From an optimization exercise on the open Yosys and OpenROAD flow, aimed at small area and a short achievable clock period; shortcuts taken in it are not production practice. In this exercise RTL edits were held to simulation tests only and were not proved equivalent to the original. Some runs may be left out. An edit can pass the tests and still lose a function that they never use.

$ cat run.sh
#!/bin/bash
# synth_recipe.tcl (not shown) runs the flow's synth.tcl, then flattens the netlist and writes it again
# the make line also repeats each setting of config.mk as NAME=value (left out here)
make -C /OpenROAD-flow-scripts/flow DESIGN_CONFIG=/design/flow/config.mk WORK_HOME=/design/flow/orfs CLKGATE_MAP_FILE= SYNTH_SCRIPT=/design/flow/synth_recipe.tcl finish
$ cat config.mk
export PLATFORM = sky130hd
export DESIGN_NAME = TopProcessor
export DESIGN_NICKNAME = TopProcessor
export VERILOG_FILES = /design/flow/design.v
export SDC_FILE = /design/flow/constraint.sdc
export NUM_CORES = 4
export LEC_CHECK = 0
export CAP_MARGIN = 20
export CORE_MARGIN = 2
export CORE_UTILIZATION = 40
export SETUP_SLACK_MARGIN = 1.0
export SLEW_MARGIN = 20
$ cat constraint.sdc
create_clock -name core_clock -period 24.0 [get_ports {Clk}]
set_input_delay 4.8000 -clock core_clock [delete_from_list [all_inputs] [get_ports {Clk}]]
set_output_delay 4.8000 -clock core_clock [all_outputs]
set_load 0.01 [all_outputs]
$ cat design.v
`timescale 1ns / 1ps
module Controller(Instruction, ALUOp, ALUSrc, MemRead, MemWrite, MemtoReg, RegWrite, PCSrc, ALUSrc2, ReadReg1, ReadReg2, WriteReg, SEInstruction, Shmt);
	input [31:0] Instruction;
	output reg ALUSrc, MemRead, MemWrite, MemtoReg, RegWrite, PCSrc, ALUSrc2;
	output reg [3:0] ALUOp;
	output reg [4:0] ReadReg1, ReadReg2, WriteReg;
	output reg [15:0] SEInstruction;
	output reg [31:0] Shmt;
	always @(Instruction) begin
		SEInstruction <= Instruction[15:0];
		Shmt <= {27'd0, Instruction[10:6]};
		MemRead <= 0;
		MemWrite <= 0;
		MemtoReg <= 0;
		PCSrc <= 0;
		ALUSrc <= 0;
		ALUSrc2 <= 0;
		ALUOp <= 0;
		RegWrite <= 1;
		ReadReg1 <= Instruction[25:21]; 
		WriteReg <= Instruction[15:11];
		ReadReg2 <= Instruction[20:16]; 
		case (Instruction[31:26])
			6'd0: begin
				case (Instruction[5:0])
					6'b100000: begin
						ALUOp <= 0;
					end
					6'b100010: begin
						ALUOp <= 1;
					end
					6'b100100: begin
						ALUOp <= 3;
					end
					6'b100101: begin
						ALUOp <= 4;
					end
					6'b101010: begin
						ALUOp <= 5;
					end
					6'd0: begin
						ReadReg1 <= Instruction[20:16];
						ALUOp <= 8;
						ALUSrc2 <= 1;
					end
					6'd2: begin
						ReadReg1 <= Instruction[20:16];
						ALUOp <= 9;
						ALUSrc2 <= 1;
					end
					6'd6: begin
						ReadReg1 <= Instruction[20:16];
						ReadReg2 <= Instruction[25:21];
						ALUOp <= 10;
					end
					default: begin
						ALUOp <= 0;
					end
				endcase
			end
			6'd28: begin
				case (Instruction[5:0])
					6'b100001: begin
						ALUOp <= 11;
					end
					6'b100000: begin
						ALUOp <= 12;
					end
					6'b00010: begin
						ALUOp <= 2;
					end
					default: begin
						ALUOp <= 11;
					end
				endcase
			end
			6'd8: begin
				WriteReg <= Instruction[20:16];
				ALUSrc <= 1;
				ALUOp <= 0;
				ALUSrc2 <= 0;
			end
			6'd13: begin
				WriteReg <= Instruction[20:16];
				ALUSrc <= 1;
				ALUOp <= 4;
			end
			6'd35: begin
				WriteReg <= Instruction[20:16];
				ALUOp <= 0;
				ALUSrc <= 1;
				MemRead <= 1;
				MemtoReg <= 1;
			end
			6'd43: begin
				RegWrite <= 0;
				ALUOp <= 0;
				MemWrite <= 1;
				MemtoReg <= 1;
				ALUSrc <= 1;
			end
			6'd5: begin
				RegWrite <= 0;
				PCSrc <= 1;
				ALUOp <= 6;
			end
			default: begin
				ALUOp <= 0;
			end
		endcase
	end
endmodule
`timescale 1ns / 1ps
module ProgramCounter(Address, PCResult, Reset, Clk);
	input [31:0] Address;
	input Reset, Clk;
	output reg [31:0] PCResult;
	always @(posedge Clk) begin
		if (Reset == 1)
			PCResult <= 32'h0;
		else
			PCResult <= Address;
	end
endmodule
`timescale 1ns / 1ps
module PCAdder(PCResult, PCAddResult);
    input [31:0] PCResult;
    output reg [31:0] PCAddResult;
    always @(PCResult) begin
        PCAddResult <= PCResult + 4;
    end
endmodule
`timescale 1ns / 1ps
module SignExtension(in, out);
    input [15:0] in;
    output reg [31:0] out;    
    always @(in) begin
        if (in[15])
            out <= {16'b1111111111111111, in};
        else
            out <= {16'b0, in};
    end
endmodule
`timescale 1ns / 1ps
module Mux32Bit2To1(out, inA, inB, sel);
    output reg [31:0] out;
    input [31:0] inA;
    input [31:0] inB;
    input sel;
    always @(inA, inB, sel) begin
        if (sel)
            out <= inA;
        else
            out <= inB;
    end
endmodule
`timescale 1ns / 1ps
module ALU32Bit(ALUControl, A, B, ALUResult, Zero);
	input [3:0] ALUControl;  
	input [31:0] A, B;	     
	output reg [31:0] ALUResult;	 
	output Zero;	     
	reg [31:0] X;
	reg [4:0] lkIdx;
	reg [5:0] lkVal;
	always @(*) begin
		case (lkIdx)
			5'd0: lkVal = 6'd0;
			5'd1: lkVal = 6'd31;
			5'd2: lkVal = 6'd9;
			5'd3: lkVal = 6'd30;
			5'd4: lkVal = 6'd3;
			5'd5: lkVal = 6'd8;
			5'd6: lkVal = 6'd13;
			5'd7: lkVal = 6'd29;
			5'd8: lkVal = 6'd2;
			5'd9: lkVal = 6'd5;
			5'd10: lkVal = 6'd7;
			5'd11: lkVal = 6'd21;
			5'd12: lkVal = 6'd12;
			5'd13: lkVal = 6'd24;
			5'd14: lkVal = 6'd28;
			5'd15: lkVal = 6'd19;
			5'd16: lkVal = 6'd1;
			5'd17: lkVal = 6'd10;
			5'd18: lkVal = 6'd4;
			5'd19: lkVal = 6'd14;
			5'd20: lkVal = 6'd6;
			5'd21: lkVal = 6'd22;
			5'd22: lkVal = 6'd25;
			5'd23: lkVal = 6'd20;
			5'd24: lkVal = 6'd11;
			5'd25: lkVal = 6'd15;
			5'd26: lkVal = 6'd23;
			5'd27: lkVal = 6'd26;
			5'd28: lkVal = 6'd16;
			5'd29: lkVal = 6'd27;
			5'd30: lkVal = 6'd17;
			5'd31: lkVal = 6'd18;
			default: lkVal = 6'd0;
		endcase
	end
	always @(*) begin
		X = 32'h0;
		lkIdx = 5'd0;
		case (ALUControl)
			0: begin
				ALUResult = A + B;
			end
			1: begin
				ALUResult = A - B;
			end
			2: begin
				ALUResult = (A * B); 
			end
			3: begin
				ALUResult = A & B;
			end
			4: begin
				ALUResult = A | B;
			end
			5: begin
				ALUResult = (A < B)? 32'h1 : 32'h0;  
			end
			6: begin
				ALUResult = (A == B);
			end
			7: begin
				ALUResult = (A != B);
			end
			8: begin
				ALUResult = (A << B);
			end
			9: begin
				ALUResult = (A >> B);
			end
			10: begin
				ALUResult = ((A >> B) | (A << (32-B)));
			end
			11: begin
			    X = ~A;
			    X = X | (X >> 1);
			    X = X | (X >> 2);
			    X = X | (X >> 4);
			    X = X | (X >> 8);
			    X = X | (X >> 16);
			    X = X + 1;
			    X = X * 32'h076BE629;
			    lkIdx = X[31:27];
			    if ( A == 32'hFFFFFFFF) begin
			        ALUResult = 32;
			    end
			    else begin
			        ALUResult = {26'd0, lkVal};
			    end
			end
			12: begin
			    X = A;
			    X = X | (X >> 1);
			    X = X | (X >> 2);
			    X = X | (X >> 4);
			    X = X | (X >> 8);
			    X = X | (X >> 16);
			    X = X + 1;
			    X = X * 32'h076BE629;
			    lkIdx = X[31:27];
			    if ( A == 0) begin
			        ALUResult = 32;
			    end
			    else begin
			        ALUResult = {26'd0, lkVal};
			    end
			end
			default: begin
				ALUResult = 32'h0;
			end
		endcase
	end
	assign Zero = (ALUResult == 0);
endmodule
`timescale 1ns / 1ps
module RegisterFile(ReadRegister1, ReadRegister2, WriteRegister, WriteData, RegWrite, Clk, ReadData1, ReadData2);
	input RegWrite, Clk;
	input [4:0] ReadRegister1, ReadRegister2, WriteRegister;
	input [31:0] WriteData;
	output reg [31:0] ReadData1, ReadData2;
	reg [31:0] regFile [1:31];
	always @(posedge Clk) begin
		if (RegWrite && WriteRegister != 5'd0) begin
			regFile[WriteRegister] <= WriteData;
		end
	end
	always @(*) begin
		ReadData1 = (ReadRegister1 == 5'd0) ? 32'h0 : regFile[ReadRegister1];
		ReadData2 = (ReadRegister2 == 5'd0) ? 32'h0 : regFile[ReadRegister2];
	end
endmodule
`timescale 1ns / 1ps
module Datapath(Clk, Reset, ALUOp, ALUSrc, MemRead, MemWrite, MemtoReg, RegWrite, PCSrc, ReadReg1, ReadReg2, WriteReg, SEInstruction, Shmt, ALUSrc2, InstrAddr, DataAddr, DataWData, DataRData, WriteData);
	input Clk, Reset, ALUSrc, MemWrite, MemRead, MemtoReg, RegWrite, PCSrc, ALUSrc2;
	input [3:0] ALUOp;
	input [4:0] ReadReg1, ReadReg2, WriteReg;
	input [15:0] SEInstruction;
	input [31:0] Shmt;
	input [31:0] DataRData;
	output [31:0] InstrAddr, DataAddr, DataWData, WriteData;
	wire [31:0] ReadData1, ReadData2, ALUResult, ReadDataDM, PCount, PCnt4;
	wire [31:0] ALUMux1, ALUMux2, PCMux, DMMux, SE, SESL2, SESL2Add;
	wire ALUZero, PCALUZero, PCALUZero2, PCSrcandALUZ;
	ALU32Bit alu(ALUOp, ReadData1, ALUMux2, ALUResult, ALUZero);
	RegisterFile regFile(ReadReg1, ReadReg2, WriteReg, DMMux, RegWrite, Clk, ReadData1, ReadData2);
	assign DataAddr = ALUResult;
	assign DataWData = ReadData2;
	assign ReadDataDM = MemRead ? DataRData : 32'h0;
	Mux32Bit2To1 dmux(DMMux, ReadDataDM, ALUResult, MemtoReg);
	ProgramCounter pc(PCMux, PCount, Reset, Clk);
	PCAdder pcadd(PCount, PCnt4);
	assign InstrAddr = PCount;
	SignExtension se(SEInstruction, SE);
	Mux32Bit2To1 muxalu(ALUMux1, SE, ReadData2, ALUSrc);
	Mux32Bit2To1 muxalu2(ALUMux2, Shmt, ALUMux1, ALUSrc2);  
	assign SESL2 = { SE[29:0] , 2'b00 };
	assign SESL2Add = PCnt4 + SESL2;
	assign PCSrcandALUZ = PCSrc & ALUZero;
	Mux32Bit2To1 pcmux(PCMux, SESL2Add, PCnt4, PCSrcandALUZ);
	assign WriteData = DMMux;
endmodule
`timescale 1ns / 1ps
module TopProcessor(Clk, Reset, InstrAddr, Instruction, DataAddr, DataWData, MemWrite, MemRead, DataRData, WriteData);
	input Clk, Reset;
	input [31:0] Instruction;
	input [31:0] DataRData;
	output [31:0] InstrAddr, DataAddr, DataWData;
	output MemWrite, MemRead;
	output [31:0] WriteData;
	wire [3:0] ALUOp;
	wire ALUSrc, ALUSrc2, MemtoReg, RegWrite, PCSrc;
	wire [4:0] ReadReg1, ReadReg2, WriteReg;
	wire [15:0] SEInstruction;
	wire [31:0] Shmt;
	Controller controller(Instruction, ALUOp, ALUSrc, MemRead, MemWrite, MemtoReg, RegWrite, PCSrc, ALUSrc2, ReadReg1, ReadReg2, WriteReg, SEInstruction, Shmt);
	Datapath datapath(Clk, Reset, ALUOp, ALUSrc, MemRead, MemWrite, MemtoReg, RegWrite, PCSrc, ReadReg1, ReadReg2, WriteReg, SEInstruction, Shmt, ALUSrc2, InstrAddr, DataAddr, DataWData, DataRData, WriteData);
endmodule
==> metrics.md, run 1 <==
| Metric | Value |
|---|---|
| RSZ-0062 raised after global routing | yes |
| HP Start | datapath.pc.PCResult[31]$_SDFF_PP0_ |
| Worst EP arrival | 18.01 ns |
| Crit path top cell by count | fa_1 |
| Layout area overhead | 16.86% |
| Fraction of area in registers | 0.2763 |
| Ant. Diodes | 15 |
| Core area | 234500 um2 |
| Dominant kind of cell | multi-input combinational cells |
| GRT overflow | 0 |
| Post-synth top flop | edfxtp_1 |
| CP required | 19.20 ns |
| Multi-input combinational area share | 0.5296 |
| Worst-Margin Slew | 1.144 ns |
| Num ports | 196 |
| Max incr delay on CP | 0.63 ns |
| Register area share after synthesis | 0.3229 |
| Post-synth ARST share | 0 |
| Top cells by area, synth | edfxtp_1 32%, fa_1 16%, ha_1 8.3%, mux2i_1 6.7%, nand2_1 6.1% |
| Largest family of logic cells by synthesized area | adder cells |
| Vias in the first global route | 83650 |
| RR Endpoint | datapath.regFile.regFile[8][0]$_DFFE_PP_ |
| Max_cap viols | 0 |
| CLK BUF | 119 |
| CP Max Fanout | 63 |
| Critical R2R Launch | datapath.regFile.regFile[2][28]$_DFFE_PP_ |
| Final sequential cell count | 1022 |
| Hold WS | 0.6083 ns |
| Final layout net count | 11820 |
| Mux contribution to synthesized area | 0.07747 |
| Fin. Hold Viols | 0 |
| Tapcells | 3150 |
| Synth Area in XOR/XNOR | 0.02229 |
| Die Wd | 489.1 um |
| CP Class | primary input to output pin |
| Worst Setup End Kind | output pin |
| Count of multi-input combinational gates | 6972 |
| Reg clk slew, reported paths | 0.06 ns |
| H-tree depth | 3 |
| Largest net degree at the start of global routing | 98 |
| Commonest cells post-synth | 1526 x nand2_1, 1246 x inv_1, 992 x edfxtp_1 |
| Num rows | 178 |
| Starting density of the core | 0.4014 |
| Most frequent cell after synthesis | nand2_1 |
| First-pass GRT wire length | 640200 um |
| Crit path capture | WriteData[31] |
| Dpl cell area | 104300 um2 |
| Synth Register Bits | 1022 |
| Crit path time final | 22.81 ns |
| TritonRoute pass-1 iters | 7 |
| Non-clock buffer area fraction after layout | 0.08420 |
| Final ANT Viol Nets | 0 |
| Num Clock Sinks | 1022 |
| Drt wl/cell | 33.99 um |
| R2R depth | 50 |
| Die Y | 489.1 um |
| Aggregate global-route resource usage | 0.3788 |
| Vias | 84580 |
| Slew Limit Fails | 0 |
| WL final | 462900 um |
| DIE AREA | 239200 um2 |
| Post-synthesis adder-cell area fraction | 0.2429 |
| Status | finished clean |
| Crit. Startpoint | Instruction[1] |
| Setup violation total in the final timing report | 0 |
| Final Cell Area | 110000 um2 |
| TritonCTS clock tree | yes |
| FF/Latch Area | 30390 um2 |
| WHS Path Cells | 3 |
| Syn Area/Cell | 9.592 um2 |
| Cell taking the most area after synthesis | edfxtp_1 |
| Cells after synthesis | 9813 |
| Bufs w/o clock | 1010 |
| GPL Wtd Cong | 1.013 |
| CP max stage cell | clkdlybuf4s50_1 |
| Multi-input gate area | 58250 um2 |
| Synth Area in Compound Gates | 0.1135 |
| Buffer levels on the longest clock path | 3 |
| Post-DP HPWL | 335900 um |
| Headroom to the max-slew limit | 0.2349 |
| Layout fillers | 22030 |
| Layout cells sized above 1 | 0.1281 |
| Initial DRC count | 11050 |
| Reg2reg setup slack | 12.29 ns |
| Syn. warnings | 7 |
| Vias/cell | 6.212 |
| Residual DRC | 0 |
| Netlist cell types | 113 |
| Number of synthesized flops with an enable pin | 992 |
| Logic inverters | 1267 |
| Cell area after synthesis | 94130 um2 |
| CP Launch Type | primary input |
| Area share of the largest cell type after synthesis | 0.3165 |
| Hold EP | datapath.pc.PCResult[31]$_SDFF_PP0_ |
| Root Buffer | clkbuf_16 |
| Clock Skew | 0.03463 ns |
| Initial antenna violation count | 22 |
| IO Port Bufs | 193 |
| Fin crit share | 0.9503 |
| Synth Area in Simple Gates | 0.1438 |
| Clk cell area share | 0.03046 |
| Fmax | 43.84 MHz |
| HP Class | register to register |
| TritonCTS buffer count | 99 |
[run 1: per-layer routing]
layer / GRT usage / up-vias / part of all wire
met1: 0.4643 / 42210 / 0.36
met5: 0 / - / 0.00025
met3: 0.08724 / 1578 / 0.11
met2: 0.5864 / 5711 / 0.44
met4: 0.2739 / 20 / 0.090
li1: - / 35060 / -
[run 1: worst max-delay path: cells and delay by family]
kind	cells	cell delay [ns]
muxes	1	0.35
and+or+nand+nor	7	1.87
adders and majority gates	10	4.29
AOI/OAI and AO/OA	11	2.83
xor gates and xnor gates	1	0.19
buffers and inverters	14	3.56
[run 1: cell usage in the layout (no fill, tap or decap), drive strengths merged, types with 25 or more instances in the layout]
cell type | netlist | routed
nand2 | 1527 | 1528
inv | 1254 | 1256
edfxtp | 992 | 992
buf | 248 | 812
fa | 751 | 751
nor2 | 645 | 645
mux2i | 635 | 635
ha | 626 | 626
a21oi | 364 | 364
nand3 | 360 | 360
o21ai | 246 | 246
clkdlybuf4s50 | 0 | 184
xnor2 | 184 | 184
a31oi | 129 | 129
clkbuf | 310 | 125
nor3 | 122 | 122
and3 | 116 | 117
a211oi | 99 | 99
nand4 | 91 | 91
a32oi | 88 | 88
o22ai | 70 | 70
a21o | 66 | 66
xor2 | 53 | 53
clkinv | 13 | 49
and2 | 47 | 47
o221ai | 41 | 41
mux2 | 41 | 41
a221oi | 39 | 39
a2111oi | 39 | 39
nor4 | 38 | 38
a22oi | 36 | 36
o211ai | 34 | 34
dfxtp | 30 | 30
nand2b | 29 | 29
or3 | 27 | 27
o2111ai | 25 | 25
[run 1: registers in the layout, indices dropped and copies added (netlist names)]
signal                    cells
datapath.pc.PCResult         30
datapath.regFile.regFile    992
[run 1: metrics by stage]
stage / worst slack [ns] / utilization / TNS, ns / instances
after floorplan: 1.122 / - / 0 / 9817
after global placement: -0.7909 / 0.4447 / -5.014 / 13330
after detailed placement: -0.9318 / 0.4448 / -6.274 / 13330
after CTS: 0.9829 / 0.4642 / 0 / 13560
after global routing: 0.8288 / 0.4689 / 0 / 13610
final: 1.192 / 0.4690 / 0 / 13620
[run 1: what timing repair did]
action / CTS / global route
hold buffers: 0 / 0
setup buffers: 49 / 36
pin swaps: 29 / 40
resized for setup: 136 / 117
gates cloned: 4 / 5
endpoints found under the setup margin: 20 / 16
run_1/clk_routes.png
The bar under the picture is 100 um long.
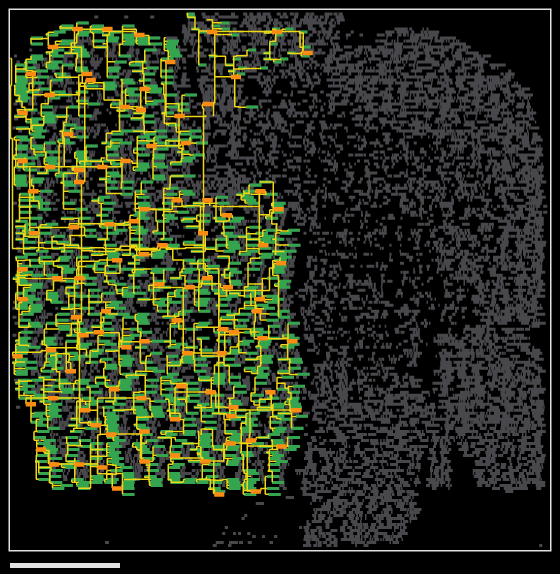
clock wires: drawn in yellow, length 12900 um. flip-flops: drawn in green, count 1022. clock drivers: drawn in orange, count 99.
There are 100 routed clock nets.
clock latency on the worst-skew pair: 0.74 ns

run_1/ir_drop.png
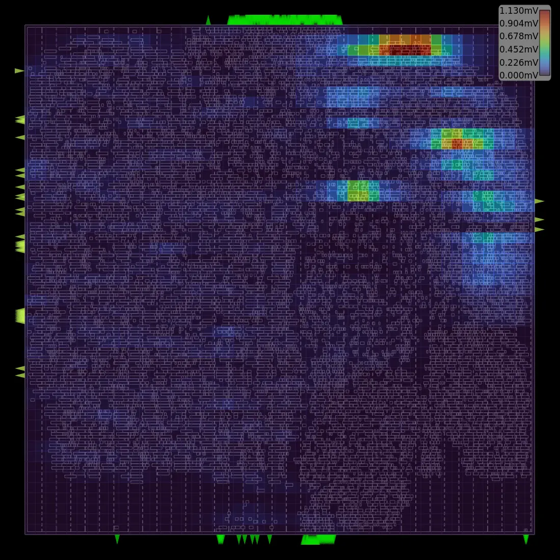

run_1/layer_met2.png
Cells faint in the background.
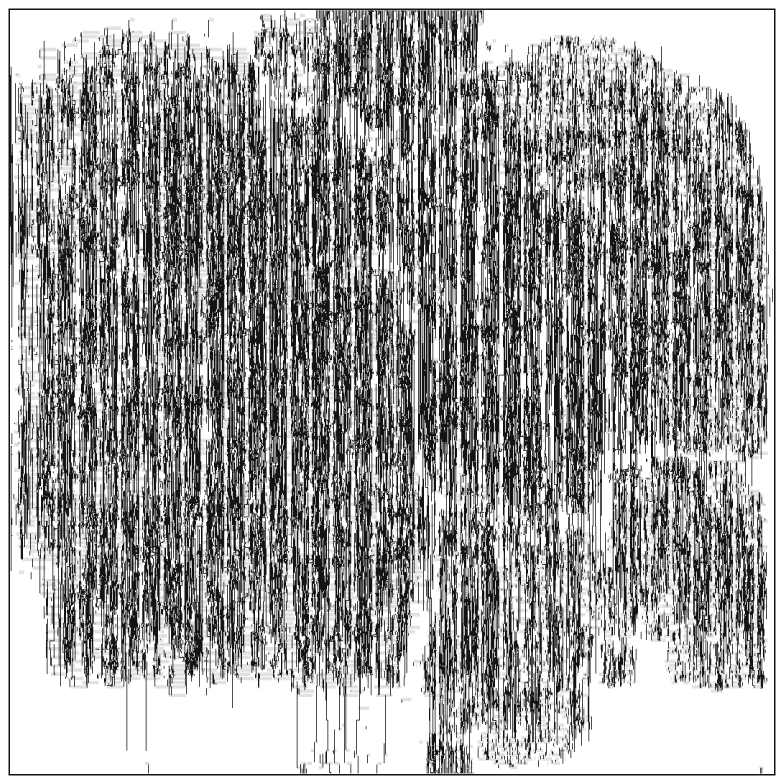
The layer carries 203 mm of wire. The wires run mostly vertical. 9939 nets have wire on it.

==> run 2: too many edits to list; what changed since run 1 <==
design.v: 343 -> 3004 lines; modules unchanged: 0
  g_inv: new, 5 lines
  g_nand2: new, 5 lines
  g_nand3: new, 5 lines
  g_nand4: new, 5 lines
  g_nor2: new, 5 lines
  g_or3: new, 5 lines
  g_nor3: new, 5 lines
  g_o22ai: new, 5 lines
  g_and2: new, 5 lines
  g_xor2: new, 5 lines
  g_xnor2: new, 5 lines
  g_a21oi: new, 5 lines
  g_o21ai: new, 5 lines
  g_a21o: new, 5 lines
  g_a22oi: new, 5 lines
  g_a222oi: new, 5 lines
  g_fa: new, 5 lines
  g_ha: new, 5 lines
  ALU32Bit: edited, 123 -> 74 lines
  RFReadBit: new, 33 lines
  BoothMul32: new, 2713 lines
  TopProcessor: edited, 15 -> 89 lines
  removed: Controller, ProgramCounter, PCAdder, SignExtension, Mux32Bit2To1, RegisterFile, Datapath
==> module g_nor2 as of run 2 <==
module g_nor2(A, B, Y);
	input A, B;
	output Y;
	assign Y = ~(A | B);
endmodule
==> module g_a22oi as of run 2 <==
module g_a22oi(A1, A2, B1, B2, Y);
	input A1, A2, B1, B2;
	output Y;
	assign Y = ~((A1 & A2) | (B1 & B2));
endmodule
==> module g_a21o as of run 2 <==
module g_a21o(A1, A2, B1, Y);
	input A1, A2, B1;
	output Y;
	assign Y = (A1 & A2) | B1;
endmodule
==> module g_xnor2 as of run 2 <==
module g_xnor2(A, B, Y);
	input A, B;
	output Y;
	assign Y = ~(A ^ B);
endmodule
==> module g_ha as of run 2 <==
module g_ha(A, B, S, CO);
	input A, B;
	output S, CO;
	assign {CO, S} = A + B;
endmodule
==> module g_nand3 as of run 2 <==
module g_nand3(A, B, C, Y);
	input A, B, C;
	output Y;
	assign Y = ~(A & B & C);
endmodule
==> module g_fa as of run 2 <==
module g_fa(A, B, CI, S, CO);
	input A, B, CI;
	output S, CO;
	assign {CO, S} = A + B + CI;
endmodule
==> module g_xor2 as of run 2 <==
module g_xor2(A, B, Y);
	input A, B;
	output Y;
	assign Y = A ^ B;
endmodule
==> module g_inv as of run 2 <==
module g_inv(A, Y);
	input A;
	output Y;
	assign Y = ~A;
endmodule
==> module RFReadBit as of run 2 <==
module RFReadBit(S, D, YN);
	input [30:0] S, D;
	output YN;
	wire n1;
	g_a222oi u1 (.A1(S[0]), .A2(D[0]), .B1(S[1]), .B2(D[1]), .C1(S[2]), .C2(D[2]), .Y(n1));
	wire n2;
	g_a222oi u2 (.A1(S[3]), .A2(D[3]), .B1(S[4]), .B2(D[4]), .C1(S[5]), .C2(D[5]), .Y(n2));
	wire n3;
	g_a222oi u3 (.A1(S[6]), .A2(D[6]), .B1(S[7]), .B2(D[7]), .C1(S[8]), .C2(D[8]), .Y(n3));
	wire n4;
	g_a222oi u4 (.A1(S[9]), .A2(D[9]), .B1(S[10]), .B2(D[10]), .C1(S[11]), .C2(D[11]), .Y(n4));
	wire n5;
	g_a222oi u5 (.A1(S[12]), .A2(D[12]), .B1(S[13]), .B2(D[13]), .C1(S[14]), .C2(D[14]), .Y(n5));
	wire n6;
	g_a222oi u6 (.A1(S[15]), .A2(D[15]), .B1(S[16]), .B2(D[16]), .C1(S[17]), .C2(D[17]), .Y(n6));
	wire n7;
	g_a222oi u7 (.A1(S[18]), .A2(D[18]), .B1(S[19]), .B2(D[19]), .C1(S[20]), .C2(D[20]), .Y(n7));
	wire n8;
	g_a222oi u8 (.A1(S[21]), .A2(D[21]), .B1(S[22]), .B2(D[22]), .C1(S[23]), .C2(D[23]), .Y(n8));
	wire n9;
	g_a222oi u9 (.A1(S[24]), .A2(D[24]), .B1(S[25]), .B2(D[25]), .C1(S[26]), .C2(D[26]), .Y(n9));
	wire n10;
	g_a222oi u10 (.A1(S[27]), .A2(D[27]), .B1(S[28]), .B2(D[28]), .C1(S[29]), .C2(D[29]), .Y(n10));
	wire n11;
	g_nand2 u11 (.A(S[30]), .B(D[30]), .Y(n11));
	wire n12;
	g_nand4 u12 (.A(n1), .B(n2), .C(n3), .D(n4), .Y(n12));
	wire n13;
	g_nand4 u13 (.A(n5), .B(n6), .C(n7), .D(n8), .Y(n13));
	wire n14;
	g_nand3 u14 (.A(n9), .B(n10), .C(n11), .Y(n14));
	g_nor3 uo (.A(n12), .B(n13), .C(n14), .Y(YN));
endmodule
==> module g_a222oi as of run 2 <==
module g_a222oi(A1, A2, B1, B2, C1, C2, Y);
	input A1, A2, B1, B2, C1, C2;
	output Y;
	assign Y = ~((A1 & A2) | (B1 & B2) | (C1 & C2));
endmodule
==> module g_nor3 as of run 2 <==
module g_nor3(A, B, C, Y);
	input A, B, C;
	output Y;
	assign Y = ~(A | B | C);
endmodule
==> module g_nand4 as of run 2 <==
module g_nand4(A, B, C, D, Y);
	input A, B, C, D;
	output Y;
	assign Y = ~(A & B & C & D);
endmodule
==> module ALU32Bit as of run 2 <==
module ALU32Bit(NA, NB, Imm, Sh, UseImm, Sub, SelAdd, SelAnd, SelOr, SelSlt,
                SelShift, ShLeft, ShRot, SelCnt, CntOnes,
                ALUResult, Sum, NotEqual);
	input [31:0] NA, NB;         
	input [31:0] Imm;            
	input [4:0] Sh;              
	input UseImm;                
	input Sub;                   
	input SelAdd, SelAnd, SelOr, SelSlt, SelShift, SelCnt;
	input ShLeft;                
	input ShRot;                 
	input CntOnes;               
	output [31:0] ALUResult;
	output [31:0] Sum;           
	output NotEqual;             
	wire [31:0] A = ~NA;
	wire [31:0] B = ~NB;
	wire [31:0] Y = UseImm ? Imm : B;
	wire [32:0] AddOut = {1'b0, A} + {1'b0, Y ^ {32{Sub}}} + {32'd0, Sub};
	assign Sum = AddOut[31:0];
	wire Less = ~AddOut[32];     
	assign NotEqual = |AddOut[31:0];
	wire [31:0] AndOut = A & Y;
	wire [31:0] OrOut = A | Y;
	wire [4:0] ShNeg = 5'd0 - Sh;
	wire [4:0] Amt = ShRot ? A[4:0] : (ShLeft ? ShNeg : Sh);
	wire [63:0] BB = {B, B};
	wire [31:0] Rot = BB >> Amt;
	wire RotBig = (|A[31:6]) | (A[5] & (|A[4:0]));
	reg [31:0] Mask;
	integer k;
	always @(*) begin
		for (k = 0; k < 32; k = k + 1) begin
			if (ShRot)
				Mask[k] = ~RotBig;
			else if (ShLeft)
				Mask[k] = (k >= Sh);
			else
				Mask[k] = (k + Sh < 32);
		end
	end
	wire [31:0] ShOut = Rot & Mask;
	wire [31:0] C = A ^ {32{CntOnes}};
	wire [15:0] z1; wire [15:0] c1;
	genvar g;
	generate for (g = 0; g < 16; g = g + 1) begin : l1
		assign z1[g] = ~(C[2*g+1] | C[2*g]);
		assign c1[g] = ~C[2*g+1];
	end endgenerate
	wire [7:0] z2; wire [15:0] c2;
	generate for (g = 0; g < 8; g = g + 1) begin : l2
		assign z2[g] = z1[2*g+1] & z1[2*g];
		assign c2[2*g+1:2*g] = z1[2*g+1] ? {1'b1, c1[2*g]} : {1'b0, c1[2*g+1]};
	end endgenerate
	wire [3:0] z3; wire [11:0] c3;
	generate for (g = 0; g < 4; g = g + 1) begin : l3
		assign z3[g] = z2[2*g+1] & z2[2*g];
		assign c3[3*g+2:3*g] = z2[2*g+1] ? {1'b1, c2[4*g+1:4*g]} : {1'b0, c2[4*g+3:4*g+2]};
	end endgenerate
	wire [1:0] z4; wire [7:0] c4;
	generate for (g = 0; g < 2; g = g + 1) begin : l4
		assign z4[g] = z3[2*g+1] & z3[2*g];
		assign c4[4*g+3:4*g] = z3[2*g+1] ? {1'b1, c3[6*g+2:6*g]} : {1'b0, c3[6*g+5:6*g+3]};
	end endgenerate
	wire z5 = z4[1] & z4[0];
	wire [4:0] c5 = z4[1] ? {1'b1, c4[3:0]} : {1'b0, c4[7:4]};
	wire [5:0] CntOut = z5 ? 6'd32 : {1'b0, c5};
	assign ALUResult = ({32{SelAdd}} & Sum)
	                 | ({32{SelAnd}} & AndOut)
	                 | ({32{SelOr}} & OrOut)
	                 | {31'd0, SelSlt & Less}
	                 | ({32{SelShift}} & ShOut)
	                 | {26'd0, {6{SelCnt}} & CntOut};
endmodule
==> module g_o22ai as of run 2 <==
module g_o22ai(A1, A2, B1, B2, Y);
	input A1, A2, B1, B2;
	output Y;
	assign Y = ~((A1 | A2) & (B1 | B2));
endmodule
==> module g_a21oi as of run 2 <==
module g_a21oi(A1, A2, B1, Y);
	input A1, A2, B1;
	output Y;
	assign Y = ~((A1 & A2) | B1);
endmodule
==> module g_and2 as of run 2 <==
module g_and2(A, B, Y);
	input A, B;
	output Y;
	assign Y = A & B;
endmodule
==> module g_or3 as of run 2 <==
module g_or3(A, B, C, Y);
	input A, B, C;
	output Y;
	assign Y = A | B | C;
endmodule
==> module g_o21ai as of run 2 <==
module g_o21ai(A1, A2, B1, Y);
	input A1, A2, B1;
	output Y;
	assign Y = ~((A1 | A2) & B1);
endmodule
==> module TopProcessor as of run 2 <==
module TopProcessor(Clk, Reset, InstrAddr, Instruction, DataAddr, DataWData, MemWrite, MemRead, DataRData, WriteData);
	input Clk, Reset;
	input [31:0] Instruction;
	input [31:0] DataRData;
	output [31:0] InstrAddr, DataAddr, DataWData;
	output MemWrite, MemRead;
	output [31:0] WriteData;
	wire [5:0] op = Instruction[31:26];
	wire [4:0] rs = Instruction[25:21];
	wire [4:0] rt = Instruction[20:16];
	wire [4:0] rd = Instruction[15:11];
	wire [4:0] sh = Instruction[10:6];
	wire [5:0] fn = Instruction[5:0];
	wire [31:0] imm = {{16{Instruction[15]}}, Instruction[15:0]};
	wire isR    = (op == 6'd0);
	wire isS    = (op == 6'd28);
	wire isAddi = (op == 6'd8);
	wire isOri  = (op == 6'd13);
	wire isLw   = (op == 6'd35);
	wire isSw   = (op == 6'd43);
	wire isBne  = (op == 6'd5);
	wire fSub = isR & (fn == 6'h22);
	wire fAnd = isR & (fn == 6'h24);
	wire fOr  = isR & (fn == 6'h25);
	wire fSlt = isR & (fn == 6'h2a);
	wire fSll = isR & (fn == 6'h00);
	wire fSrl = isR & (fn == 6'h02);
	wire fRot = isR & (fn == 6'h06);
	wire fMul = isS & (fn == 6'h02);
	wire fClz = isS & (fn == 6'h20);
	wire fCnt = isS & ~fMul;
	wire useImm = isAddi | isOri | isLw | isSw;
	wire selAnd = fAnd;
	wire selOr  = fOr | isOri;
	wire selSlt = fSlt;
	wire selShift = fSll | fSrl | fRot;
	wire selAdd = ~(selAnd | selOr | selSlt | selShift | isS);
	wire doSub = fSub | fSlt | isBne;
	wire regWrite = ~(isSw | isBne);
	wire [4:0] wreg = (isAddi | isOri | isLw) ? rt : rd;
	assign MemRead = isLw;
	assign MemWrite = isSw;
	reg [991:0] RF;
	integer i;
	always @(posedge Clk) begin
		for (i = 1; i < 32; i = i + 1)
			if (regWrite && wreg == i)
				RF[32*(i-1) +: 32] <= WriteData;
	end
	wire [30:0] sel1, sel2;
	genvar g, k;
	generate for (g = 1; g < 32; g = g + 1) begin : dec
		assign sel1[g-1] = (rs == g);
		assign sel2[g-1] = (rt == g);
	end endgenerate
	wire [31:0] NRA, NRB;        
	generate for (k = 0; k < 32; k = k + 1) begin : rd_port
		wire [30:0] col;
		for (g = 0; g < 31; g = g + 1) begin : c
			assign col[g] = RF[32*g + k];
		end
		RFReadBit p1 (.S(sel1), .D(col), .YN(NRA[k]));
		RFReadBit p2 (.S(sel2), .D(col), .YN(NRB[k]));
	end endgenerate
	wire [31:0] ALUOther, Sum, MulOut;
	wire NotEqual;
	ALU32Bit alu(.NA(NRA), .NB(NRB), .Imm(imm), .Sh(sh), .UseImm(useImm), .Sub(doSub),
	             .SelAdd(selAdd), .SelAnd(selAnd), .SelOr(selOr), .SelSlt(selSlt),
	             .SelShift(selShift), .ShLeft(fSll), .ShRot(fRot),
	             .SelCnt(fCnt), .CntOnes(~fClz),
	             .ALUResult(ALUOther), .Sum(Sum), .NotEqual(NotEqual));
	BoothMul32 mul(.NA(NRA), .NB(NRB), .P(MulOut));
	assign DataAddr = Sum;
	assign DataWData = ~NRB;
	wire [31:0] OtherW = isLw ? DataRData : ALUOther;
	generate for (k = 0; k < 32; k = k + 1) begin : wb
		g_a21o m (.A1(fMul), .A2(MulOut[k]), .B1(OtherW[k]), .Y(WriteData[k]));
	end endgenerate
	reg [31:2] PC;
	wire taken = isBne & NotEqual;
	wire [31:2] PCNext = PC + (taken ? imm[29:0] : 30'd0) + 30'd1;
	always @(posedge Clk) begin
		if (Reset)
			PC <= 30'd0;
		else
			PC <= PCNext;
	end
	assign InstrAddr = {PC, 2'b00};
endmodule
==> module g_nand2 as of run 2 <==
module g_nand2(A, B, Y);
	input A, B;
	output Y;
	assign Y = ~(A & B);
endmodule
--- a/config.mk
+++ b/config.mk
@@ -9,4 +9,5 @@
 export CORE_MARGIN = 2
 export CORE_UTILIZATION = 40
-export SETUP_SLACK_MARGIN = 1.0
+export SETUP_SLACK_MARGIN = 5
 export SLEW_MARGIN = 20
+export SYNTH_HIERARCHICAL = 1
run_2/sizes.png
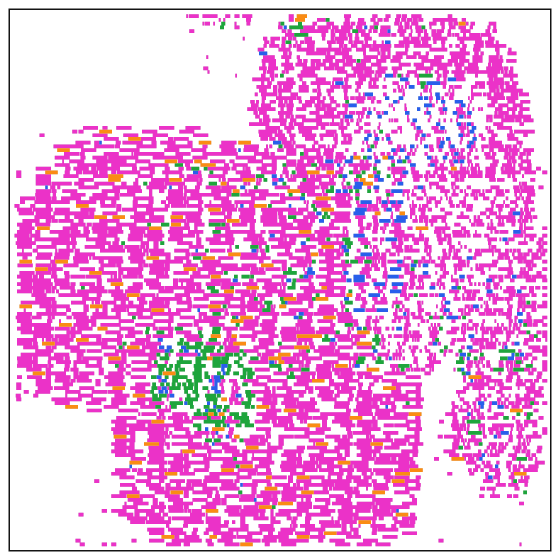
_6 and larger: drawn in orange, cells 144, share 2.6%, most used clkbuf_16. _2 cells: drawn in blue, cells 243, share 4.5%, most used a21oi_2. _0 and _1 cells: drawn in magenta, cells 4681, share 86%, most used edfxtp_1. _3 and _4 cells: drawn in green, cells 377, share 6.9%, most used buf_4.

run_2/clk_routes.png
The bar under the picture is 100 um long.
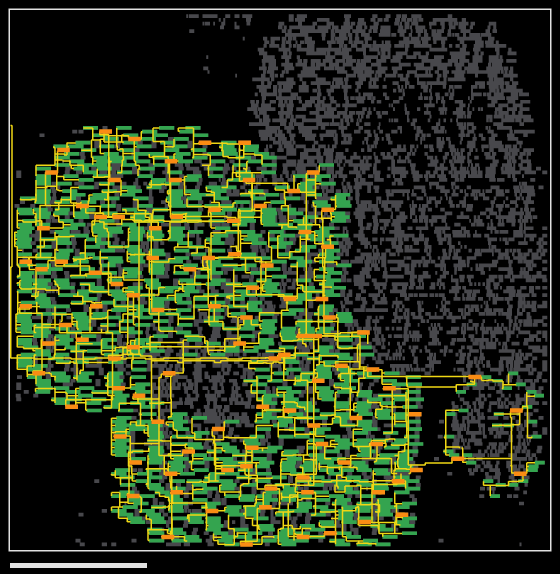
clock latency on the worst-skew pair: 0.75 ns

run_2/ir_drop.png
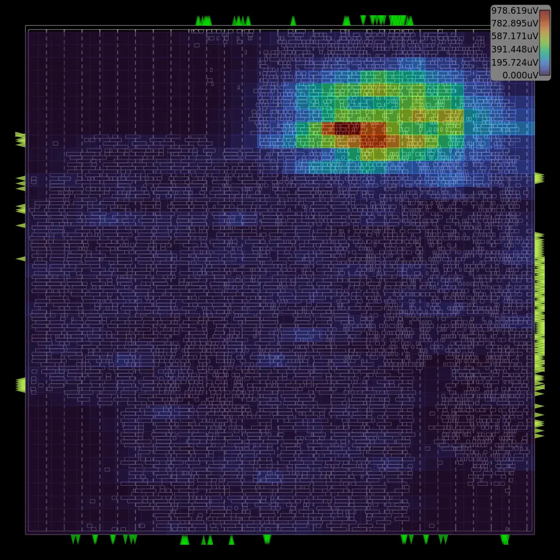

==> run 2 against run 1 <==
Net effect: synthesized area fell by 35%; die area fell by 35%; sequential cell count did not move; first-iteration DRC count fell by 9.7%; highest routed layer unchanged.
==> metrics.md, run 2 <==
| Metric | Value |
|---|---|
| Post-DP HPWL | 166500 um (-50%) |
| Top flop regs | RF: 992 flops, PC: 30 flops |
| Die Y | 394.9 um (-19%) |
| Setup violation total in the final timing report | 0 (unchanged) |
| Slew Limit Fails | 0 (unchanged) |
| Crit path top cell by count | fa_1 |
| Cells after DPL | 7267 (-45%) |
| Max reg flops | 992 (unchanged) |
| Hold WS | 0.5425 ns (-0.06584 ns) |
| Initial DRC count | 9986 (-9.7%) |
| Post-synth ARST share | 0 (unchanged) |
| Vias in the first global route | 50380 (-40%) |
| Dpl cell area | 67700 um2 (-35%) |
| Max_cap viols | 0 (unchanged) |
| Crit path time final | 18.78 ns (-4.024 ns) |
| H-tree depth | 3 (unchanged) |
| Largest Register | RF |
| Commonest cells post-synth | 992 x edfxtp_1, 640 x a222oi_1, 353 x nand2_1 |
| Leading cell type in the layout, fill and taps excluded | edfxtp_1 |
| Register area share after synthesis | 0.4973 (+0.1744) |
| Initial antenna violation count | 12 (-45%) |
| Crit-path leading delay family | buffers and inverters |
| WL final | 263200 um (-43%) |
| Num Clock Sinks | 1022 (unchanged) |
| Final layout net count | 5728 (-52%) |
| Largest net degree at the start of global routing | 59 (-40%) |
| Die Wd | 394.9 um (-19%) |
| CP Launch Type | primary input |
| Top cells by area, synth | edfxtp_1 49%, a222oi_1 10%, fa_1 6.9%, xnor2_1 4.8%, o22ai_1 2.7% |
| Worst Setup Slack, final | 5.216 ns (+4.024 ns) |
| Buffer levels on the longest clock path | 3 (unchanged) |
| Area share of the largest cell type after synthesis | 0.4875 (+0.1710) |
| Final Cell Area | 71560 um2 (-35%) |
| Fin. Hold Viols | 0 (unchanged) |
| Worst EP arrival | 13.98 ns (-4.03 ns) |
| Fin cells | 7486 (-45%) |
| DIE AREA | 155900 um2 (-35%) |
| Final ANT Viol Nets | 0 (unchanged) |
| Cell taking the most area after synthesis | edfxtp_1 |
| Status | finished clean |
| First-pass GRT wire length | 364800 um (-43%) |
| CP Class | primary input to output pin |
| Max incr delay on CP | 0.64 ns (about the same) |
| Worst-Margin Slew | 1.048 ns (-0.09573 ns) |
| Cells after synthesis | 4946 (-50%) |
| Most frequent cells in the layout | 992 x edfxtp_1, 640 x a222oi_1, 336 x nand2_1 |
| Syn Area/Cell | 12.36 um2 (+29%) |
| IO Port Bufs | 193 (unchanged) |
| Vias/cell | 7.020 (+13%) |
| TritonCTS buffer count | 101 (+2.0%) |
| Num ports | 196 (unchanged) |
| CP required | 19.20 ns (about the same) |
| Layout area overhead | 17.11% |
| Starting density of the core | 0.4023 (+0.0009206) |
| Most frequent cell after synthesis | edfxtp_1 |
| GPL Wtd Cong | 0.9951 (-1.7%) |
| Fin crit share | 0.7827 (-0.1677) |
| Post-synth top flop | edfxtp_1 |
| Reg clk slew, reported paths | 0.06 ns (about the same) |
| Worst Setup End Kind | output pin |
| Netlist cell types | 93 (-18%) |
| TNS Setup | 0 ns (unchanged) |
| Number of synthesized flops with an enable pin | 992 (unchanged) |
| Num rows | 143 (-20%) |
| Drt wl/cell | 35.16 um (+3.4%) |
| TritonRoute pass-1 iters | 13 (+6) |
| Cell area after synthesis | 61110 um2 (-35%) |
| CP Max Fanout | 35 (-44%) |
| CP bufs+invs | 10 (-4) |
| CP max stage cell | buf_4 |
| Fmax | 53.24 MHz (+21%) |
| Worst Setup Slack post-DPL | 3.724 ns (+4.656 ns) |
| Root Buffer | clkbuf_16 |
| Core area | 151900 um2 (-35%) |
| GRT overflow | 0 (unchanged) |
| TritonCTS clock tree | yes |
| Aggregate global-route resource usage | 0.3235 (-0.05534) |
| Post-route core utilization | 0.4711 (+0.002067) |
| Synth Register Bits | 1022 (unchanged) |
| Layout cells sized above 1 | 0.1403 (+0.01220) |
| Syn. warnings | 8 (+1) |
| Clock Skew | 0.07439 ns (+0.03976 ns) |
| Vias | 52550 (-38%) |
| Headroom to the max-slew limit | 0.2989 (+0.06402) |
| HP Class | register to register |
| Residual DRC | 0 (unchanged) |
| RSZ-0062 raised after global routing | no |
## run 2: worst reg2reg max path, delay by kind of cell (launching register included)
| kind | cells | cell delay (ns) |
|---|---|---|
| xor gates and xnor gates | 2 | 0.49 |
| and+or+nand+nor | 10 | 3.19 |
| buffers and inverters | 6 | 1.29 |
| adders and majority gates | 3 | 0.85 |
| AOI/OAI and AO/OA | 9 | 2.62 |
| muxes | 3 | 0.84 |
| DFF | 1 | 0.40 |
## run 2: worst paths after layout
| check | slack [ns] | cells past startpoint | start | end |
|---|---|---|---|---|
| max | 5.22 | 30 | Instruction[16] | WriteData[31] |
| min reg2reg | 0.54 | 2 | PC[24]$_SDFF_PP0_ | PC[24]$_SDFF_PP0_ |
| min | 0.54 | 2 | PC[24]$_SDFF_PP0_ | PC[24]$_SDFF_PP0_ |
| max reg2reg | 14.15 | 33 | RF[485]$_DFFE_PP_ | PC[28]$_SDFF_PP0_ |
## run 2: logic make-up after synthesis
logic type               count (synthesis)  share of synthesized area
AND/OR/NAND/NOR                       1118                    0.09310
AO/OA/AOI/OAI                         1512                     0.1974
adder cells (fa/ha/maj)                292                    0.08583
buffers and inverters                  355                    0.02463
XOR/XNOR                               437                    0.06263
multiplexers                           209                    0.03900
flip-flops                            1022                     0.4973
other                                    1                 0.00006137
## run 2: cell type report
| cell class | count | area, um2 |
|---|---|---|
| Antenna cell | 11 | 27.53 |
| Clock buffer | 119 | 2595 |
| Clock inverter | 59 | 491.7 |
| Fill cell | 13470 | 80340 |
| Inverter | 215 | 807.0 |
| Multi-Input combinational cell | 3572 | 30570 |
| Sequential cell | 1022 | 30390 |
| Tap cell | 2030 | 2540 |
| Timing Repair Buffer | 458 | 4146 |
## run 2: repair_timing
item / CTS / global route
hold buffers: 0 / 0
pin swaps: 17 / 27
endpoints found under the hold margin: 0 / 0
cloned: 1 / 3
resized for setup: 56 / 62
setup buffers: 15 / 11
setup endpoints to repair: 21 / 16
## run 2: metal layers
metal	track usage	wire, um
met1	0.4184	94810
met2	0.4664	110700
met3	0.1082	39630
met4	0.2006	18040
met5	0	35
run_2/layer_met2.png
Cells faint in the background.
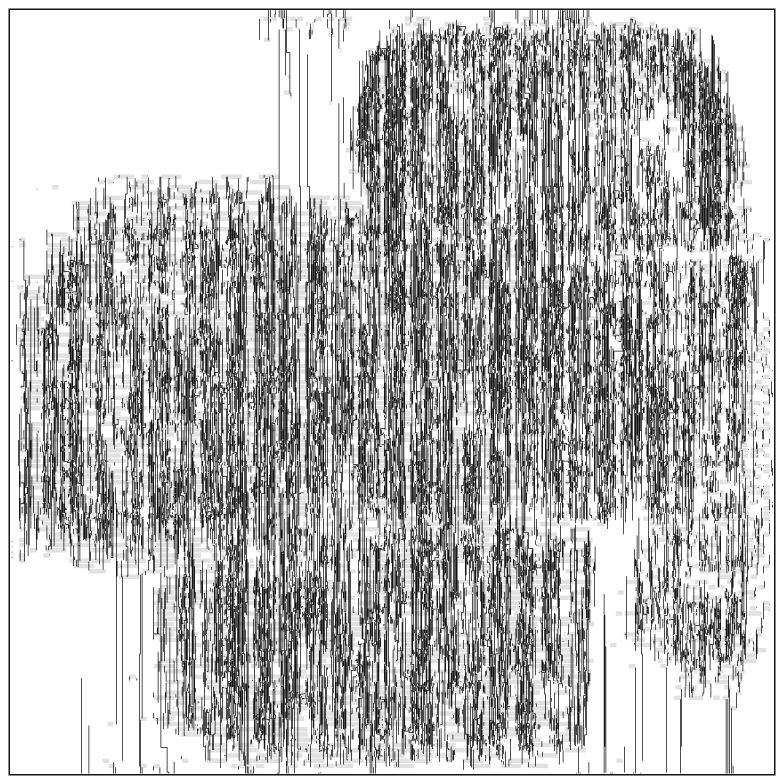

## Run 3: what changed since run 2
==> flow/run.sh (new file) <==
#!/bin/bash
# Own layout flow: the standard synthesis unchanged, then ORFS from
# floorplan to finish with three knobs the flow settings cannot reach:
#  - a larger setup margin for the timing repair steps,
#  - repair of the worst path only (no total-negative-slack repair),
#  - buf_2 cells as the port buffers.
# Each step's full output goes to its own log in this folder.
set -euo pipefail
MARGIN=8
bash standard.sh synth > synth.log 2>&1
sed -e "s|\"\${@:-finish}\"|SETUP_SLACK_MARGIN=$MARGIN TNS_END_PERCENT=0 BUFFER_PORTS_ARGS='-buffer_cell sky130_fd_sc_hd__buf_2' \"\${@:-finish}\"|" standard.sh > layout.sh
bash layout.sh > layout.log 2>&1
==> standard.sh (new file) <==
#!/bin/bash
# synth_recipe.tcl (not shown) runs the flow's synth.tcl, then flattens the netlist and writes it again
# the make line also repeats each setting of config.mk as NAME=value (left out here)
make -C /OpenROAD-flow-scripts/flow DESIGN_CONFIG=/design/flow/config.mk WORK_HOME=/design/flow/orfs CLKGATE_MAP_FILE= SYNTH_SCRIPT=/design/flow/synth_recipe.tcl "${@:-finish}"
--- a/config.mk
+++ b/config.mk
@@ -8,5 +8,5 @@
 export CAP_MARGIN = 20
 export CORE_MARGIN = 2
-export CORE_UTILIZATION = 40
+export CORE_UTILIZATION = 55
 export SETUP_SLACK_MARGIN = 5
 export SLEW_MARGIN = 20
removed: run.sh
run_3/layer_met2.png
Cells faint in the background.
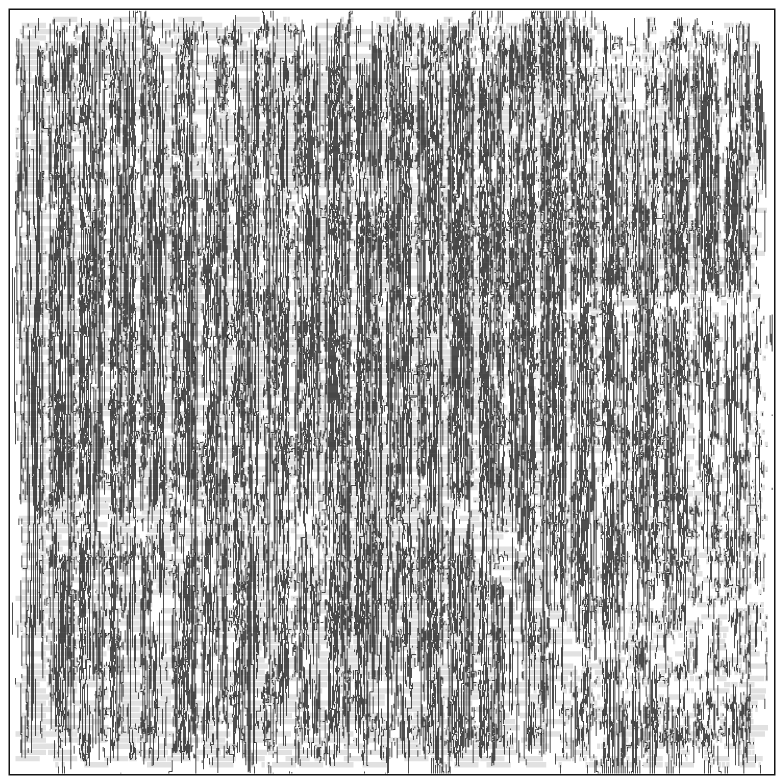
The layer carries 113 mm of wire. The longest straight run is 149 um. The layer holds 42% of the routed length. 5145 nets have wire on it. The wires run mostly vertical.

run_3/sizes.png
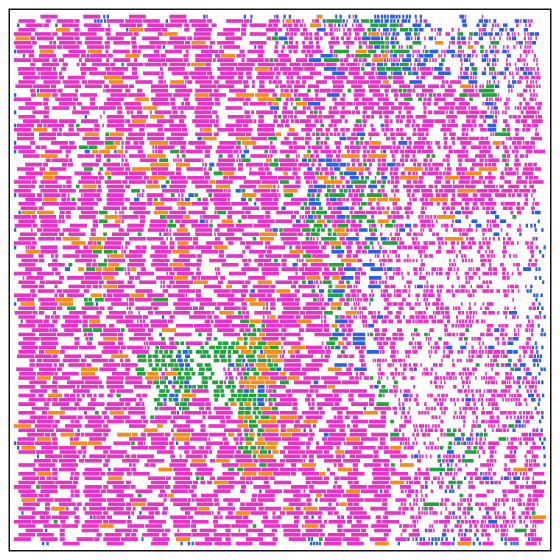
_0 and _1 cells: drawn in magenta, cells 4371, share 78%, most used edfxtp_1. _3 and _4 cells: drawn in green, cells 472, share 8.4%, most used buf_4. _2 cells: drawn in blue, cells 486, share 8.7%, most used buf_2. _6 and larger: drawn in orange, cells 266, share 4.8%, most used clkbuf_16.

==> run 3 against run 2 <==
Net effect: critical path depth up 3; register-to-register slack improved by 0.09 ns; routed wire length increased by 3.3%; clock-buffer cell count rose by 8; synthesized area did not move; sequential cell count stayed put; core utilization is 20 points higher; synthesized cell count stayed put; global-route usage grew 15 points; highest routed layer unchanged.
==> metrics.md, run 3 <==
| Metric | Value |
|---|---|
| Status | finished clean |
| Number of synthesized flops with an enable pin | 992 (unchanged) |
| Wl on met1 | 88680 um (-6.5%) |
| Synth Area in Simple Gates | 0.09310 (unchanged) |
| TNS Setup | 0 ns (unchanged) |
| Aggregate global-route resource usage | 0.4696 (+0.1462) |
| Num rows | 122 (-15%) |
| Max reg flops | 992 (unchanged) |
| Slew Limit Fails | 0 (unchanged) |
| Post-DP HPWL | 163200 um (-2.0%) |
| Crit path time final | 17.09 ns (-1.693 ns) |
| CP Max Fanout | 16 (-54%) |
| CP Class | primary input to output pin |
| First-pass GRT wire length | 375800 um (+3.0%) |
| Area share of the largest cell type after synthesis | 0.4875 (unchanged) |
| HP Class | register to register |
| H-tree depth | 3 (unchanged) |
| Met3 WL post-DR | 42990 um (+8.5%) |
| HP Start | PC[2]$_SDFF_PP0_ |
| Reg clk slew, reported paths | 0.06 ns (about the same) |
| Initial DRC count | 11470 (+15%) |
| DIE AREA | 113800 um2 (-27%) |
| CP required | 19.20 ns (about the same) |
| Hold EP | PC[2]$_SDFF_PP0_ |
| Root Buffer | clkbuf_16 |
| WL final | 271900 um (+3.3%) |
| Cell area after synthesis | 61110 um2 (unchanged) |
| Final Cell Area | 73610 um2 (+2.9%) |
| Crit path top cell by count | buf_6 |
| Final ANT Viol Nets | 0 (unchanged) |
| TritonCTS clock tree | yes |
| Commonest cells post-synth | 992 x edfxtp_1, 640 x a222oi_1, 353 x nand2_1 |
| Drt wl/cell | 38.33 um (+9.0%) |
| Die Y | 337.3 um (-15%) |
| Worst Setup End Kind | output pin |
| GRT overflow | 0 (unchanged) |
| Die Wd | 337.3 um (-15%) |
| Cell taking the most area after synthesis | edfxtp_1 |
| Highest metal used | met5 |
| Post-synthesis adder-cell area fraction | 0.08583 (unchanged) |
| Worst-Margin Slew | 1.211 ns (+0.1626 ns) |
| Residual DRC | 0 (unchanged) |
| Cells after synthesis | 4946 (unchanged) |
| TritonCTS buffer count | 104 (+3.0%) |
| Critical R2R Launch | RF[301]$_DFFE_PP_ |
| Layout cells sized above 1 | 0.2188 (+0.07845) |
| Synth Register Bits | 1022 (unchanged) |
| Fin. Hold Viols | 0 (unchanged) |
| Post-synth ARST share | 0 (unchanged) |
| Most frequent cells in the layout | 992 x edfxtp_1, 640 x a222oi_1, 329 x nand2_1 |
| Crit path capture | WriteData[31] |
| CP Launch Type | primary input |
| Headroom to the max-slew limit | 0.1883 (-0.1106) |
| Post-synth top flop | edfxtp_1 |
| Synth Area in XOR/XNOR | 0.06263 (unchanged) |
| Num Clock Sinks | 1022 (unchanged) |
| Top flop regs | RF: 992 flops, PC: 30 flops |
| Dpl cell area | 65970 um2 (-2.6%) |
| TritonRoute pass-1 iters | 13 (unchanged) |
| Syn Area/Cell | 12.36 um2 (unchanged) |
| Vias/cell | 7.693 (+9.6%) |
| Largest net degree at the start of global routing | 59 (unchanged) |
| CP max stage cell | fa_2 |
| Register area share after synthesis | 0.4973 (unchanged) |
| GPL Wtd Cong | 0.9825 (-1.3%) |
| Max_cap viols | 0 (unchanged) |
| Initial antenna violation count | 14 (+2) |
| Fmax | 58.51 MHz (+9.9%) |
| Max incr delay on CP | 0.66 ns (+0.02 ns) |
| R2R depth | 32 (-3.0%) |
| Most frequent cell after synthesis | edfxtp_1 |
| Largest family of logic cells by synthesized area | compound AO/OA/AOI/OAI gates |
| Buffer levels on the longest clock path | 3 (unchanged) |
| Fin crit share | 0.7122 (-0.07052) |
| Synth Area in Compound Gates | 0.1974 (unchanged) |
| RR Endpoint | PC[28]$_SDFF_PP0_ |
| Mux contribution to synthesized area | 0.03900 (unchanged) |
| Setup violation total in the final timing report | 0 (unchanged) |
| Num ports | 196 (unchanged) |
| RSZ-0062 raised after global routing | yes |
| Netlist cell types | 93 (unchanged) |
| Core area | 110400 um2 (-27%) |
| Worst EP arrival | 12.29 ns (-1.69 ns) |
run_3/clk_routes.png
The bar under the picture is 100 um long.
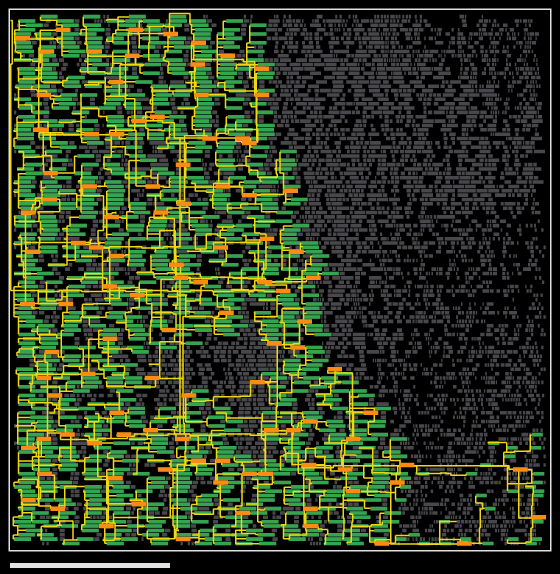
clock latency on the worst-skew pair: 0.72 ns

==> run 3: cell counts after synthesis <==
No cell type changed its count.
==> run 3: kinds of logic after synthesis <==
group / after synthesis
AOI/OAI and AO/OA: 1512
and+or+nand+nor: 1118
DFF: 1022
xor gates and xnor gates: 437
buffers and inverters: 355
adders and majority gates: 292
muxes: 209
other: 1
==> run 3: worst max-delay path: cells and delay by family <==
kind                     cells  cell delay, ns
AO/OA/AOI/OAI                8            1.26
XOR/XNOR                     4            0.74
adder cells (fa/ha/maj)      5            2.78
buffers and inverters       11            1.45
AND/OR/NAND/NOR              5            1.21
==> run 3: per-module statistics from Yosys, one instance, submodules excluded, excerpt <==
module,flops+latches,times used
ALU32Bit,0,1
BoothMul32,0,1
g_a21oi,0,51
g_a222oi,0,640
g_fa,0,210
g_ha,0,30
g_inv,0,83
g_nand2,0,182
g_nand3,0,64
g_nand4,0,128
g_nor2,0,39
g_nor3,0,64
g_o21ai,0,71
g_o22ai,0,256
g_xor2,0,66
==> run 3: area by class of cell <==
cell class | count | area, um2
Clock inverter | 67 | 850.8
Tap cell | 1488 | 1862
Sequential cell | 1022 | 30390
Multi-Input combinational cell | 3583 | 31550
Timing Repair Buffer | 581 | 5386
Antenna cell | 10 | 25.02
Fill cell | 8208 | 36760
Inverter | 215 | 814.5
Clock buffer | 127 | 2730
==> run 3: timing repair <==
item                       CTS  global route
hold endpoints to repair     0             0
cloned                      30             6
resized for setup          333            63
pin swaps                  151            63
hold buffers                 0             0
setup buffers              122            28
setup endpoints to repair   38            30
==> run 3: metrics by stage <==
step / cells / utilization / hold WS, ns / setup WS, ns
after floorplan: 4947 / - / 0.5444 / 5.774
after detailed placement: 6703 / 0.5977 / 0.5507 / 4.843
final: 7093 / 0.6670 / 0.5669 / 6.908
after global routing: 7083 / 0.6667 / 0.5775 / 6.825
after CTS: 7049 / 0.6608 / 0.5631 / 7.210
after global placement: 6702 / 0.5976 / 0.5455 / 4.961
==> run 3: per-layer routing <==
metal,vias up,track usage
li1,21790,-
met1,26430,0.5801
met2,5153,0.6729
met3,1185,0.1591
met4,12,0.3762
met5,-,0
run_3/ir_drop.png
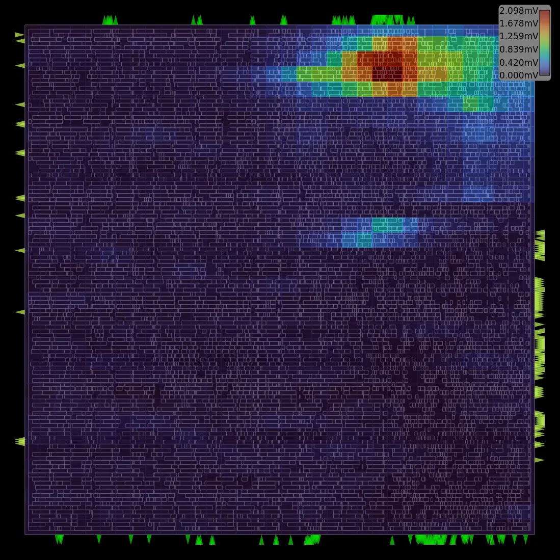

==> run 4: too many edits to list; what changed since run 3 <==
design.v: 3004 -> 3350 lines; modules unchanged: 20
  AluAdder: new, 454 lines
  ALU32Bit: edited, 74 -> 75 lines
  BoothMul32: edited, 2713 -> 2603 lines
==> module ALU32Bit as of run 4 <==
module ALU32Bit(NA, NB, Imm, Sh, UseImm, Sub, SelAdd, SelAnd, SelOr, SelSlt,
                SelShift, ShLeft, ShRot, SelCnt, CntOnes,
                ALUResult, Sum, NotEqual);
	input [31:0] NA, NB;         
	input [31:0] Imm;            
	input [4:0] Sh;              
	input UseImm;                
	input Sub;                   
	input SelAdd, SelAnd, SelOr, SelSlt, SelShift, SelCnt;
	input ShLeft;                
	input ShRot;                 
	input CntOnes;               
	output [31:0] ALUResult;
	output [31:0] Sum;           
	output NotEqual;             
	wire [31:0] A = ~NA;
	wire [31:0] B = ~NB;
	wire [31:0] Yx = UseImm ? Imm : (B ^ {32{Sub}});
	wire [31:0] AddNG, AddP;
	wire AddCO;
	AluAdder add(.A(A), .B(Yx), .CI(Sub), .S(Sum), .CO(AddCO), .NG(AddNG), .P(AddP));
	wire Less = ~AddCO;          
	assign NotEqual = ~&AddP;    
	wire [31:0] AndOut = ~AddNG;
	wire [31:0] OrOut = ~AddNG | AddP;
	wire [4:0] ShNeg = 5'd0 - Sh;
	wire [4:0] Amt = ShRot ? A[4:0] : (ShLeft ? ShNeg : Sh);
	wire [63:0] BB = {B, B};
	wire [31:0] Rot = BB >> Amt;
	wire RotBig = (|A[31:6]) | (A[5] & (|A[4:0]));
	reg [31:0] Mask;
	integer k;
	always @(*) begin
		for (k = 0; k < 32; k = k + 1) begin
			if (ShRot)
				Mask[k] = ~RotBig;
			else if (ShLeft)
				Mask[k] = (k >= Sh);
			else
				Mask[k] = (k + Sh < 32);
		end
	end
	wire [31:0] ShOut = Rot & Mask;
	wire [31:0] C = A ^ {32{CntOnes}};
	wire [15:0] z1; wire [15:0] c1;
	genvar g;
	generate for (g = 0; g < 16; g = g + 1) begin : l1
		assign z1[g] = ~(C[2*g+1] | C[2*g]);
		assign c1[g] = ~C[2*g+1];
	end endgenerate
	wire [7:0] z2; wire [15:0] c2;
	generate for (g = 0; g < 8; g = g + 1) begin : l2
		assign z2[g] = z1[2*g+1] & z1[2*g];
		assign c2[2*g+1:2*g] = z1[2*g+1] ? {1'b1, c1[2*g]} : {1'b0, c1[2*g+1]};
	end endgenerate
	wire [3:0] z3; wire [11:0] c3;
	generate for (g = 0; g < 4; g = g + 1) begin : l3
		assign z3[g] = z2[2*g+1] & z2[2*g];
		assign c3[3*g+2:3*g] = z2[2*g+1] ? {1'b1, c2[4*g+1:4*g]} : {1'b0, c2[4*g+3:4*g+2]};
	end endgenerate
	wire [1:0] z4; wire [7:0] c4;
	generate for (g = 0; g < 2; g = g + 1) begin : l4
		assign z4[g] = z3[2*g+1] & z3[2*g];
		assign c4[4*g+3:4*g] = z3[2*g+1] ? {1'b1, c3[6*g+2:6*g]} : {1'b0, c3[6*g+5:6*g+3]};
	end endgenerate
	wire z5 = z4[1] & z4[0];
	wire [4:0] c5 = z4[1] ? {1'b1, c4[3:0]} : {1'b0, c4[7:4]};
	wire [5:0] CntOut = z5 ? 6'd32 : {1'b0, c5};
	assign ALUResult = ({32{SelAdd}} & Sum)
	                 | ({32{SelAnd}} & AndOut)
	                 | ({32{SelOr}} & OrOut)
	                 | {31'd0, SelSlt & Less}
	                 | ({32{SelShift}} & ShOut)
	                 | {26'd0, {6{SelCnt}} & CntOut};
endmodule
==> flow/run.sh (replaced) <==
#!/bin/bash
# Own layout flow: the standard synthesis unchanged, then ORFS from
# floorplan to finish with four knobs the flow settings cannot reach:
#  - a larger setup margin for the timing repair steps,
#  - repair of the worst path only (no total-negative-slack repair),
#  - buf_2 cells as the port buffers,
#  - sizing not held to the same cell footprint.
# Each step's full output goes to its own log in this folder.
set -euo pipefail
MARGIN=10
bash standard.sh synth > synth.log 2>&1
sed -e "s|\"\${@:-finish}\"|SETUP_SLACK_MARGIN=$MARGIN TNS_END_PERCENT=0 MATCH_CELL_FOOTPRINT=0 BUFFER_PORTS_ARGS='-buffer_cell sky130_fd_sc_hd__buf_2' \"\${@:-finish}\"|" standard.sh > layout.sh
bash layout.sh > layout.log 2>&1
run_4/ir_drop.png
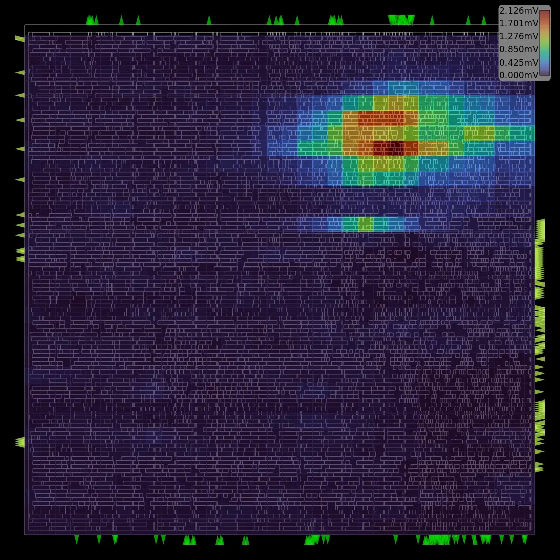

run_4/sizes.png
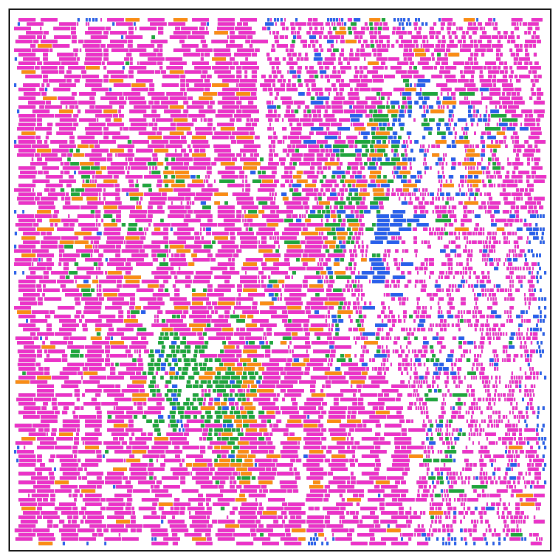
_2 cells: drawn in blue, cells 511, share 9.3%, most used buf_2. _0 and _1 cells: drawn in magenta, cells 4203, share 76%, most used edfxtp_1. _3 and _4 cells: drawn in green, cells 491, share 8.9%, most used buf_4. _6 and larger: drawn in orange, cells 291, share 5.3%, most used clkbuf_16.

==> run 4 against run 3 <==
Net effect: final area shrank 0.83%; final cell count shrank 1.6%; worst hold slack lost 0.012 ns; core utilization grew 0.087 points; critical endpoint is now WriteData[23]; clock skew grew 0.027 ns; clock-buffer cell count shrank 1; routed wire length grew 0.79%; sequential cell count is the same; first-iteration DRC count grew 3.1%; still clean on timing, DRC and antenna; synthesized cell count shrank 1.1%.
==> metrics.md, run 4 <==
| Metric | Value |
|---|---|
| Layout cells sized above 1 | 0.2353 (+0.01650) |
| Layout fillers | 8096 (-1.4%) |
| Commonest cells post-synth | 992 x edfxtp_1, 642 x a222oi_1, 361 x nand2_1, 361 x xnor2_1, 264 x o22ai_1 |
| Fin. Hold Viols | 0 (unchanged) |
| Num Clock Sinks | 1022 (unchanged) |
| Post-CTS setup buffer count | 143 (+17%) |
| Buffer levels on the longest clock path | 3 (unchanged) |
| Multi-input gate area | 30690 um2 (-2.7%) |
| Max reg flops | 992 (unchanged) |
| Cell taking the most area after synthesis | edfxtp_1 |
| FF/Latch Area | 30390 um2 (unchanged) |
| H-tree depth | 3 (unchanged) |
| Cells after synthesis | 4892 (-1.1%) |
| Post_cts resized | 383 (+15%) |
| Routed wl met2 | 113200 um |
| Setup violation total in the final timing report | 0 (unchanged) |
| Vias in the first global route | 50450 |
| IO Port Bufs | 193 |
| CLK BUF | 126 (-0.79%) |
| Largest Register | RF |
| TritonCTS clock tree | yes |
| Status | finished clean |
| CP max stage cell | a222oi_1 |
| WHS Path Cells | 2 |
| Clk cell area share | 0.04609 (-0.002559) |
| CP Launch Type | primary input |
| DIE AREA | 113200 um2 (-0.48%) |
| Hold EP | PC[24]$_SDFF_PP0_ |
| Dpl cell area | 64940 um2 (-1.6%) |
| Clock latency on the worst-skew pair | 0.73 ns (about the same) |
| Num rows | 121 (-0.82%) |
| Initial DRC count | 11820 (+3.1%) |
| Area share of the largest cell type after synthesis | 0.4899 (+0.002387) |
| RR Endpoint | RF[503]$_DFFE_PP_ |
| Wl on met1 | 89390 um (+0.80%) |
| Headroom to the max-slew limit | 0.2138 (+0.02555) |
| Post-synth top flop | edfxtp_1 |
| Tapcells | 1476 (-0.81%) |
| Aggregate global-route resource usage | 0.4668 (-0.002865) |
| HP Class | register to register |
| Final Cell Area | 73000 um2 (-0.83%) |
| Fin crit share | 0.7086 (-0.003550) |
| Slew Limit Fails | 0 (unchanged) |
| Bufs w/o clock | 634 (+9.1%) |
| RSZ-0062 raised after global routing | yes |
| Max_cap viols | 0 (unchanged) |
| Post-synth ARST share | 0 (unchanged) |
| Multi-input combinational area share | 0.4205 (-0.008147) |
| Reg clk slew, reported paths | 0.07 ns (about the same) |
| Register area share after synthesis | 0.4997 (+0.002435) |
| First-pass GRT wire length | 371200 um (-1.2%) |
| Die Y | 336.5 um (-0.24%) |
| Vias/cell | 7.708 (+0.20%) |
| Crit-path leading delay family | adder cells |
| Die Wd | 336.5 um (-0.24%) |
| Crit path top cell by count | fa_1 |
| Max incr delay on CP | 0.59 ns (-0.07 ns) |
| CP required | 19.20 ns (about the same) |
| Number of synthesized flops with an enable pin | 992 (unchanged) |
| TritonRoute pass-1 iters | 14 (+1) |
| Netlist cell types | 89 (-4.3%) |
| Final sequential cell count | 1022 (unchanged) |
| Syn. warnings | 8 |
| Worst EP arrival | 12.21 ns (-0.08 ns) |
| Logic inverters | 167 (-22%) |
| Worst Setup End Kind | output pin |
| Worst-Margin Slew | 1.176 ns (-0.03546 ns) |
| TNS Setup | 0 ns (unchanged) |
| Ant. Diodes | 6 (-4) |
| Largest net degree at the start of global routing | 65 (+10%) |
| Non-clock buffer area fraction after layout | 0.08294 (+0.009764) |
| Root Buffer | clkbuf_16 |
| Top flop regs | RF: 992 flops, PC: 30 flops |
| Fmax | 58.80 MHz (+0.50%) |
| R2R depth | 25 (-22%) |
| CP Class | primary input to output pin |
| Most frequent cell after synthesis | edfxtp_1 |
| Critical R2R Launch | RF[486]$_DFFE_PP_ |
| WL final | 274000 um (+0.79%) |
| Highest metal used | met5 |
| Synth Register Bits | 1022 (unchanged) |
| Syn Area/Cell | 12.43 um2 (+0.61%) |
| Final ANT Viol Nets | 0 (unchanged) |
| CP Max Fanout | 32 (+16) |
| Crit path time final | 17.01 ns (-0.08519 ns) |
| TritonCTS buffer count | 103 (-0.96%) |
| Met3 WL post-DR | 44590 um (+3.7%) |
| Core area | 109300 um2 (-0.96%) |
| HP Start | PC[24]$_SDFF_PP0_ |
| GPL Wtd Cong | 0.9930 (+1.1%) |
| Most frequent cells in the layout | 992 x edfxtp_1, 642 x a222oi_1, 335 x nand2_1 |
| Post-DP HPWL | 159600 um (-2.2%) |
| CTS Hold Bufs | 0 (unchanged) |
| Dominant kind of cell | multi-input combinational cells |
| Fraction of area in registers | 0.4163 (+0.003446) |
| GRT overflow | 0 (unchanged) |
| Num ports | 196 (unchanged) |
| Residual DRC | 0 (unchanged) |
| Cell area after synthesis | 60810 um2 (-0.49%) |
| Post-route core utilization | 0.6678 (+0.0008690) |
run_4/layer_met2.png
Cells faint in the background.
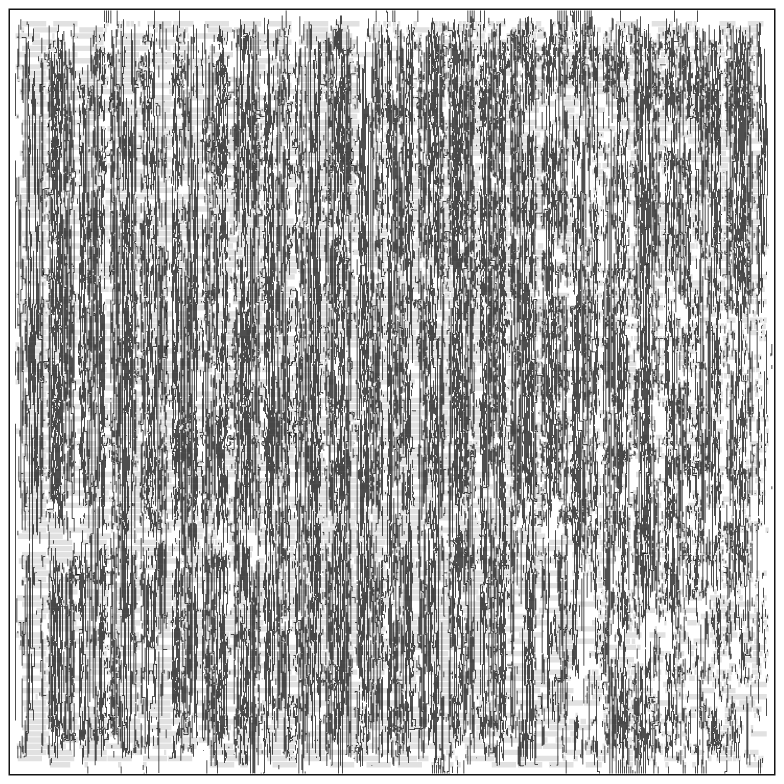
5056 nets have wire on it. The layer carries 113 mm of wire. The longest straight run is 144 um. The wires run mostly vertical.

run 4: cell types whose count changed after synthesis, moves of 16 or more:
cell	before	now
mux2i_1	147	37
o21ai_0	113	95
ha_1	80	50
o21ai_1	76	117
a22oi_1	5	65
inv_1	213	166
xnor2_1	337	361
nor2_1	234	254
a21oi_1	133	93
a21oi_2	54	70
buf_4	37	134
a221o_1	3	26
run 4: how the worst max path moves through the flow:
stage	cells after the start	startpoint	slack, ns	to
after floorplan	26	Instruction[20]	5.82	WriteData[30]
after global placement	28	Instruction[16]	4.82	WriteData[22]
after detailed placement	26	Instruction[16]	4.87	WriteData[27]
after CTS	31	Instruction[20]	7.37	WriteData[30]
after global routing	32	Instruction[16]	7.02	WriteData[28]
final	24	Instruction[24]	6.99	WriteData[23]
run 4: kinds of logic after synthesis:
logic type | count (synthesis) | synth area share
buffers and inverters | 393 | 0.03366
AND/OR/NAND/NOR | 1116 | 0.09242
XOR/XNOR | 476 | 0.06856
other | 1 | 0.00006167
multiplexers | 116 | 0.02683
AO/OA/AOI/OAI | 1507 | 0.1990
flip-flops | 1022 | 0.4997
adder cells (fa/ha/maj) | 261 | 0.07975
run 4: per-layer routing:
metal | vias to the layer above | global-route usage
met2 | 5054 | 0.6645
li1 | 21370 | -
met4 | 2 | 0.3595
met1 | 26200 | 0.5734
met3 | 1162 | 0.1769
met5 | - | 0.008936
run 4: Yosys stat by module (local to each module, per instance), excerpt:
module	cells inside	cell area [um2]
BoothMul32	32	240.2
g_xor2	1	8.758
TopProcessor	1600	33880
g_a21oi	1	8.758
g_nand2	1	3.754
g_fa	1	20.02
g_inv	1	3.754
g_ha	1	12.51
g_nand4	1	6.256
g_xnor2	1	8.758
run 4: per-stage QoR:
step	instances	worst slack [ns]	hold WS (ns)
after detailed placement	6550	4.872	0.5430
final	6978	6.993	0.5549
after global routing	6973	7.016	0.5930
after CTS	6913	7.372	0.5568
after floorplan	4893	5.823	0.5444
after global placement	6549	4.816	0.5400
run 4: worst min-delay path, stage by stage, from the launching register on:
cell and delay [ns]:
dfxtp_1 0.36, nand3_1 0.10, a21oi_2 0.05
run_4/clk_routes.png
The bar under the picture is 100 um long.
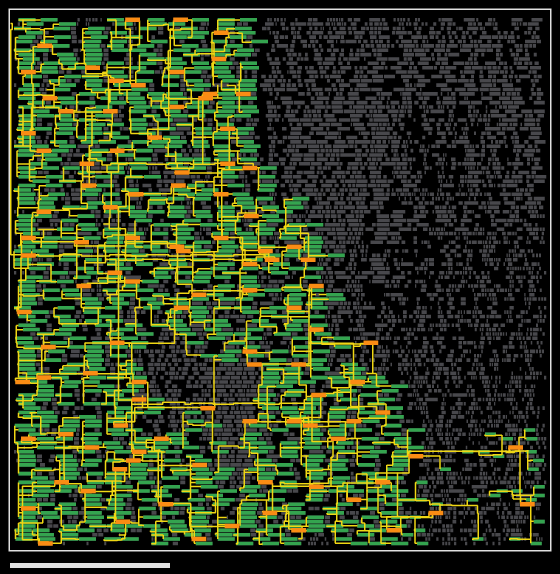

## Run 5: what changed since run 4
--- a/flow/run.sh
+++ b/flow/run.sh
@@ -8,5 +8,5 @@
 # Each step's full output goes to its own log in this folder.
 set -euo pipefail
-MARGIN=10
+MARGIN=8.5
 bash standard.sh synth > synth.log 2>&1
 sed -e "s|\"\${@:-finish}\"|SETUP_SLACK_MARGIN=$MARGIN TNS_END_PERCENT=0 MATCH_CELL_FOOTPRINT=0 BUFFER_PORTS_ARGS='-buffer_cell sky130_fd_sc_hd__buf_2' \"\${@:-finish}\"|" standard.sh > layout.sh
--- a/config.mk
+++ b/config.mk
@@ -6,8 +6,10 @@
 export NUM_CORES = 4
 export LEC_CHECK = 0
-export CAP_MARGIN = 20
+export CAP_MARGIN = 10
 export CORE_MARGIN = 2
 export CORE_UTILIZATION = 55
+export CTS_CLUSTER_DIAMETER = 80
+export CTS_CLUSTER_SIZE = 20
 export SETUP_SLACK_MARGIN = 5
-export SLEW_MARGIN = 20
+export SLEW_MARGIN = 10
 export SYNTH_HIERARCHICAL = 1
run_5/clk_routes.png
The bar under the picture is 100 um long.
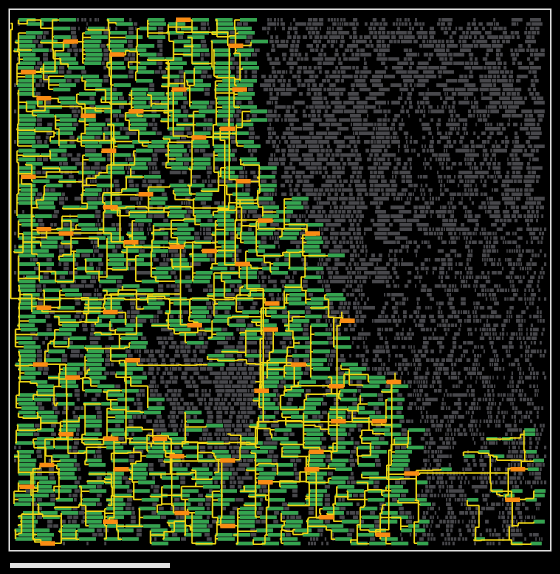
clock drivers: drawn in orange, count 60. clock wires: drawn in yellow, length 10700 um. flip-flops: drawn in green, count 1022.
There are 61 routed clock nets.
Clock Skew: 0.05104 ns

run_5/ir_drop.png
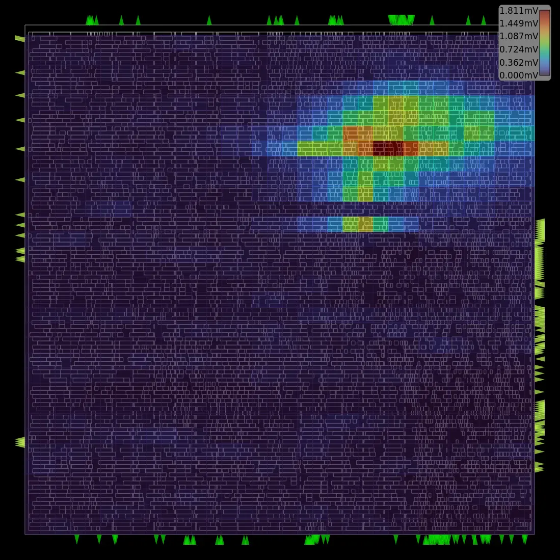

run_5/sizes.png
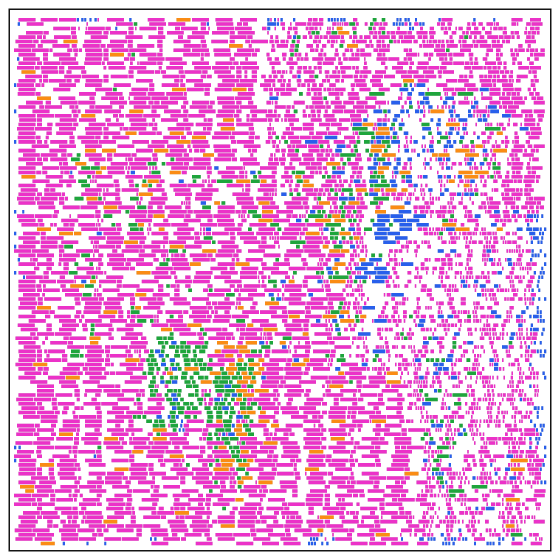
bufs w/o clock: 594
Worst Setup Slack, final: 7.039 ns
Layout area overhead: 15.65%
Final Cell Area: 70330 um2

==> run 5 against run 4 <==
Net effect: still clean; via count is 1.2% lower; die area stayed put; global-route usage is 0.051 points lower; critical endpoint is now WriteData[28].
==> metrics.md, run 5 <==
| Metric | Value |
|---|---|
| Max incr delay on CP | 0.62 ns (+0.03 ns) |
| Most frequent cells in the layout | 992 x edfxtp_1, 642 x a222oi_1, 341 x nand2_1 |
| Aggregate global-route resource usage | 0.4663 (-0.0005131) |
| Syn. warnings | 8 (unchanged) |
| TritonCTS clock tree | yes |
| CP max stage cell | nand4_1 |
| Cells after synthesis | 4892 (unchanged) |
| Crit path time final | 16.96 ns (-0.04602 ns) |
| Layout fillers | 8440 (+4.2%) |
| Most frequent cell after synthesis | edfxtp_1 |
| CP Max Fanout | 32 (unchanged) |
| Headroom to the max-slew limit | 0.1906 (-0.02325) |
| Largest Register | RF |
| Fmax | 58.96 MHz (+0.27%) |
| Syn Area/Cell | 12.43 um2 (unchanged) |
| Num Clock Sinks | 1022 (unchanged) |
| Status | finished clean |
| Largest net degree at the start of global routing | 65 (unchanged) |
| HP Class | register to register |
| Fin crit share | 0.7067 (-0.001917) |
| Slew Limit Fails | 0 (unchanged) |
| Reg clk slew, reported paths | 0.08 ns (about the same) |
| Crit. Startpoint | Instruction[22] |
| IO Port Bufs | 193 (unchanged) |
| Worst Setup End Kind | output pin |
| RSZ-0062 raised after global routing | yes |
| Max_cap viols | 0 (unchanged) |
| Post-synth top flop | edfxtp_1 |
| Synth Register Bits | 1022 (unchanged) |
| Cell taking the most area after synthesis | edfxtp_1 |
| Post-route core utilization | 0.6434 (-0.02442) |
| CP Launch Type | primary input |
| DIE AREA | 113200 um2 (unchanged) |
| GRT overflow | 0 (unchanged) |
| Register area share after synthesis | 0.4997 (unchanged) |
| Vias/cell | 7.778 (+0.91%) |
| Number of synthesized flops with an enable pin | 992 (unchanged) |
| Post-DP HPWL | 159700 um (about the same) |
| Multi-input gate area | 30360 um2 (-1.1%) |
| TritonCTS buffer count | 60 (-42%) |
| Clock latency on the worst-skew pair | 0.72 ns (about the same) |
| Root Buffer | clkbuf_16 |
| Crit path top cell by count | fa_1 |
| Critical R2R Launch | RF[21]$_DFFE_PP_ |
| Vias in the first global route | 49620 (-1.7%) |
| Area share of the largest cell type after synthesis | 0.4899 (unchanged) |
| WL final | 270600 um (-1.2%) |
| Fin. Hold Viols | 0 (unchanged) |
| Netlist cell types | 89 (unchanged) |
| Core area | 109300 um2 (unchanged) |
| Final ANT Viol Nets | 0 (unchanged) |
| Cell area after synthesis | 60810 um2 (unchanged) |
| Buffer levels on the longest clock path | 3 (unchanged) |
| CP required | 19.20 ns (about the same) |
| Top flop regs | RF: 992 flops, PC: 30 flops |
| TritonRoute pass-1 iters | 13 (-1) |
| Die Wd | 336.5 um (unchanged) |
| Crit path capture | WriteData[28] |
| R2R depth | 23 (-8.0%) |
| Worst-Margin Slew | 1.214 ns (+0.03861 ns) |
| Hold WS | 0.5659 ns (+0.01094 ns) |
| Setup violation total in the final timing report | 0 (unchanged) |
| Commonest cells post-synth | 992 x edfxtp_1, 642 x a222oi_1, 361 x nand2_1, 361 x xnor2_1, 264 x o22ai_1 |
| CP Class | primary input to output pin |
| First-pass GRT wire length | 370800 um (-0.12%) |
-- run 5: stage by stage --
| step | worst slack [ns] | cells | cell area, um2 |
|---|---|---|---|
| final | 7.039 | 6833 | 70330 |
| after global routing | 6.977 | 6830 | 70320 |
| after CTS | 7.311 | 6819 | 70100 |
| after detailed placement | 4.807 | 6549 | 64930 |
| after global placement | 4.816 | 6549 | 64930 |
| after floorplan | 5.823 | 4893 | 61050 |
-- run 5: repair_timing --
item | CTS | global route
gates cloned | 31 | 2
buffers inserted | 160 | 4
gates resized for setup | 360 | 26
hold buffers | 0 | 0
pin swaps | 153 | 16
endpoints found under the setup margin | 52 | 49
-- run 5: cell type report --
cell class | count | area share
antenna | 8 | 0.0002846
clock buffer | 72 | 0.02229
clock inverter | 7 | 0.001850
inverter | 167 | 0.008984
multi-input combinational | 3487 | 0.4317
sequential | 1022 | 0.4321
tap | 1476 | 0.02626
timing repair buffer | 594 | 0.07657
-- run 5: routing by layer --
layer	share of wire	wire length [um]	track usage
met3	0.16	43550	0.1578
met5	0.00081	218	0
met2	0.41	112000	0.6721
met1	0.33	89440	0.5854
met4	0.094	25400	0.3434
-- run 5: worst min path at each step --
| stage | startpoint | slack, ns | end |
|---|---|---|---|
| after floorplan | PC[24]$_SDFF_PP0_ | 0.54 | PC[24]$_SDFF_PP0_ |
| after global placement | PC[24]$_SDFF_PP0_ | 0.54 | PC[24]$_SDFF_PP0_ |
| after detailed placement | PC[24]$_SDFF_PP0_ | 0.55 | PC[24]$_SDFF_PP0_ |
| after CTS | PC[24]$_SDFF_PP0_ | 0.56 | PC[24]$_SDFF_PP0_ |
| after global routing | PC[24]$_SDFF_PP0_ | 0.61 | PC[24]$_SDFF_PP0_ |
| final | PC[24]$_SDFF_PP0_ | 0.57 | PC[24]$_SDFF_PP0_ |
-- run 5: logic make-up after synthesis --
| kind of cell | share of synthesized area |
|---|---|
| AOI/OAI and AO/OA | 0.1990 |
| xor gates and xnor gates | 0.06856 |
| adders and majority gates | 0.07975 |
| buffers and inverters | 0.03366 |
| DFF | 0.4997 |
| muxes | 0.02683 |
| other | 0.00006167 |
| and+or+nand+nor | 0.09242 |
run_5/layer_met2.png
Cells faint in the background.
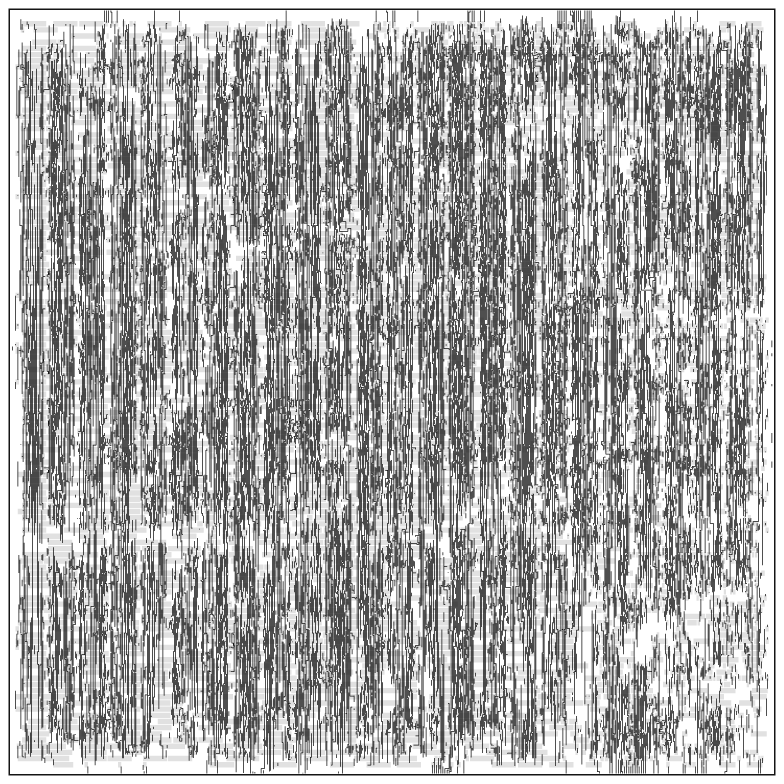

## Run 6: what changed since run 5
--- a/flow/run.sh
+++ b/flow/run.sh
@@ -8,5 +8,5 @@
 # Each step's full output goes to its own log in this folder.
 set -euo pipefail
-MARGIN=8.5
+MARGIN=7.2
 bash standard.sh synth > synth.log 2>&1
 sed -e "s|\"\${@:-finish}\"|SETUP_SLACK_MARGIN=$MARGIN TNS_END_PERCENT=0 MATCH_CELL_FOOTPRINT=0 BUFFER_PORTS_ARGS='-buffer_cell sky130_fd_sc_hd__buf_2' \"\${@:-finish}\"|" standard.sh > layout.sh
run_6/layer_met2.png
Cells faint in the background.
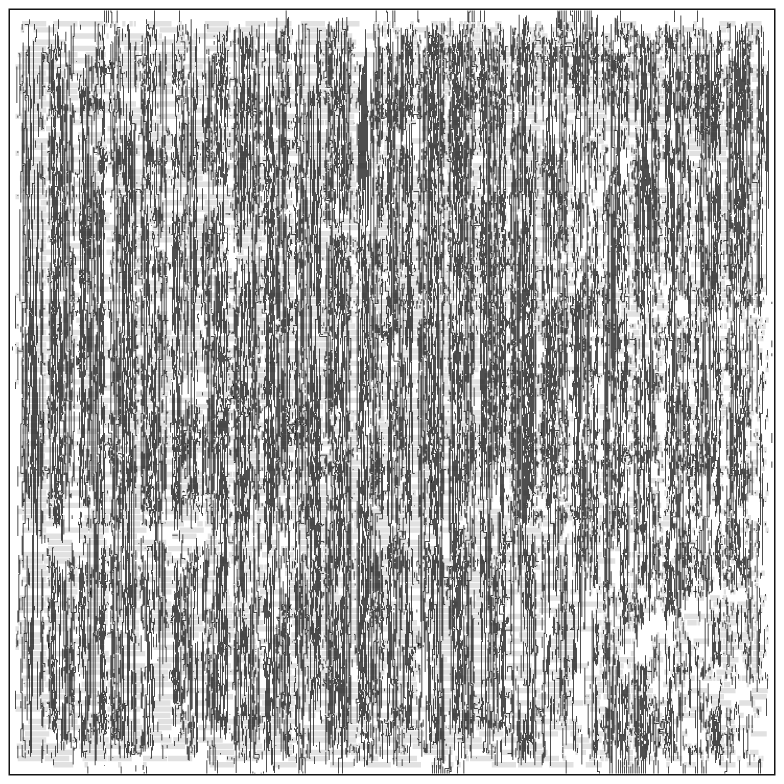
The wires run mostly vertical. The longest straight run is 136 um. The layer carries 112 mm of wire.

run_6/sizes.png
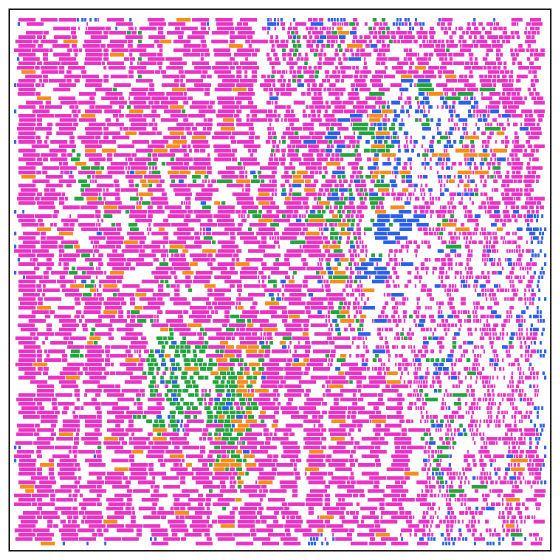
_6 and larger: drawn in orange, cells 215, share 4.0%, most used clkbuf_16. _2 cells: drawn in blue, cells 487, share 9.1%, most used buf_2. _3 and _4 cells: drawn in green, cells 492, share 9.1%, most used buf_4. _0 and _1 cells: drawn in magenta, cells 4187, share 78%, most used edfxtp_1.
Layout area overhead: 16.47%
Final Cell Area: 70820 um2
Worst Setup Slack, final: 6.914 ns
bufs w/o clock: 627

run_6/ir_drop.png
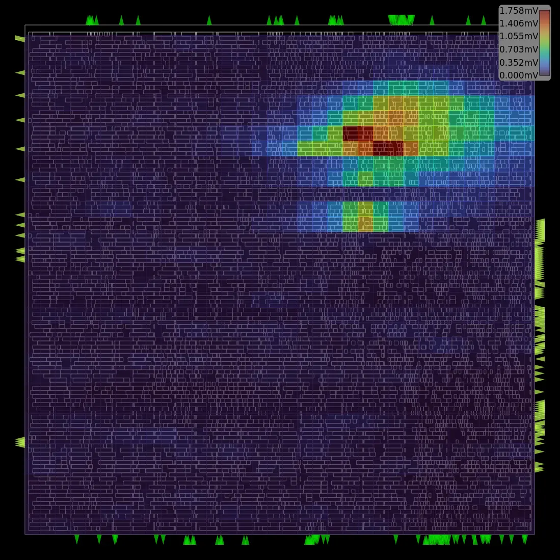

==> run 6 against run 5 <==
Net effect: still clean on timing, DRC and antenna; die area unchanged; worst setup slack worse by 0.13 ns; clock skew about the same; global-route usage down 1.4 points; routed wire length down 0.36%; non-clock buffer count up 33; core utilization up 0.45 points; worst hold slack better by 0.00099 ns; register-to-register slack worse by 0.17 ns; final area up 0.70%; sequential share of layout area down 0.30 points; critical endpoint is now WriteData[31]; largest cell class is now multi-input combinational cells; highest routed layer unchanged.
==> metrics.md, run 6 <==
| Metric | Value |
|---|---|
| Max_cap viols | 0 (unchanged) |
| Root Buffer | clkbuf_16 |
| Core area | 109300 um2 (unchanged) |
| Most frequent cell after synthesis | edfxtp_1 |
| Buffer levels on the longest clock path | 3 (unchanged) |
| Met3 usage | 0.1502 (-0.007649) |
| CP max stage cell | nand4_1 |
| Headroom to the max-slew limit | 0.1593 (-0.03128) |
| Worst-Margin Slew | 1.261 ns (+0.04692 ns) |
| Aggregate global-route resource usage | 0.4522 (-0.01408) |
| Synth Register Bits | 1022 (unchanged) |
| WL final | 269700 um (-0.36%) |
| Most frequent cells in the layout | 992 x edfxtp_1, 642 x a222oi_1, 339 x nand2_1 |
| Area share of the largest cell type after synthesis | 0.4899 (unchanged) |
| Cell taking the most area after synthesis | edfxtp_1 |
| Met3 WL post-DR | 43870 um (+0.75%) |
| Final ANT Viol Nets | 0 (unchanged) |
| CP Class | primary input to output pin |
| Status | finished clean |
| Vias in the first global route | 49050 (-1.1%) |
| Cell area after synthesis | 60810 um2 (unchanged) |
| TritonRoute pass-1 iters | 15 (+2) |
| Fin cells | 6862 (+0.42%) |
| Setup violation total in the final timing report | 0 (unchanged) |
| Crit path top cell by count | fa_1 |
| Crit path time final | 17.09 ns (+0.1256 ns) |
| Max incr delay on CP | 0.73 ns (+0.11 ns) |
| Global Route met1 Usage | 0.5692 (-0.01617) |
| DIE AREA | 113200 um2 (unchanged) |
| Syn Area/Cell | 12.43 um2 (unchanged) |
| Post-DP HPWL | 159700 um (unchanged) |
| Post-synth top flop | edfxtp_1 |
| Layout fillers | 8379 (-0.72%) |
| Netlist cell types | 89 (unchanged) |
| HP Class | register to register |
| Busiest grt layer | met2 |
| Clock latency on the worst-skew pair | 0.73 ns (about the same) |
| TritonCTS clock tree | yes |
| Die Wd | 336.5 um (unchanged) |
| Number of synthesized flops with an enable pin | 992 (unchanged) |
| Highest metal used | met5 |
| Crit-path leading delay family | adder cells |
| IO Port Bufs | 193 (unchanged) |
| TritonCTS buffer count | 60 (unchanged) |
| Cells after DPL | 6549 (unchanged) |
| Largest net degree at the start of global routing | 65 (unchanged) |
| Reg clk slew, reported paths | 0.08 ns (about the same) |
| Num Clock Sinks | 1022 (unchanged) |
| CP required | 19.20 ns (about the same) |
| CP Max Fanout | 32 (unchanged) |
| Commonest cells post-synth | 992 x edfxtp_1, 642 x a222oi_1, 361 x nand2_1, 361 x xnor2_1, 264 x o22ai_1 |
| Largest Register | RF |
| Hold WS | 0.5668 ns (+0.0009900 ns) |
| Clock Skew | 0.05071 ns (-0.0003262 ns) |
| CP Launch Type | primary input |
| Syn. warnings | 8 (unchanged) |
| Fmax | 58.53 MHz (-0.73%) |
| Fin. Hold Viols | 0 (unchanged) |
| Cells after synthesis | 4892 (unchanged) |
| First-pass GRT wire length | 361100 um (-2.6%) |
| Vias/cell | 7.746 (-0.41%) |
## run 6: area by class of cell
type	count	area, um2	area share
multi-input cells	3486	30550	0.4314
flip-flops and latches	1022	30390	0.4291
repair buffers	627	5690	0.08035
well taps	1476	1847	0.02608
clock buffers	72	1568	0.02214
inverters	167	634.4	0.008957
clock inverters	7	130.1	0.001837
diodes	5	12.51	0.0001767
## run 6: final timing paths
check | start | endpoint | slack, ns | depth (start not counted)
hold reg to reg | PC[24]$_SDFF_PP0_ | PC[24]$_SDFF_PP0_ | 0.57 | 2
setup / recovery | Instruction[16] | WriteData[31] | 6.91 | 30
hold / removal | PC[24]$_SDFF_PP0_ | PC[24]$_SDFF_PP0_ | 0.57 | 2
setup reg to reg | RF[590]$_DFFE_PP_ | RF[279]$_DFFE_PP_ | 16.21 | 25
## run 6: logic make-up (layout without fill, tap and decap cells)
kind of cell             count (synthesis)  count (layout)  synth area share
other                                    1               7        0.00006167
XOR/XNOR                               476             477           0.06856
flip-flops                            1022            1022            0.4997
adder cells (fa/ha/maj)                261             261           0.07975
AO/OA/AOI/OAI                         1507            1512            0.1990
buffers and inverters                  393             873           0.03366
multiplexers                           116             116           0.02683
AND/OR/NAND/NOR                       1116            1118           0.09242
## run 6: what timing repair did
action                     in CTS  in global routing
pin swaps                      82                144
setup endpoints to repair      26                 23
gates cloned                   18                 15
resized for setup             222                198
buffers inserted               93                103
hold buffers                    0                  0
## run 6: modules after synthesis, one instance, submodules excluded, a selection
module,copies in the design,flops+latches
BoothMul32,1,0
g_ha,30,0
g_nand2,193,0
g_nand4,128,0
AluAdder,1,0
g_a21oi,69,0
g_inv,72,0
g_fa,210,0
g_a21o,32,0
g_nor2,86,0
g_a222oi,640,0
TopProcessor,1,1022
g_o22ai,256,0
## run 6: through the flow
| step | setup slack (ns) | area, um2 |
|---|---|---|
| floorplan | 5.823 | 61050 |
| global placement | 4.816 | 64930 |
| detailed placement | 4.807 | 64930 |
| CTS | 7.110 | 68670 |
| global route | 6.953 | 70820 |
| finish | 6.914 | 70820 |
run_6/clk_routes.png
The bar under the picture is 100 um long.
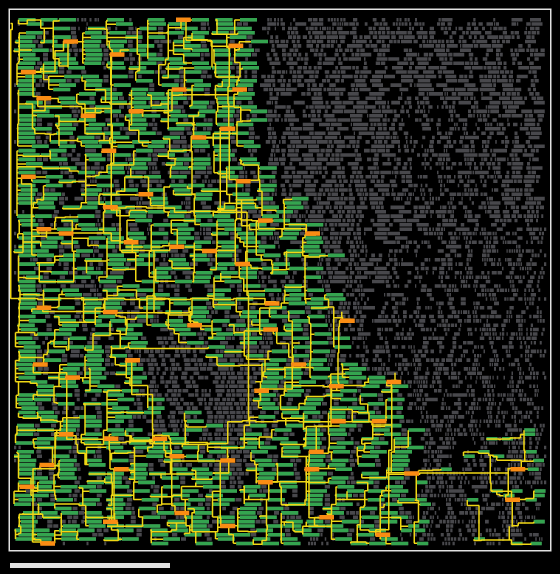

## Run 7: what changed since run 6
--- a/flow/run.sh
+++ b/flow/run.sh
@@ -8,5 +8,5 @@
 # Each step's full output goes to its own log in this folder.
 set -euo pipefail
-MARGIN=7.2
+MARGIN=7.5
 bash standard.sh synth > synth.log 2>&1
 sed -e "s|\"\${@:-finish}\"|SETUP_SLACK_MARGIN=$MARGIN TNS_END_PERCENT=0 MATCH_CELL_FOOTPRINT=0 BUFFER_PORTS_ARGS='-buffer_cell sky130_fd_sc_hd__buf_2' \"\${@:-finish}\"|" standard.sh > layout.sh
--- a/config.mk
+++ b/config.mk
@@ -9,6 +9,6 @@
 export CORE_MARGIN = 2
 export CORE_UTILIZATION = 55
-export CTS_CLUSTER_DIAMETER = 80
-export CTS_CLUSTER_SIZE = 20
+export CTS_CLUSTER_DIAMETER = 90
+export CTS_CLUSTER_SIZE = 24
 export SETUP_SLACK_MARGIN = 5
 export SLEW_MARGIN = 10
run_7/clk_routes.png
The bar under the picture is 100 um long.
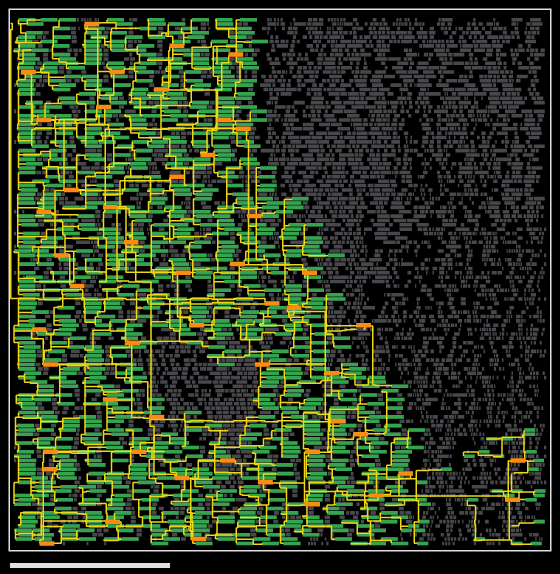
clock drivers: drawn in orange, count 50. flip-flops: drawn in green, count 1022. clock wires: drawn in yellow, length 10600 um.
There are 51 routed clock nets.
Clock Skew: 0.04959 ns

run_7/sizes.png
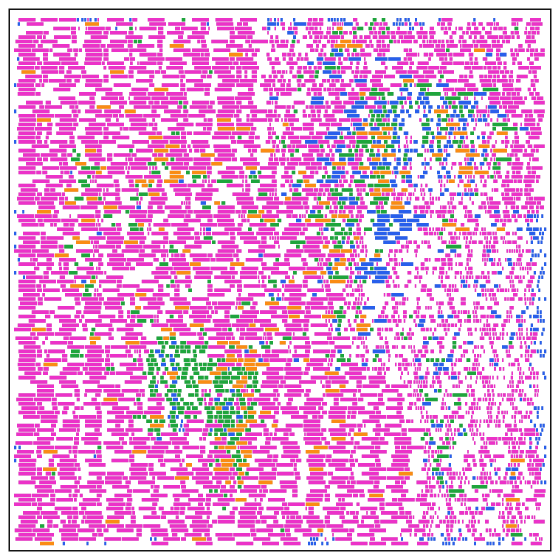
_2 cells: drawn in blue, cells 528, share 9.8%, most used buf_2. _6 and larger: drawn in orange, cells 217, share 4.0%, most used clkbuf_16. _3 and _4 cells: drawn in green, cells 535, share 9.9%, most used buf_4. _0 and _1 cells: drawn in magenta, cells 4127, share 76%, most used edfxtp_1.
Final Cell Area: 71410 um2
Layout area overhead: 17.43%
Worst Setup Slack, final: 7.061 ns

==> run 7 against run 6 <==
Net effect: die area is the same; register-to-register slack gained 0.21 ns; final area grew 0.83%; clock skew shrank 0.0011 ns; final cell count grew 0.50%; non-clock buffer count grew 37; global-route usage grew 1.6 points; via count grew 0.99%; worst hold slack gained 0.00099 ns.
==> metrics.md, run 7 <==
| Metric | Value |
|---|---|
| Clock latency on the worst-skew pair | 0.72 ns (about the same) |
| Setup violation total in the final timing report | 0 (unchanged) |
| Die Wd | 336.5 um (unchanged) |
| Fin cells | 6896 (+0.50%) |
| IO Port Bufs | 193 (unchanged) |
| Post-synth top flop | edfxtp_1 |
| GRT overflow | 0 |
| Layout cells sized above 1 | 0.2367 |
| TritonRoute pass-1 iters | 13 (-2) |
| Leading cell type in the layout, fill and taps excluded | edfxtp_1 |
| TritonCTS buffer count | 50 (-17%) |
| Most frequent cells in the layout | 992 x edfxtp_1, 642 x a222oi_1, 329 x nand2_1 |
| CP Launch Type | primary input |
| Headroom to the max-slew limit | 0.1528 (-0.006513) |
| Num Clock Sinks | 1022 (unchanged) |
| Final ANT Viol Nets | 0 (unchanged) |
| Cells after DPL | 6549 (unchanged) |
| First-pass GRT wire length | 371900 um (+3.0%) |
| Fmax | 59.04 MHz (+0.87%) |
| Top cells by area, synth | edfxtp_1 49%, a222oi_1 11%, fa_1 6.9%, xnor2_1 5.2%, o22ai_1 2.7% |
| Aggregate global-route resource usage | 0.4682 (+0.01603) |
| Slew Limit Fails | 0 |
| Max incr delay on CP | 0.60 ns (-0.13 ns) |
| Dpl cell area | 64930 um2 (unchanged) |
| CP max stage cell | fa_1 |
| TritonCTS clock tree | yes |
| Worst Setup Slack post-DPL | 4.807 ns (unchanged) |
| Status | finished clean |
| Largest Register | RF |
| Vias/cell | 7.784 (+0.49%) |
| Reg clk slew, reported paths | 0.10 ns (+0.02 ns) |
| Cells after synthesis | 4892 (unchanged) |
| DIE AREA | 113200 um2 (unchanged) |
| Fin. Hold Viols | 0 (unchanged) |
| HP Class | register to register |
| Core area | 109300 um2 (unchanged) |
| Vias in the first global route | 49910 (+1.8%) |
| Worst-Margin Slew | 1.271 ns (+0.009770 ns) |
| CP Class | primary input to output pin |
| CP required | 19.20 ns (about the same) |
| Max reg flops | 992 |
| Post-DP HPWL | 159700 um (unchanged) |
| Cell taking the most area after synthesis | edfxtp_1 |
| Netlist cell types | 89 (unchanged) |
| Num rows | 121 |
| Number of synthesized flops with an enable pin | 992 (unchanged) |
| Syn. warnings | 8 (unchanged) |
| Largest net degree at the start of global routing | 65 (unchanged) |
| Crit path time final | 16.94 ns (-0.1475 ns) |
| Max_cap viols | 0 (unchanged) |
| CP Max Fanout | 32 (unchanged) |
| Crit path top cell by count | fa_1 |
| Buffer levels on the longest clock path | 3 (unchanged) |
| Root Buffer | clkbuf_16 |
| Drt wl/cell | 39.64 um |
| H-tree depth | 2 |
| Synth Register Bits | 1022 (unchanged) |
| Syn Area/Cell | 12.43 um2 (unchanged) |
| WL final | 273300 um (+1.4%) |
| Cell area after synthesis | 60810 um2 (unchanged) |
| Area share of the largest cell type after synthesis | 0.4899 (unchanged) |
| Commonest cells post-synth | 992 x edfxtp_1, 642 x a222oi_1, 361 x nand2_1, 361 x xnor2_1, 264 x o22ai_1 |
| Hold WS | 0.5678 ns (+0.0009850 ns) |
| Most frequent cell after synthesis | edfxtp_1 |
run_7/layer_met2.png
Cells faint in the background.
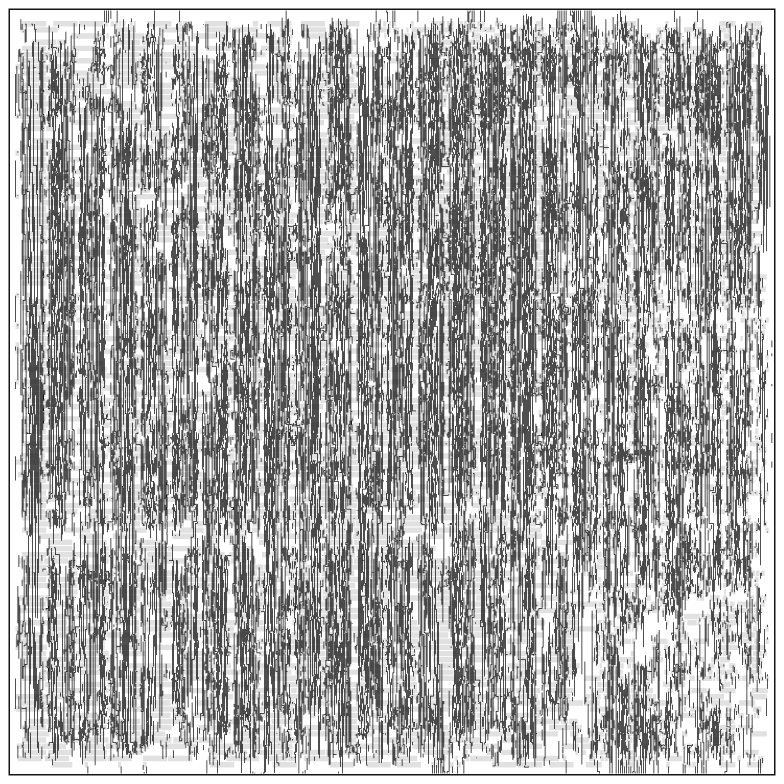
vias: 53680
GR Util met2: 0.6671

[run 7: cell counts after synthesis]
No cell type changed its count.
[run 7: critical path: cells and delay by family]
kind                     cells  cell delay [ns]
AO/OA/AOI/OAI                4             1.07
XOR/XNOR                     4             0.60
adder cells (fa/ha/maj)      6             2.93
buffers and inverters        8             1.21
AND/OR/NAND/NOR              9             1.45
[run 7: kinds of logic (layout without fill, tap and decap cells)]
family	Yosys count	after routing	synth area share
xor gates and xnor gates	476	477	0.06856
buffers and inverters	393	897	0.03366
muxes	116	116	0.02683
other	1	15	0.00006167
adders and majority gates	261	261	0.07975
DFF	1022	1022	0.4997
and+or+nand+nor	1116	1119	0.09242
AOI/OAI and AO/OA	1507	1513	0.1990
[run 7: final cells by class]
type / instances / area [um2]
multi-input combinational: 3488 / 30890
clock buffer: 60 / 1341
inverter: 167 / 631.9
sequential: 1022 / 30390
antenna: 13 / 32.53
tap: 1476 / 1847
fill: 8303 / 37900
timing repair buffer: 664 / 6166
clock inverter: 6 / 117.6
[run 7: path summary, 6_finish.rpt]
check             depth (start not counted)              start  slack, ns                end
hold / removal                            2  PC[24]$_SDFF_PP0_       0.57  PC[24]$_SDFF_PP0_
setup / recovery                         31    Instruction[19]       7.06      WriteData[31]
hold reg to reg                           2  PC[24]$_SDFF_PP0_       0.57  PC[24]$_SDFF_PP0_
setup reg to reg                         25  RF[590]$_DFFE_PP_      16.42  RF[631]$_DFFE_PP_
[run 7: layer usage]
layer  up-vias  share of wire  GRT usage
met5         -        0.00029  0.0008511
li1      21230              -          -
met1     26300           0.33     0.5798
met4        12          0.095     0.3643
met3      1159           0.16     0.1686
met2      4984           0.41     0.6671
[run 7: Yosys stat by module, one instance, submodules excluded, a selection]
| module | flip-flops and latches | cell area, um2 | times used | cells inside |
|---|---|---|---|---|
| g_ha | 0 | 12.51 | 30 | 1 |
| g_o22ai | 0 | 6.256 | 256 | 1 |
| g_nand4 | 0 | 6.256 | 128 | 1 |
| g_xnor2 | 0 | 8.758 | 349 | 1 |
| g_xor2 | 0 | 8.758 | 79 | 1 |
| g_a222oi | 0 | 10.01 | 640 | 1 |
| g_nand2 | 0 | 3.754 | 193 | 1 |
[run 7: repair_timing]
item                       CTS  global route
resized for setup          395           126
pin swaps                  159           114
setup endpoints to repair   28            23
gates cloned                39             5
setup buffers              179            45
hold buffers                 0             0
run_7/ir_drop.png
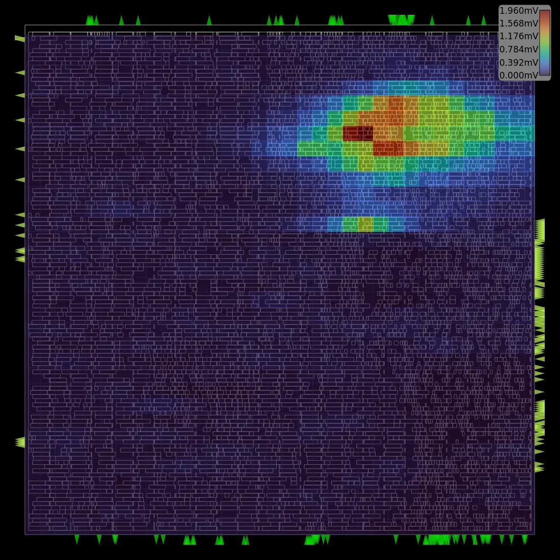

## Run 8: what changed since run 7
==> flow/run.sh (replaced) <==
#!/bin/bash
# Own layout flow: the standard synthesis unchanged, then ORFS from
# floorplan to finish with four knobs the flow settings cannot reach:
#  - a larger setup margin for the timing repair steps,
#  - repair of the worst path only (no total-negative-slack repair),
#  - buf_1 cells as the port buffers,
#  - sizing not held to the same cell footprint.
# Each step's full output goes to its own log in this folder.
set -euo pipefail
MARGIN=8.5
bash standard.sh synth > synth.log 2>&1
sed -e "s|\"\${@:-finish}\"|SETUP_SLACK_MARGIN=$MARGIN TNS_END_PERCENT=0 MATCH_CELL_FOOTPRINT=0 BUFFER_PORTS_ARGS='-buffer_cell sky130_fd_sc_hd__buf_1' \"\${@:-finish}\"|" standard.sh > layout.sh
bash layout.sh > layout.log 2>&1
--- a/config.mk
+++ b/config.mk
@@ -8,7 +8,7 @@
 export CAP_MARGIN = 10
 export CORE_MARGIN = 2
-export CORE_UTILIZATION = 55
-export CTS_CLUSTER_DIAMETER = 90
-export CTS_CLUSTER_SIZE = 24
+export CORE_UTILIZATION = 62
+export CTS_CLUSTER_DIAMETER = 80
+export CTS_CLUSTER_SIZE = 20
 export SETUP_SLACK_MARGIN = 5
 export SLEW_MARGIN = 10
run_8/ir_drop.png
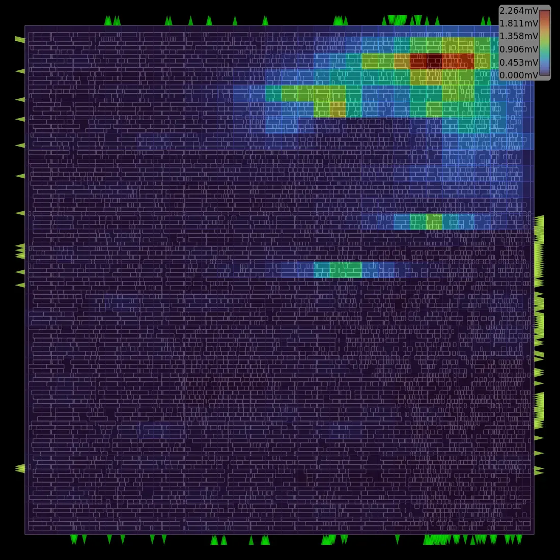

run_8/clk_routes.png
The bar under the picture is 100 um long.
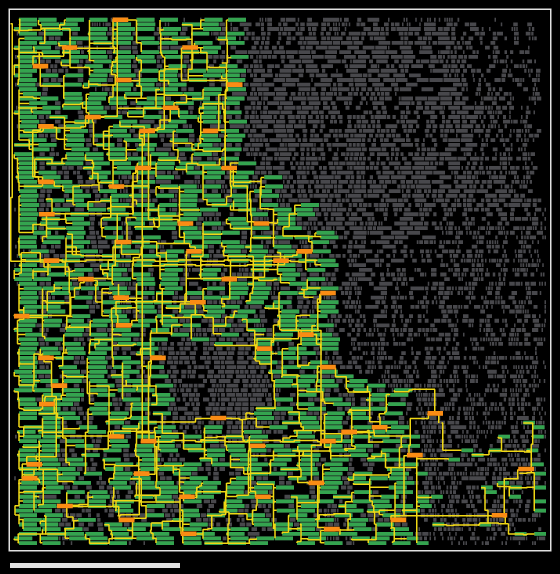
flip-flops: drawn in green, count 1022. clock wires: drawn in yellow, length 10100 um. clock drivers: drawn in orange, count 59.
There are 60 routed clock nets.
Clock Skew: 0.05510 ns

run_8/logic_types.png
The bar under the picture is 100 um long.
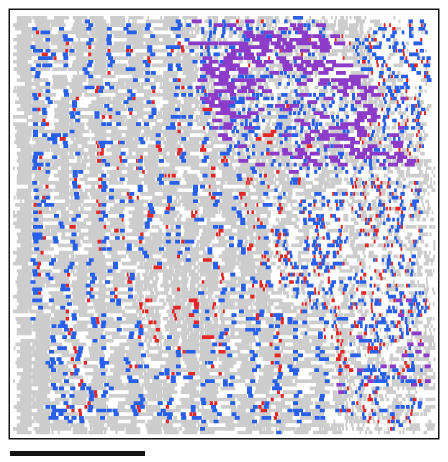
nand cells: drawn in red, cells 632, most used nand2_1, where all over the die. aoi and oai cells: drawn in blue, cells 1420, most used a222oi_1, where all over the die. fa/ha/maj cells: drawn in purple, cells 261, most used fa_1.
multi-input combinational area share: 0.4398
fin cells: 6577
leading cell type in the layout, fill and taps excluded: edfxtp_1

==> run 8 against run 7 <==
Net effect: still clean; critical path depth grew 1; fmax shrank 2.5%; core utilization grew 6.0 points; via count shrank 0.18%; first-iteration DRC count grew 9.9%; register-to-register slack lost 0.11 ns; clock-buffer cell count grew 10; critical endpoint unchanged; largest cell class unchanged; highest routed layer unchanged.
==> metrics.md, run 8 <==
| Metric | Value |
|---|---|
| Starting density of the core | 0.6270 |
| Status | finished clean |
| CTS Hold Bufs | 0 (unchanged) |
| Wl on met1 | 81220 um (-11%) |
| TNS Setup | 0 ns |
| Most frequent cell after synthesis | edfxtp_1 |
| H-tree depth | 2 (unchanged) |
| Highest metal used | met5 |
| Root Buffer | clkbuf_16 |
| Top flop regs | RF: 992 flops, PC: 30 flops |
| Layout area overhead | 13.82% |
| Post-synth ARST share | 0 |
| Layout cells sized above 1 | 0.1735 (-0.06323) |
| Final Cell Area | 69220 um2 (-3.1%) |
| Routed wl met2 | 102300 um (-9.7%) |
| CP max stage cell | fa_1 |
| Final layout net count | 5601 |
| WHS Path Cells | 3 (+1) |
| Reg2reg setup slack | 16.31 ns (-0.11 ns) |
| Clock latency on the worst-skew pair | 0.72 ns (about the same) |
| Hold EP | PC[2]$_SDFF_PP0_ |
| CP Launch Type | primary input |
| IO Port Bufs | 193 (unchanged) |
| Fin crit share | 0.7241 |
| Met3 usage | 0.2055 (+0.03692) |
| Drt wl/cell | 38.85 um (-2.0%) |
| Initial antenna violation count | 10 |
| Number of synthesized flops with an enable pin | 992 (unchanged) |
| R2R depth | 25 (unchanged) |
| Register area share after synthesis | 0.4997 |
| RR Endpoint | RF[93]$_DFFE_PP_ |
| Crit path time final | 17.38 ns (+0.4393 ns) |
| Syn. warnings | 8 (unchanged) |
| Cells after DPL | 6344 (-3.1%) |
| Core area | 96990 um2 (-11%) |
| Cells after synthesis | 4892 (unchanged) |
| Worst Setup Slack post-DPL | 4.492 ns (-0.3157 ns) |
| Largest Register | RF |
| Max incr delay on CP | 0.52 ns (-0.08 ns) |
| Area share of the largest cell type after synthesis | 0.4899 (unchanged) |
| First-pass GRT wire length | 349900 um (-5.9%) |
| Reg clk slew, reported paths | 0.08 ns (-0.02 ns) |
| Residual DRC | 0 |
| Worst Setup End Kind | output pin |
| Global Route met1 Usage | 0.6164 (+0.03659) |
| Initial DRC count | 13170 |
| Num rows | 114 (-5.8%) |
| Aggregate global-route resource usage | 0.4908 (+0.02256) |
| Largest net degree at the start of global routing | 65 (unchanged) |
| Crit. Startpoint | Instruction[16] |
| Most frequent cells in the layout | 992 x edfxtp_1, 642 x a222oi_1, 339 x nand2_1 |
| Worst Setup Slack, final | 6.622 ns (-0.4393 ns) |
| Setup violation total in the final timing report | 0 (unchanged) |
| Num ports | 196 |
| HP Start | PC[2]$_SDFF_PP0_ |
| CP Max Fanout | 27 (-16%) |
| TritonRoute pass-1 iters | 14 (+1) |
| Vias in the first global route | 49370 (-1.1%) |
| Layout fillers | 6830 (-18%) |
| Max reg flops | 992 (unchanged) |
| Crit path capture | WriteData[31] |
| Critical R2R Launch | RF[578]$_DFFE_PP_ |
| RSZ-0062 raised after global routing | yes |
| Fmax | 57.54 MHz (-2.5%) |
| Worst-Margin Slew | 1.315 ns (+0.04411 ns) |
| Synth Register Bits | 1022 (unchanged) |
| Max_cap viols | 0 (unchanged) |
| Slew Limit Fails | 0 (unchanged) |
| Final ANT Viol Nets | 0 (unchanged) |
| TritonCTS clock tree | yes |
| Busiest grt layer | met2 |
| Post-route core utilization | 0.7136 |
| GRT overflow | 0 (unchanged) |
| Cell taking the most area after synthesis | edfxtp_1 |
| Post-synth top flop | edfxtp_1 |
| Vias | 53580 (-0.18%) |
| Headroom to the max-slew limit | 0.1213 (-0.03149) |
| Commonest cells post-synth | 992 x edfxtp_1, 642 x a222oi_1, 361 x nand2_1, 361 x xnor2_1, 264 x o22ai_1 |
| Die Wd | 317.2 um (-5.7%) |
| Met3 WL post-DR | 46620 um (+8.6%) |
| Crit path top cell by count | fa_1 |
| Syn Area/Cell | 12.43 um2 (unchanged) |
| Netlist cell types | 89 (unchanged) |
| GR Util met2 | 0.6797 (+0.01262) |
| Num Clock Sinks | 1022 (unchanged) |
| HP Class | register to register |
| WL final | 255500 um (-6.5%) |
| Post-DP HPWL | 154600 um (-3.2%) |
| GPL Wtd Cong | 0.9992 |
| Die Y | 317.2 um |
| CP Class | primary input to output pin |
| TritonCTS buffer count | 59 (+18%) |
| Top cells by area, synth | edfxtp_1 49%, a222oi_1 11%, fa_1 6.9%, xnor2_1 5.2%, o22ai_1 2.7% |
| Dpl cell area | 64350 um2 (-0.89%) |
| DIE AREA | 100600 um2 (-11%) |
| Fin. Hold Viols | 0 (unchanged) |
| Hold WS | 0.5734 ns (+0.005558 ns) |
| Cell area after synthesis | 60810 um2 (unchanged) |
| Worst EP arrival | 12.58 ns |
| Buffer levels on the longest clock path | 3 (unchanged) |
| CP required | 19.20 ns (about the same) |
| Vias/cell | 8.147 (+4.7%) |
## run 8: cell count changes in the layout (fill, tap and decap cells not counted), sizes merged
cell      previous run  this run
a21o                47        44
buf                627       512
clkbuf              97        98
clkinvlp             1         3
diode               13        10
nand2              365       362
nand2b              22        23
nor3               114       115
## run 8: cells by family after synthesis
logic type	after synthesis	synth area share
AO/OA/AOI/OAI	1507	0.1990
XOR/XNOR	476	0.06856
adder cells (fa/ha/maj)	261	0.07975
buffers and inverters	393	0.03366
flip-flops	1022	0.4997
multiplexers	116	0.02683
other	1	0.00006167
AND/OR/NAND/NOR	1116	0.09242
## run 8: final cells by class
| type | instances | area (um2) | share of cell area |
|---|---|---|---|
| antenna | 10 | 25.02 | 0.0003615 |
| clock buffer | 70 | 1518 | 0.02193 |
| clock inverter | 8 | 122.6 | 0.001772 |
| inverter | 167 | 635.6 | 0.009183 |
| multi-input combinational | 3484 | 30440 | 0.4398 |
| sequential | 1022 | 30390 | 0.4391 |
| tap | 1276 | 1597 | 0.02307 |
| timing repair buffer | 540 | 4488 | 0.06484 |
## run 8: critical path: cells and delay by family
family          cells  cell delay (ns)
compound gates      8             1.49
buf+inv             9             1.35
xor+xnor            4             0.95
simple gates        5             1.11
fa+ha+maj           6             2.77
## run 8: repair_timing
item,in CTS,in global routing
setup buffers,67,46
cloned,17,14
endpoints found under the hold margin,0,0
pin swaps,91,67
gates resized for setup,246,112
endpoints found under the setup margin,52,47
## run 8: per-module statistics from Yosys (local to each module, per instance), a selection
| module | copies in the design | area (um2) | cells inside | flip-flops and latches |
|---|---|---|---|---|
| AluAdder | 1 | 720.7 | 96 | 0 |
| g_o21ai | 111 | 5.005 | 1 | 0 |
| g_a21o | 32 | 7.507 | 1 | 0 |
| BoothMul32 | 1 | 240.2 | 32 | 0 |
| ALU32Bit | 1 | 5151 | 781 | 0 |
| g_nand4 | 128 | 6.256 | 1 | 0 |
| g_nand2 | 193 | 3.754 | 1 | 0 |
| g_xnor2 | 349 | 8.758 | 1 | 0 |
| g_xor2 | 79 | 8.758 | 1 | 0 |

-- re-timing with driven ports --
How much do the figures lean on ideal ports? The routed layouts below were timed once more, with nothing changed but the port constraints.
Step 1: set_driving_cell puts a clkbuf_16 on Clk and a buf_2 on each other input, an assumption about the parent block.
Step 2 adds t to the input delays and takes it off the output delays; t is the mean of the earliest and latest rising clock arrival at the registers after step 1. Input paths then give back, and output paths get back, about the clock's delay inside the block.
Three values: ideal, step 1, step 2; two values: the first two.
| run | t (ns) | setup slack, ns | worst register clock-pin slew, ns | worst slew at a driven data input, ns | pins driven straight from the clock port |
|---|---|---|---|---|---|
| run 1 | 0.799 | 1.192 / 1.143 / 1.143 | 0.07 / 0.07 | 0.09 | 1 |
| run 2 | 0.790 | 5.216 / 5.183 / 5.183 | 0.07 / 0.07 | 0.09 | 1 |
| run 3 | 0.776 | 6.908 / 6.706 / 6.706 | 0.07 / 0.07 | 0.22 | 1 |
| run 4 | 0.768 | 6.993 / 6.898 / 6.898 | 0.07 / 0.07 | 0.11 | 1 |
| run 5 | 0.772 | 7.039 / 6.948 / 6.948 | 0.09 / 0.09 | 0.12 | 1 |
| run 6 | 0.774 | 6.914 / 6.836 / 6.836 | 0.10 / 0.10 | 0.11 | 1 |
| run 7 | 0.764 | 7.061 / 6.965 / 6.965 | 0.11 / 0.11 | 0.11 | 1 |
| run 8 | 0.768 | 6.622 / 6.522 / 6.522 | 0.09 / 0.09 | 0.13 | 1 |
After both steps setup and hold are still met in every run listed. For run 3, which loses most, drivers alone change the setup slack by -0.202 ns; drivers and shift together by -0.202 ns.
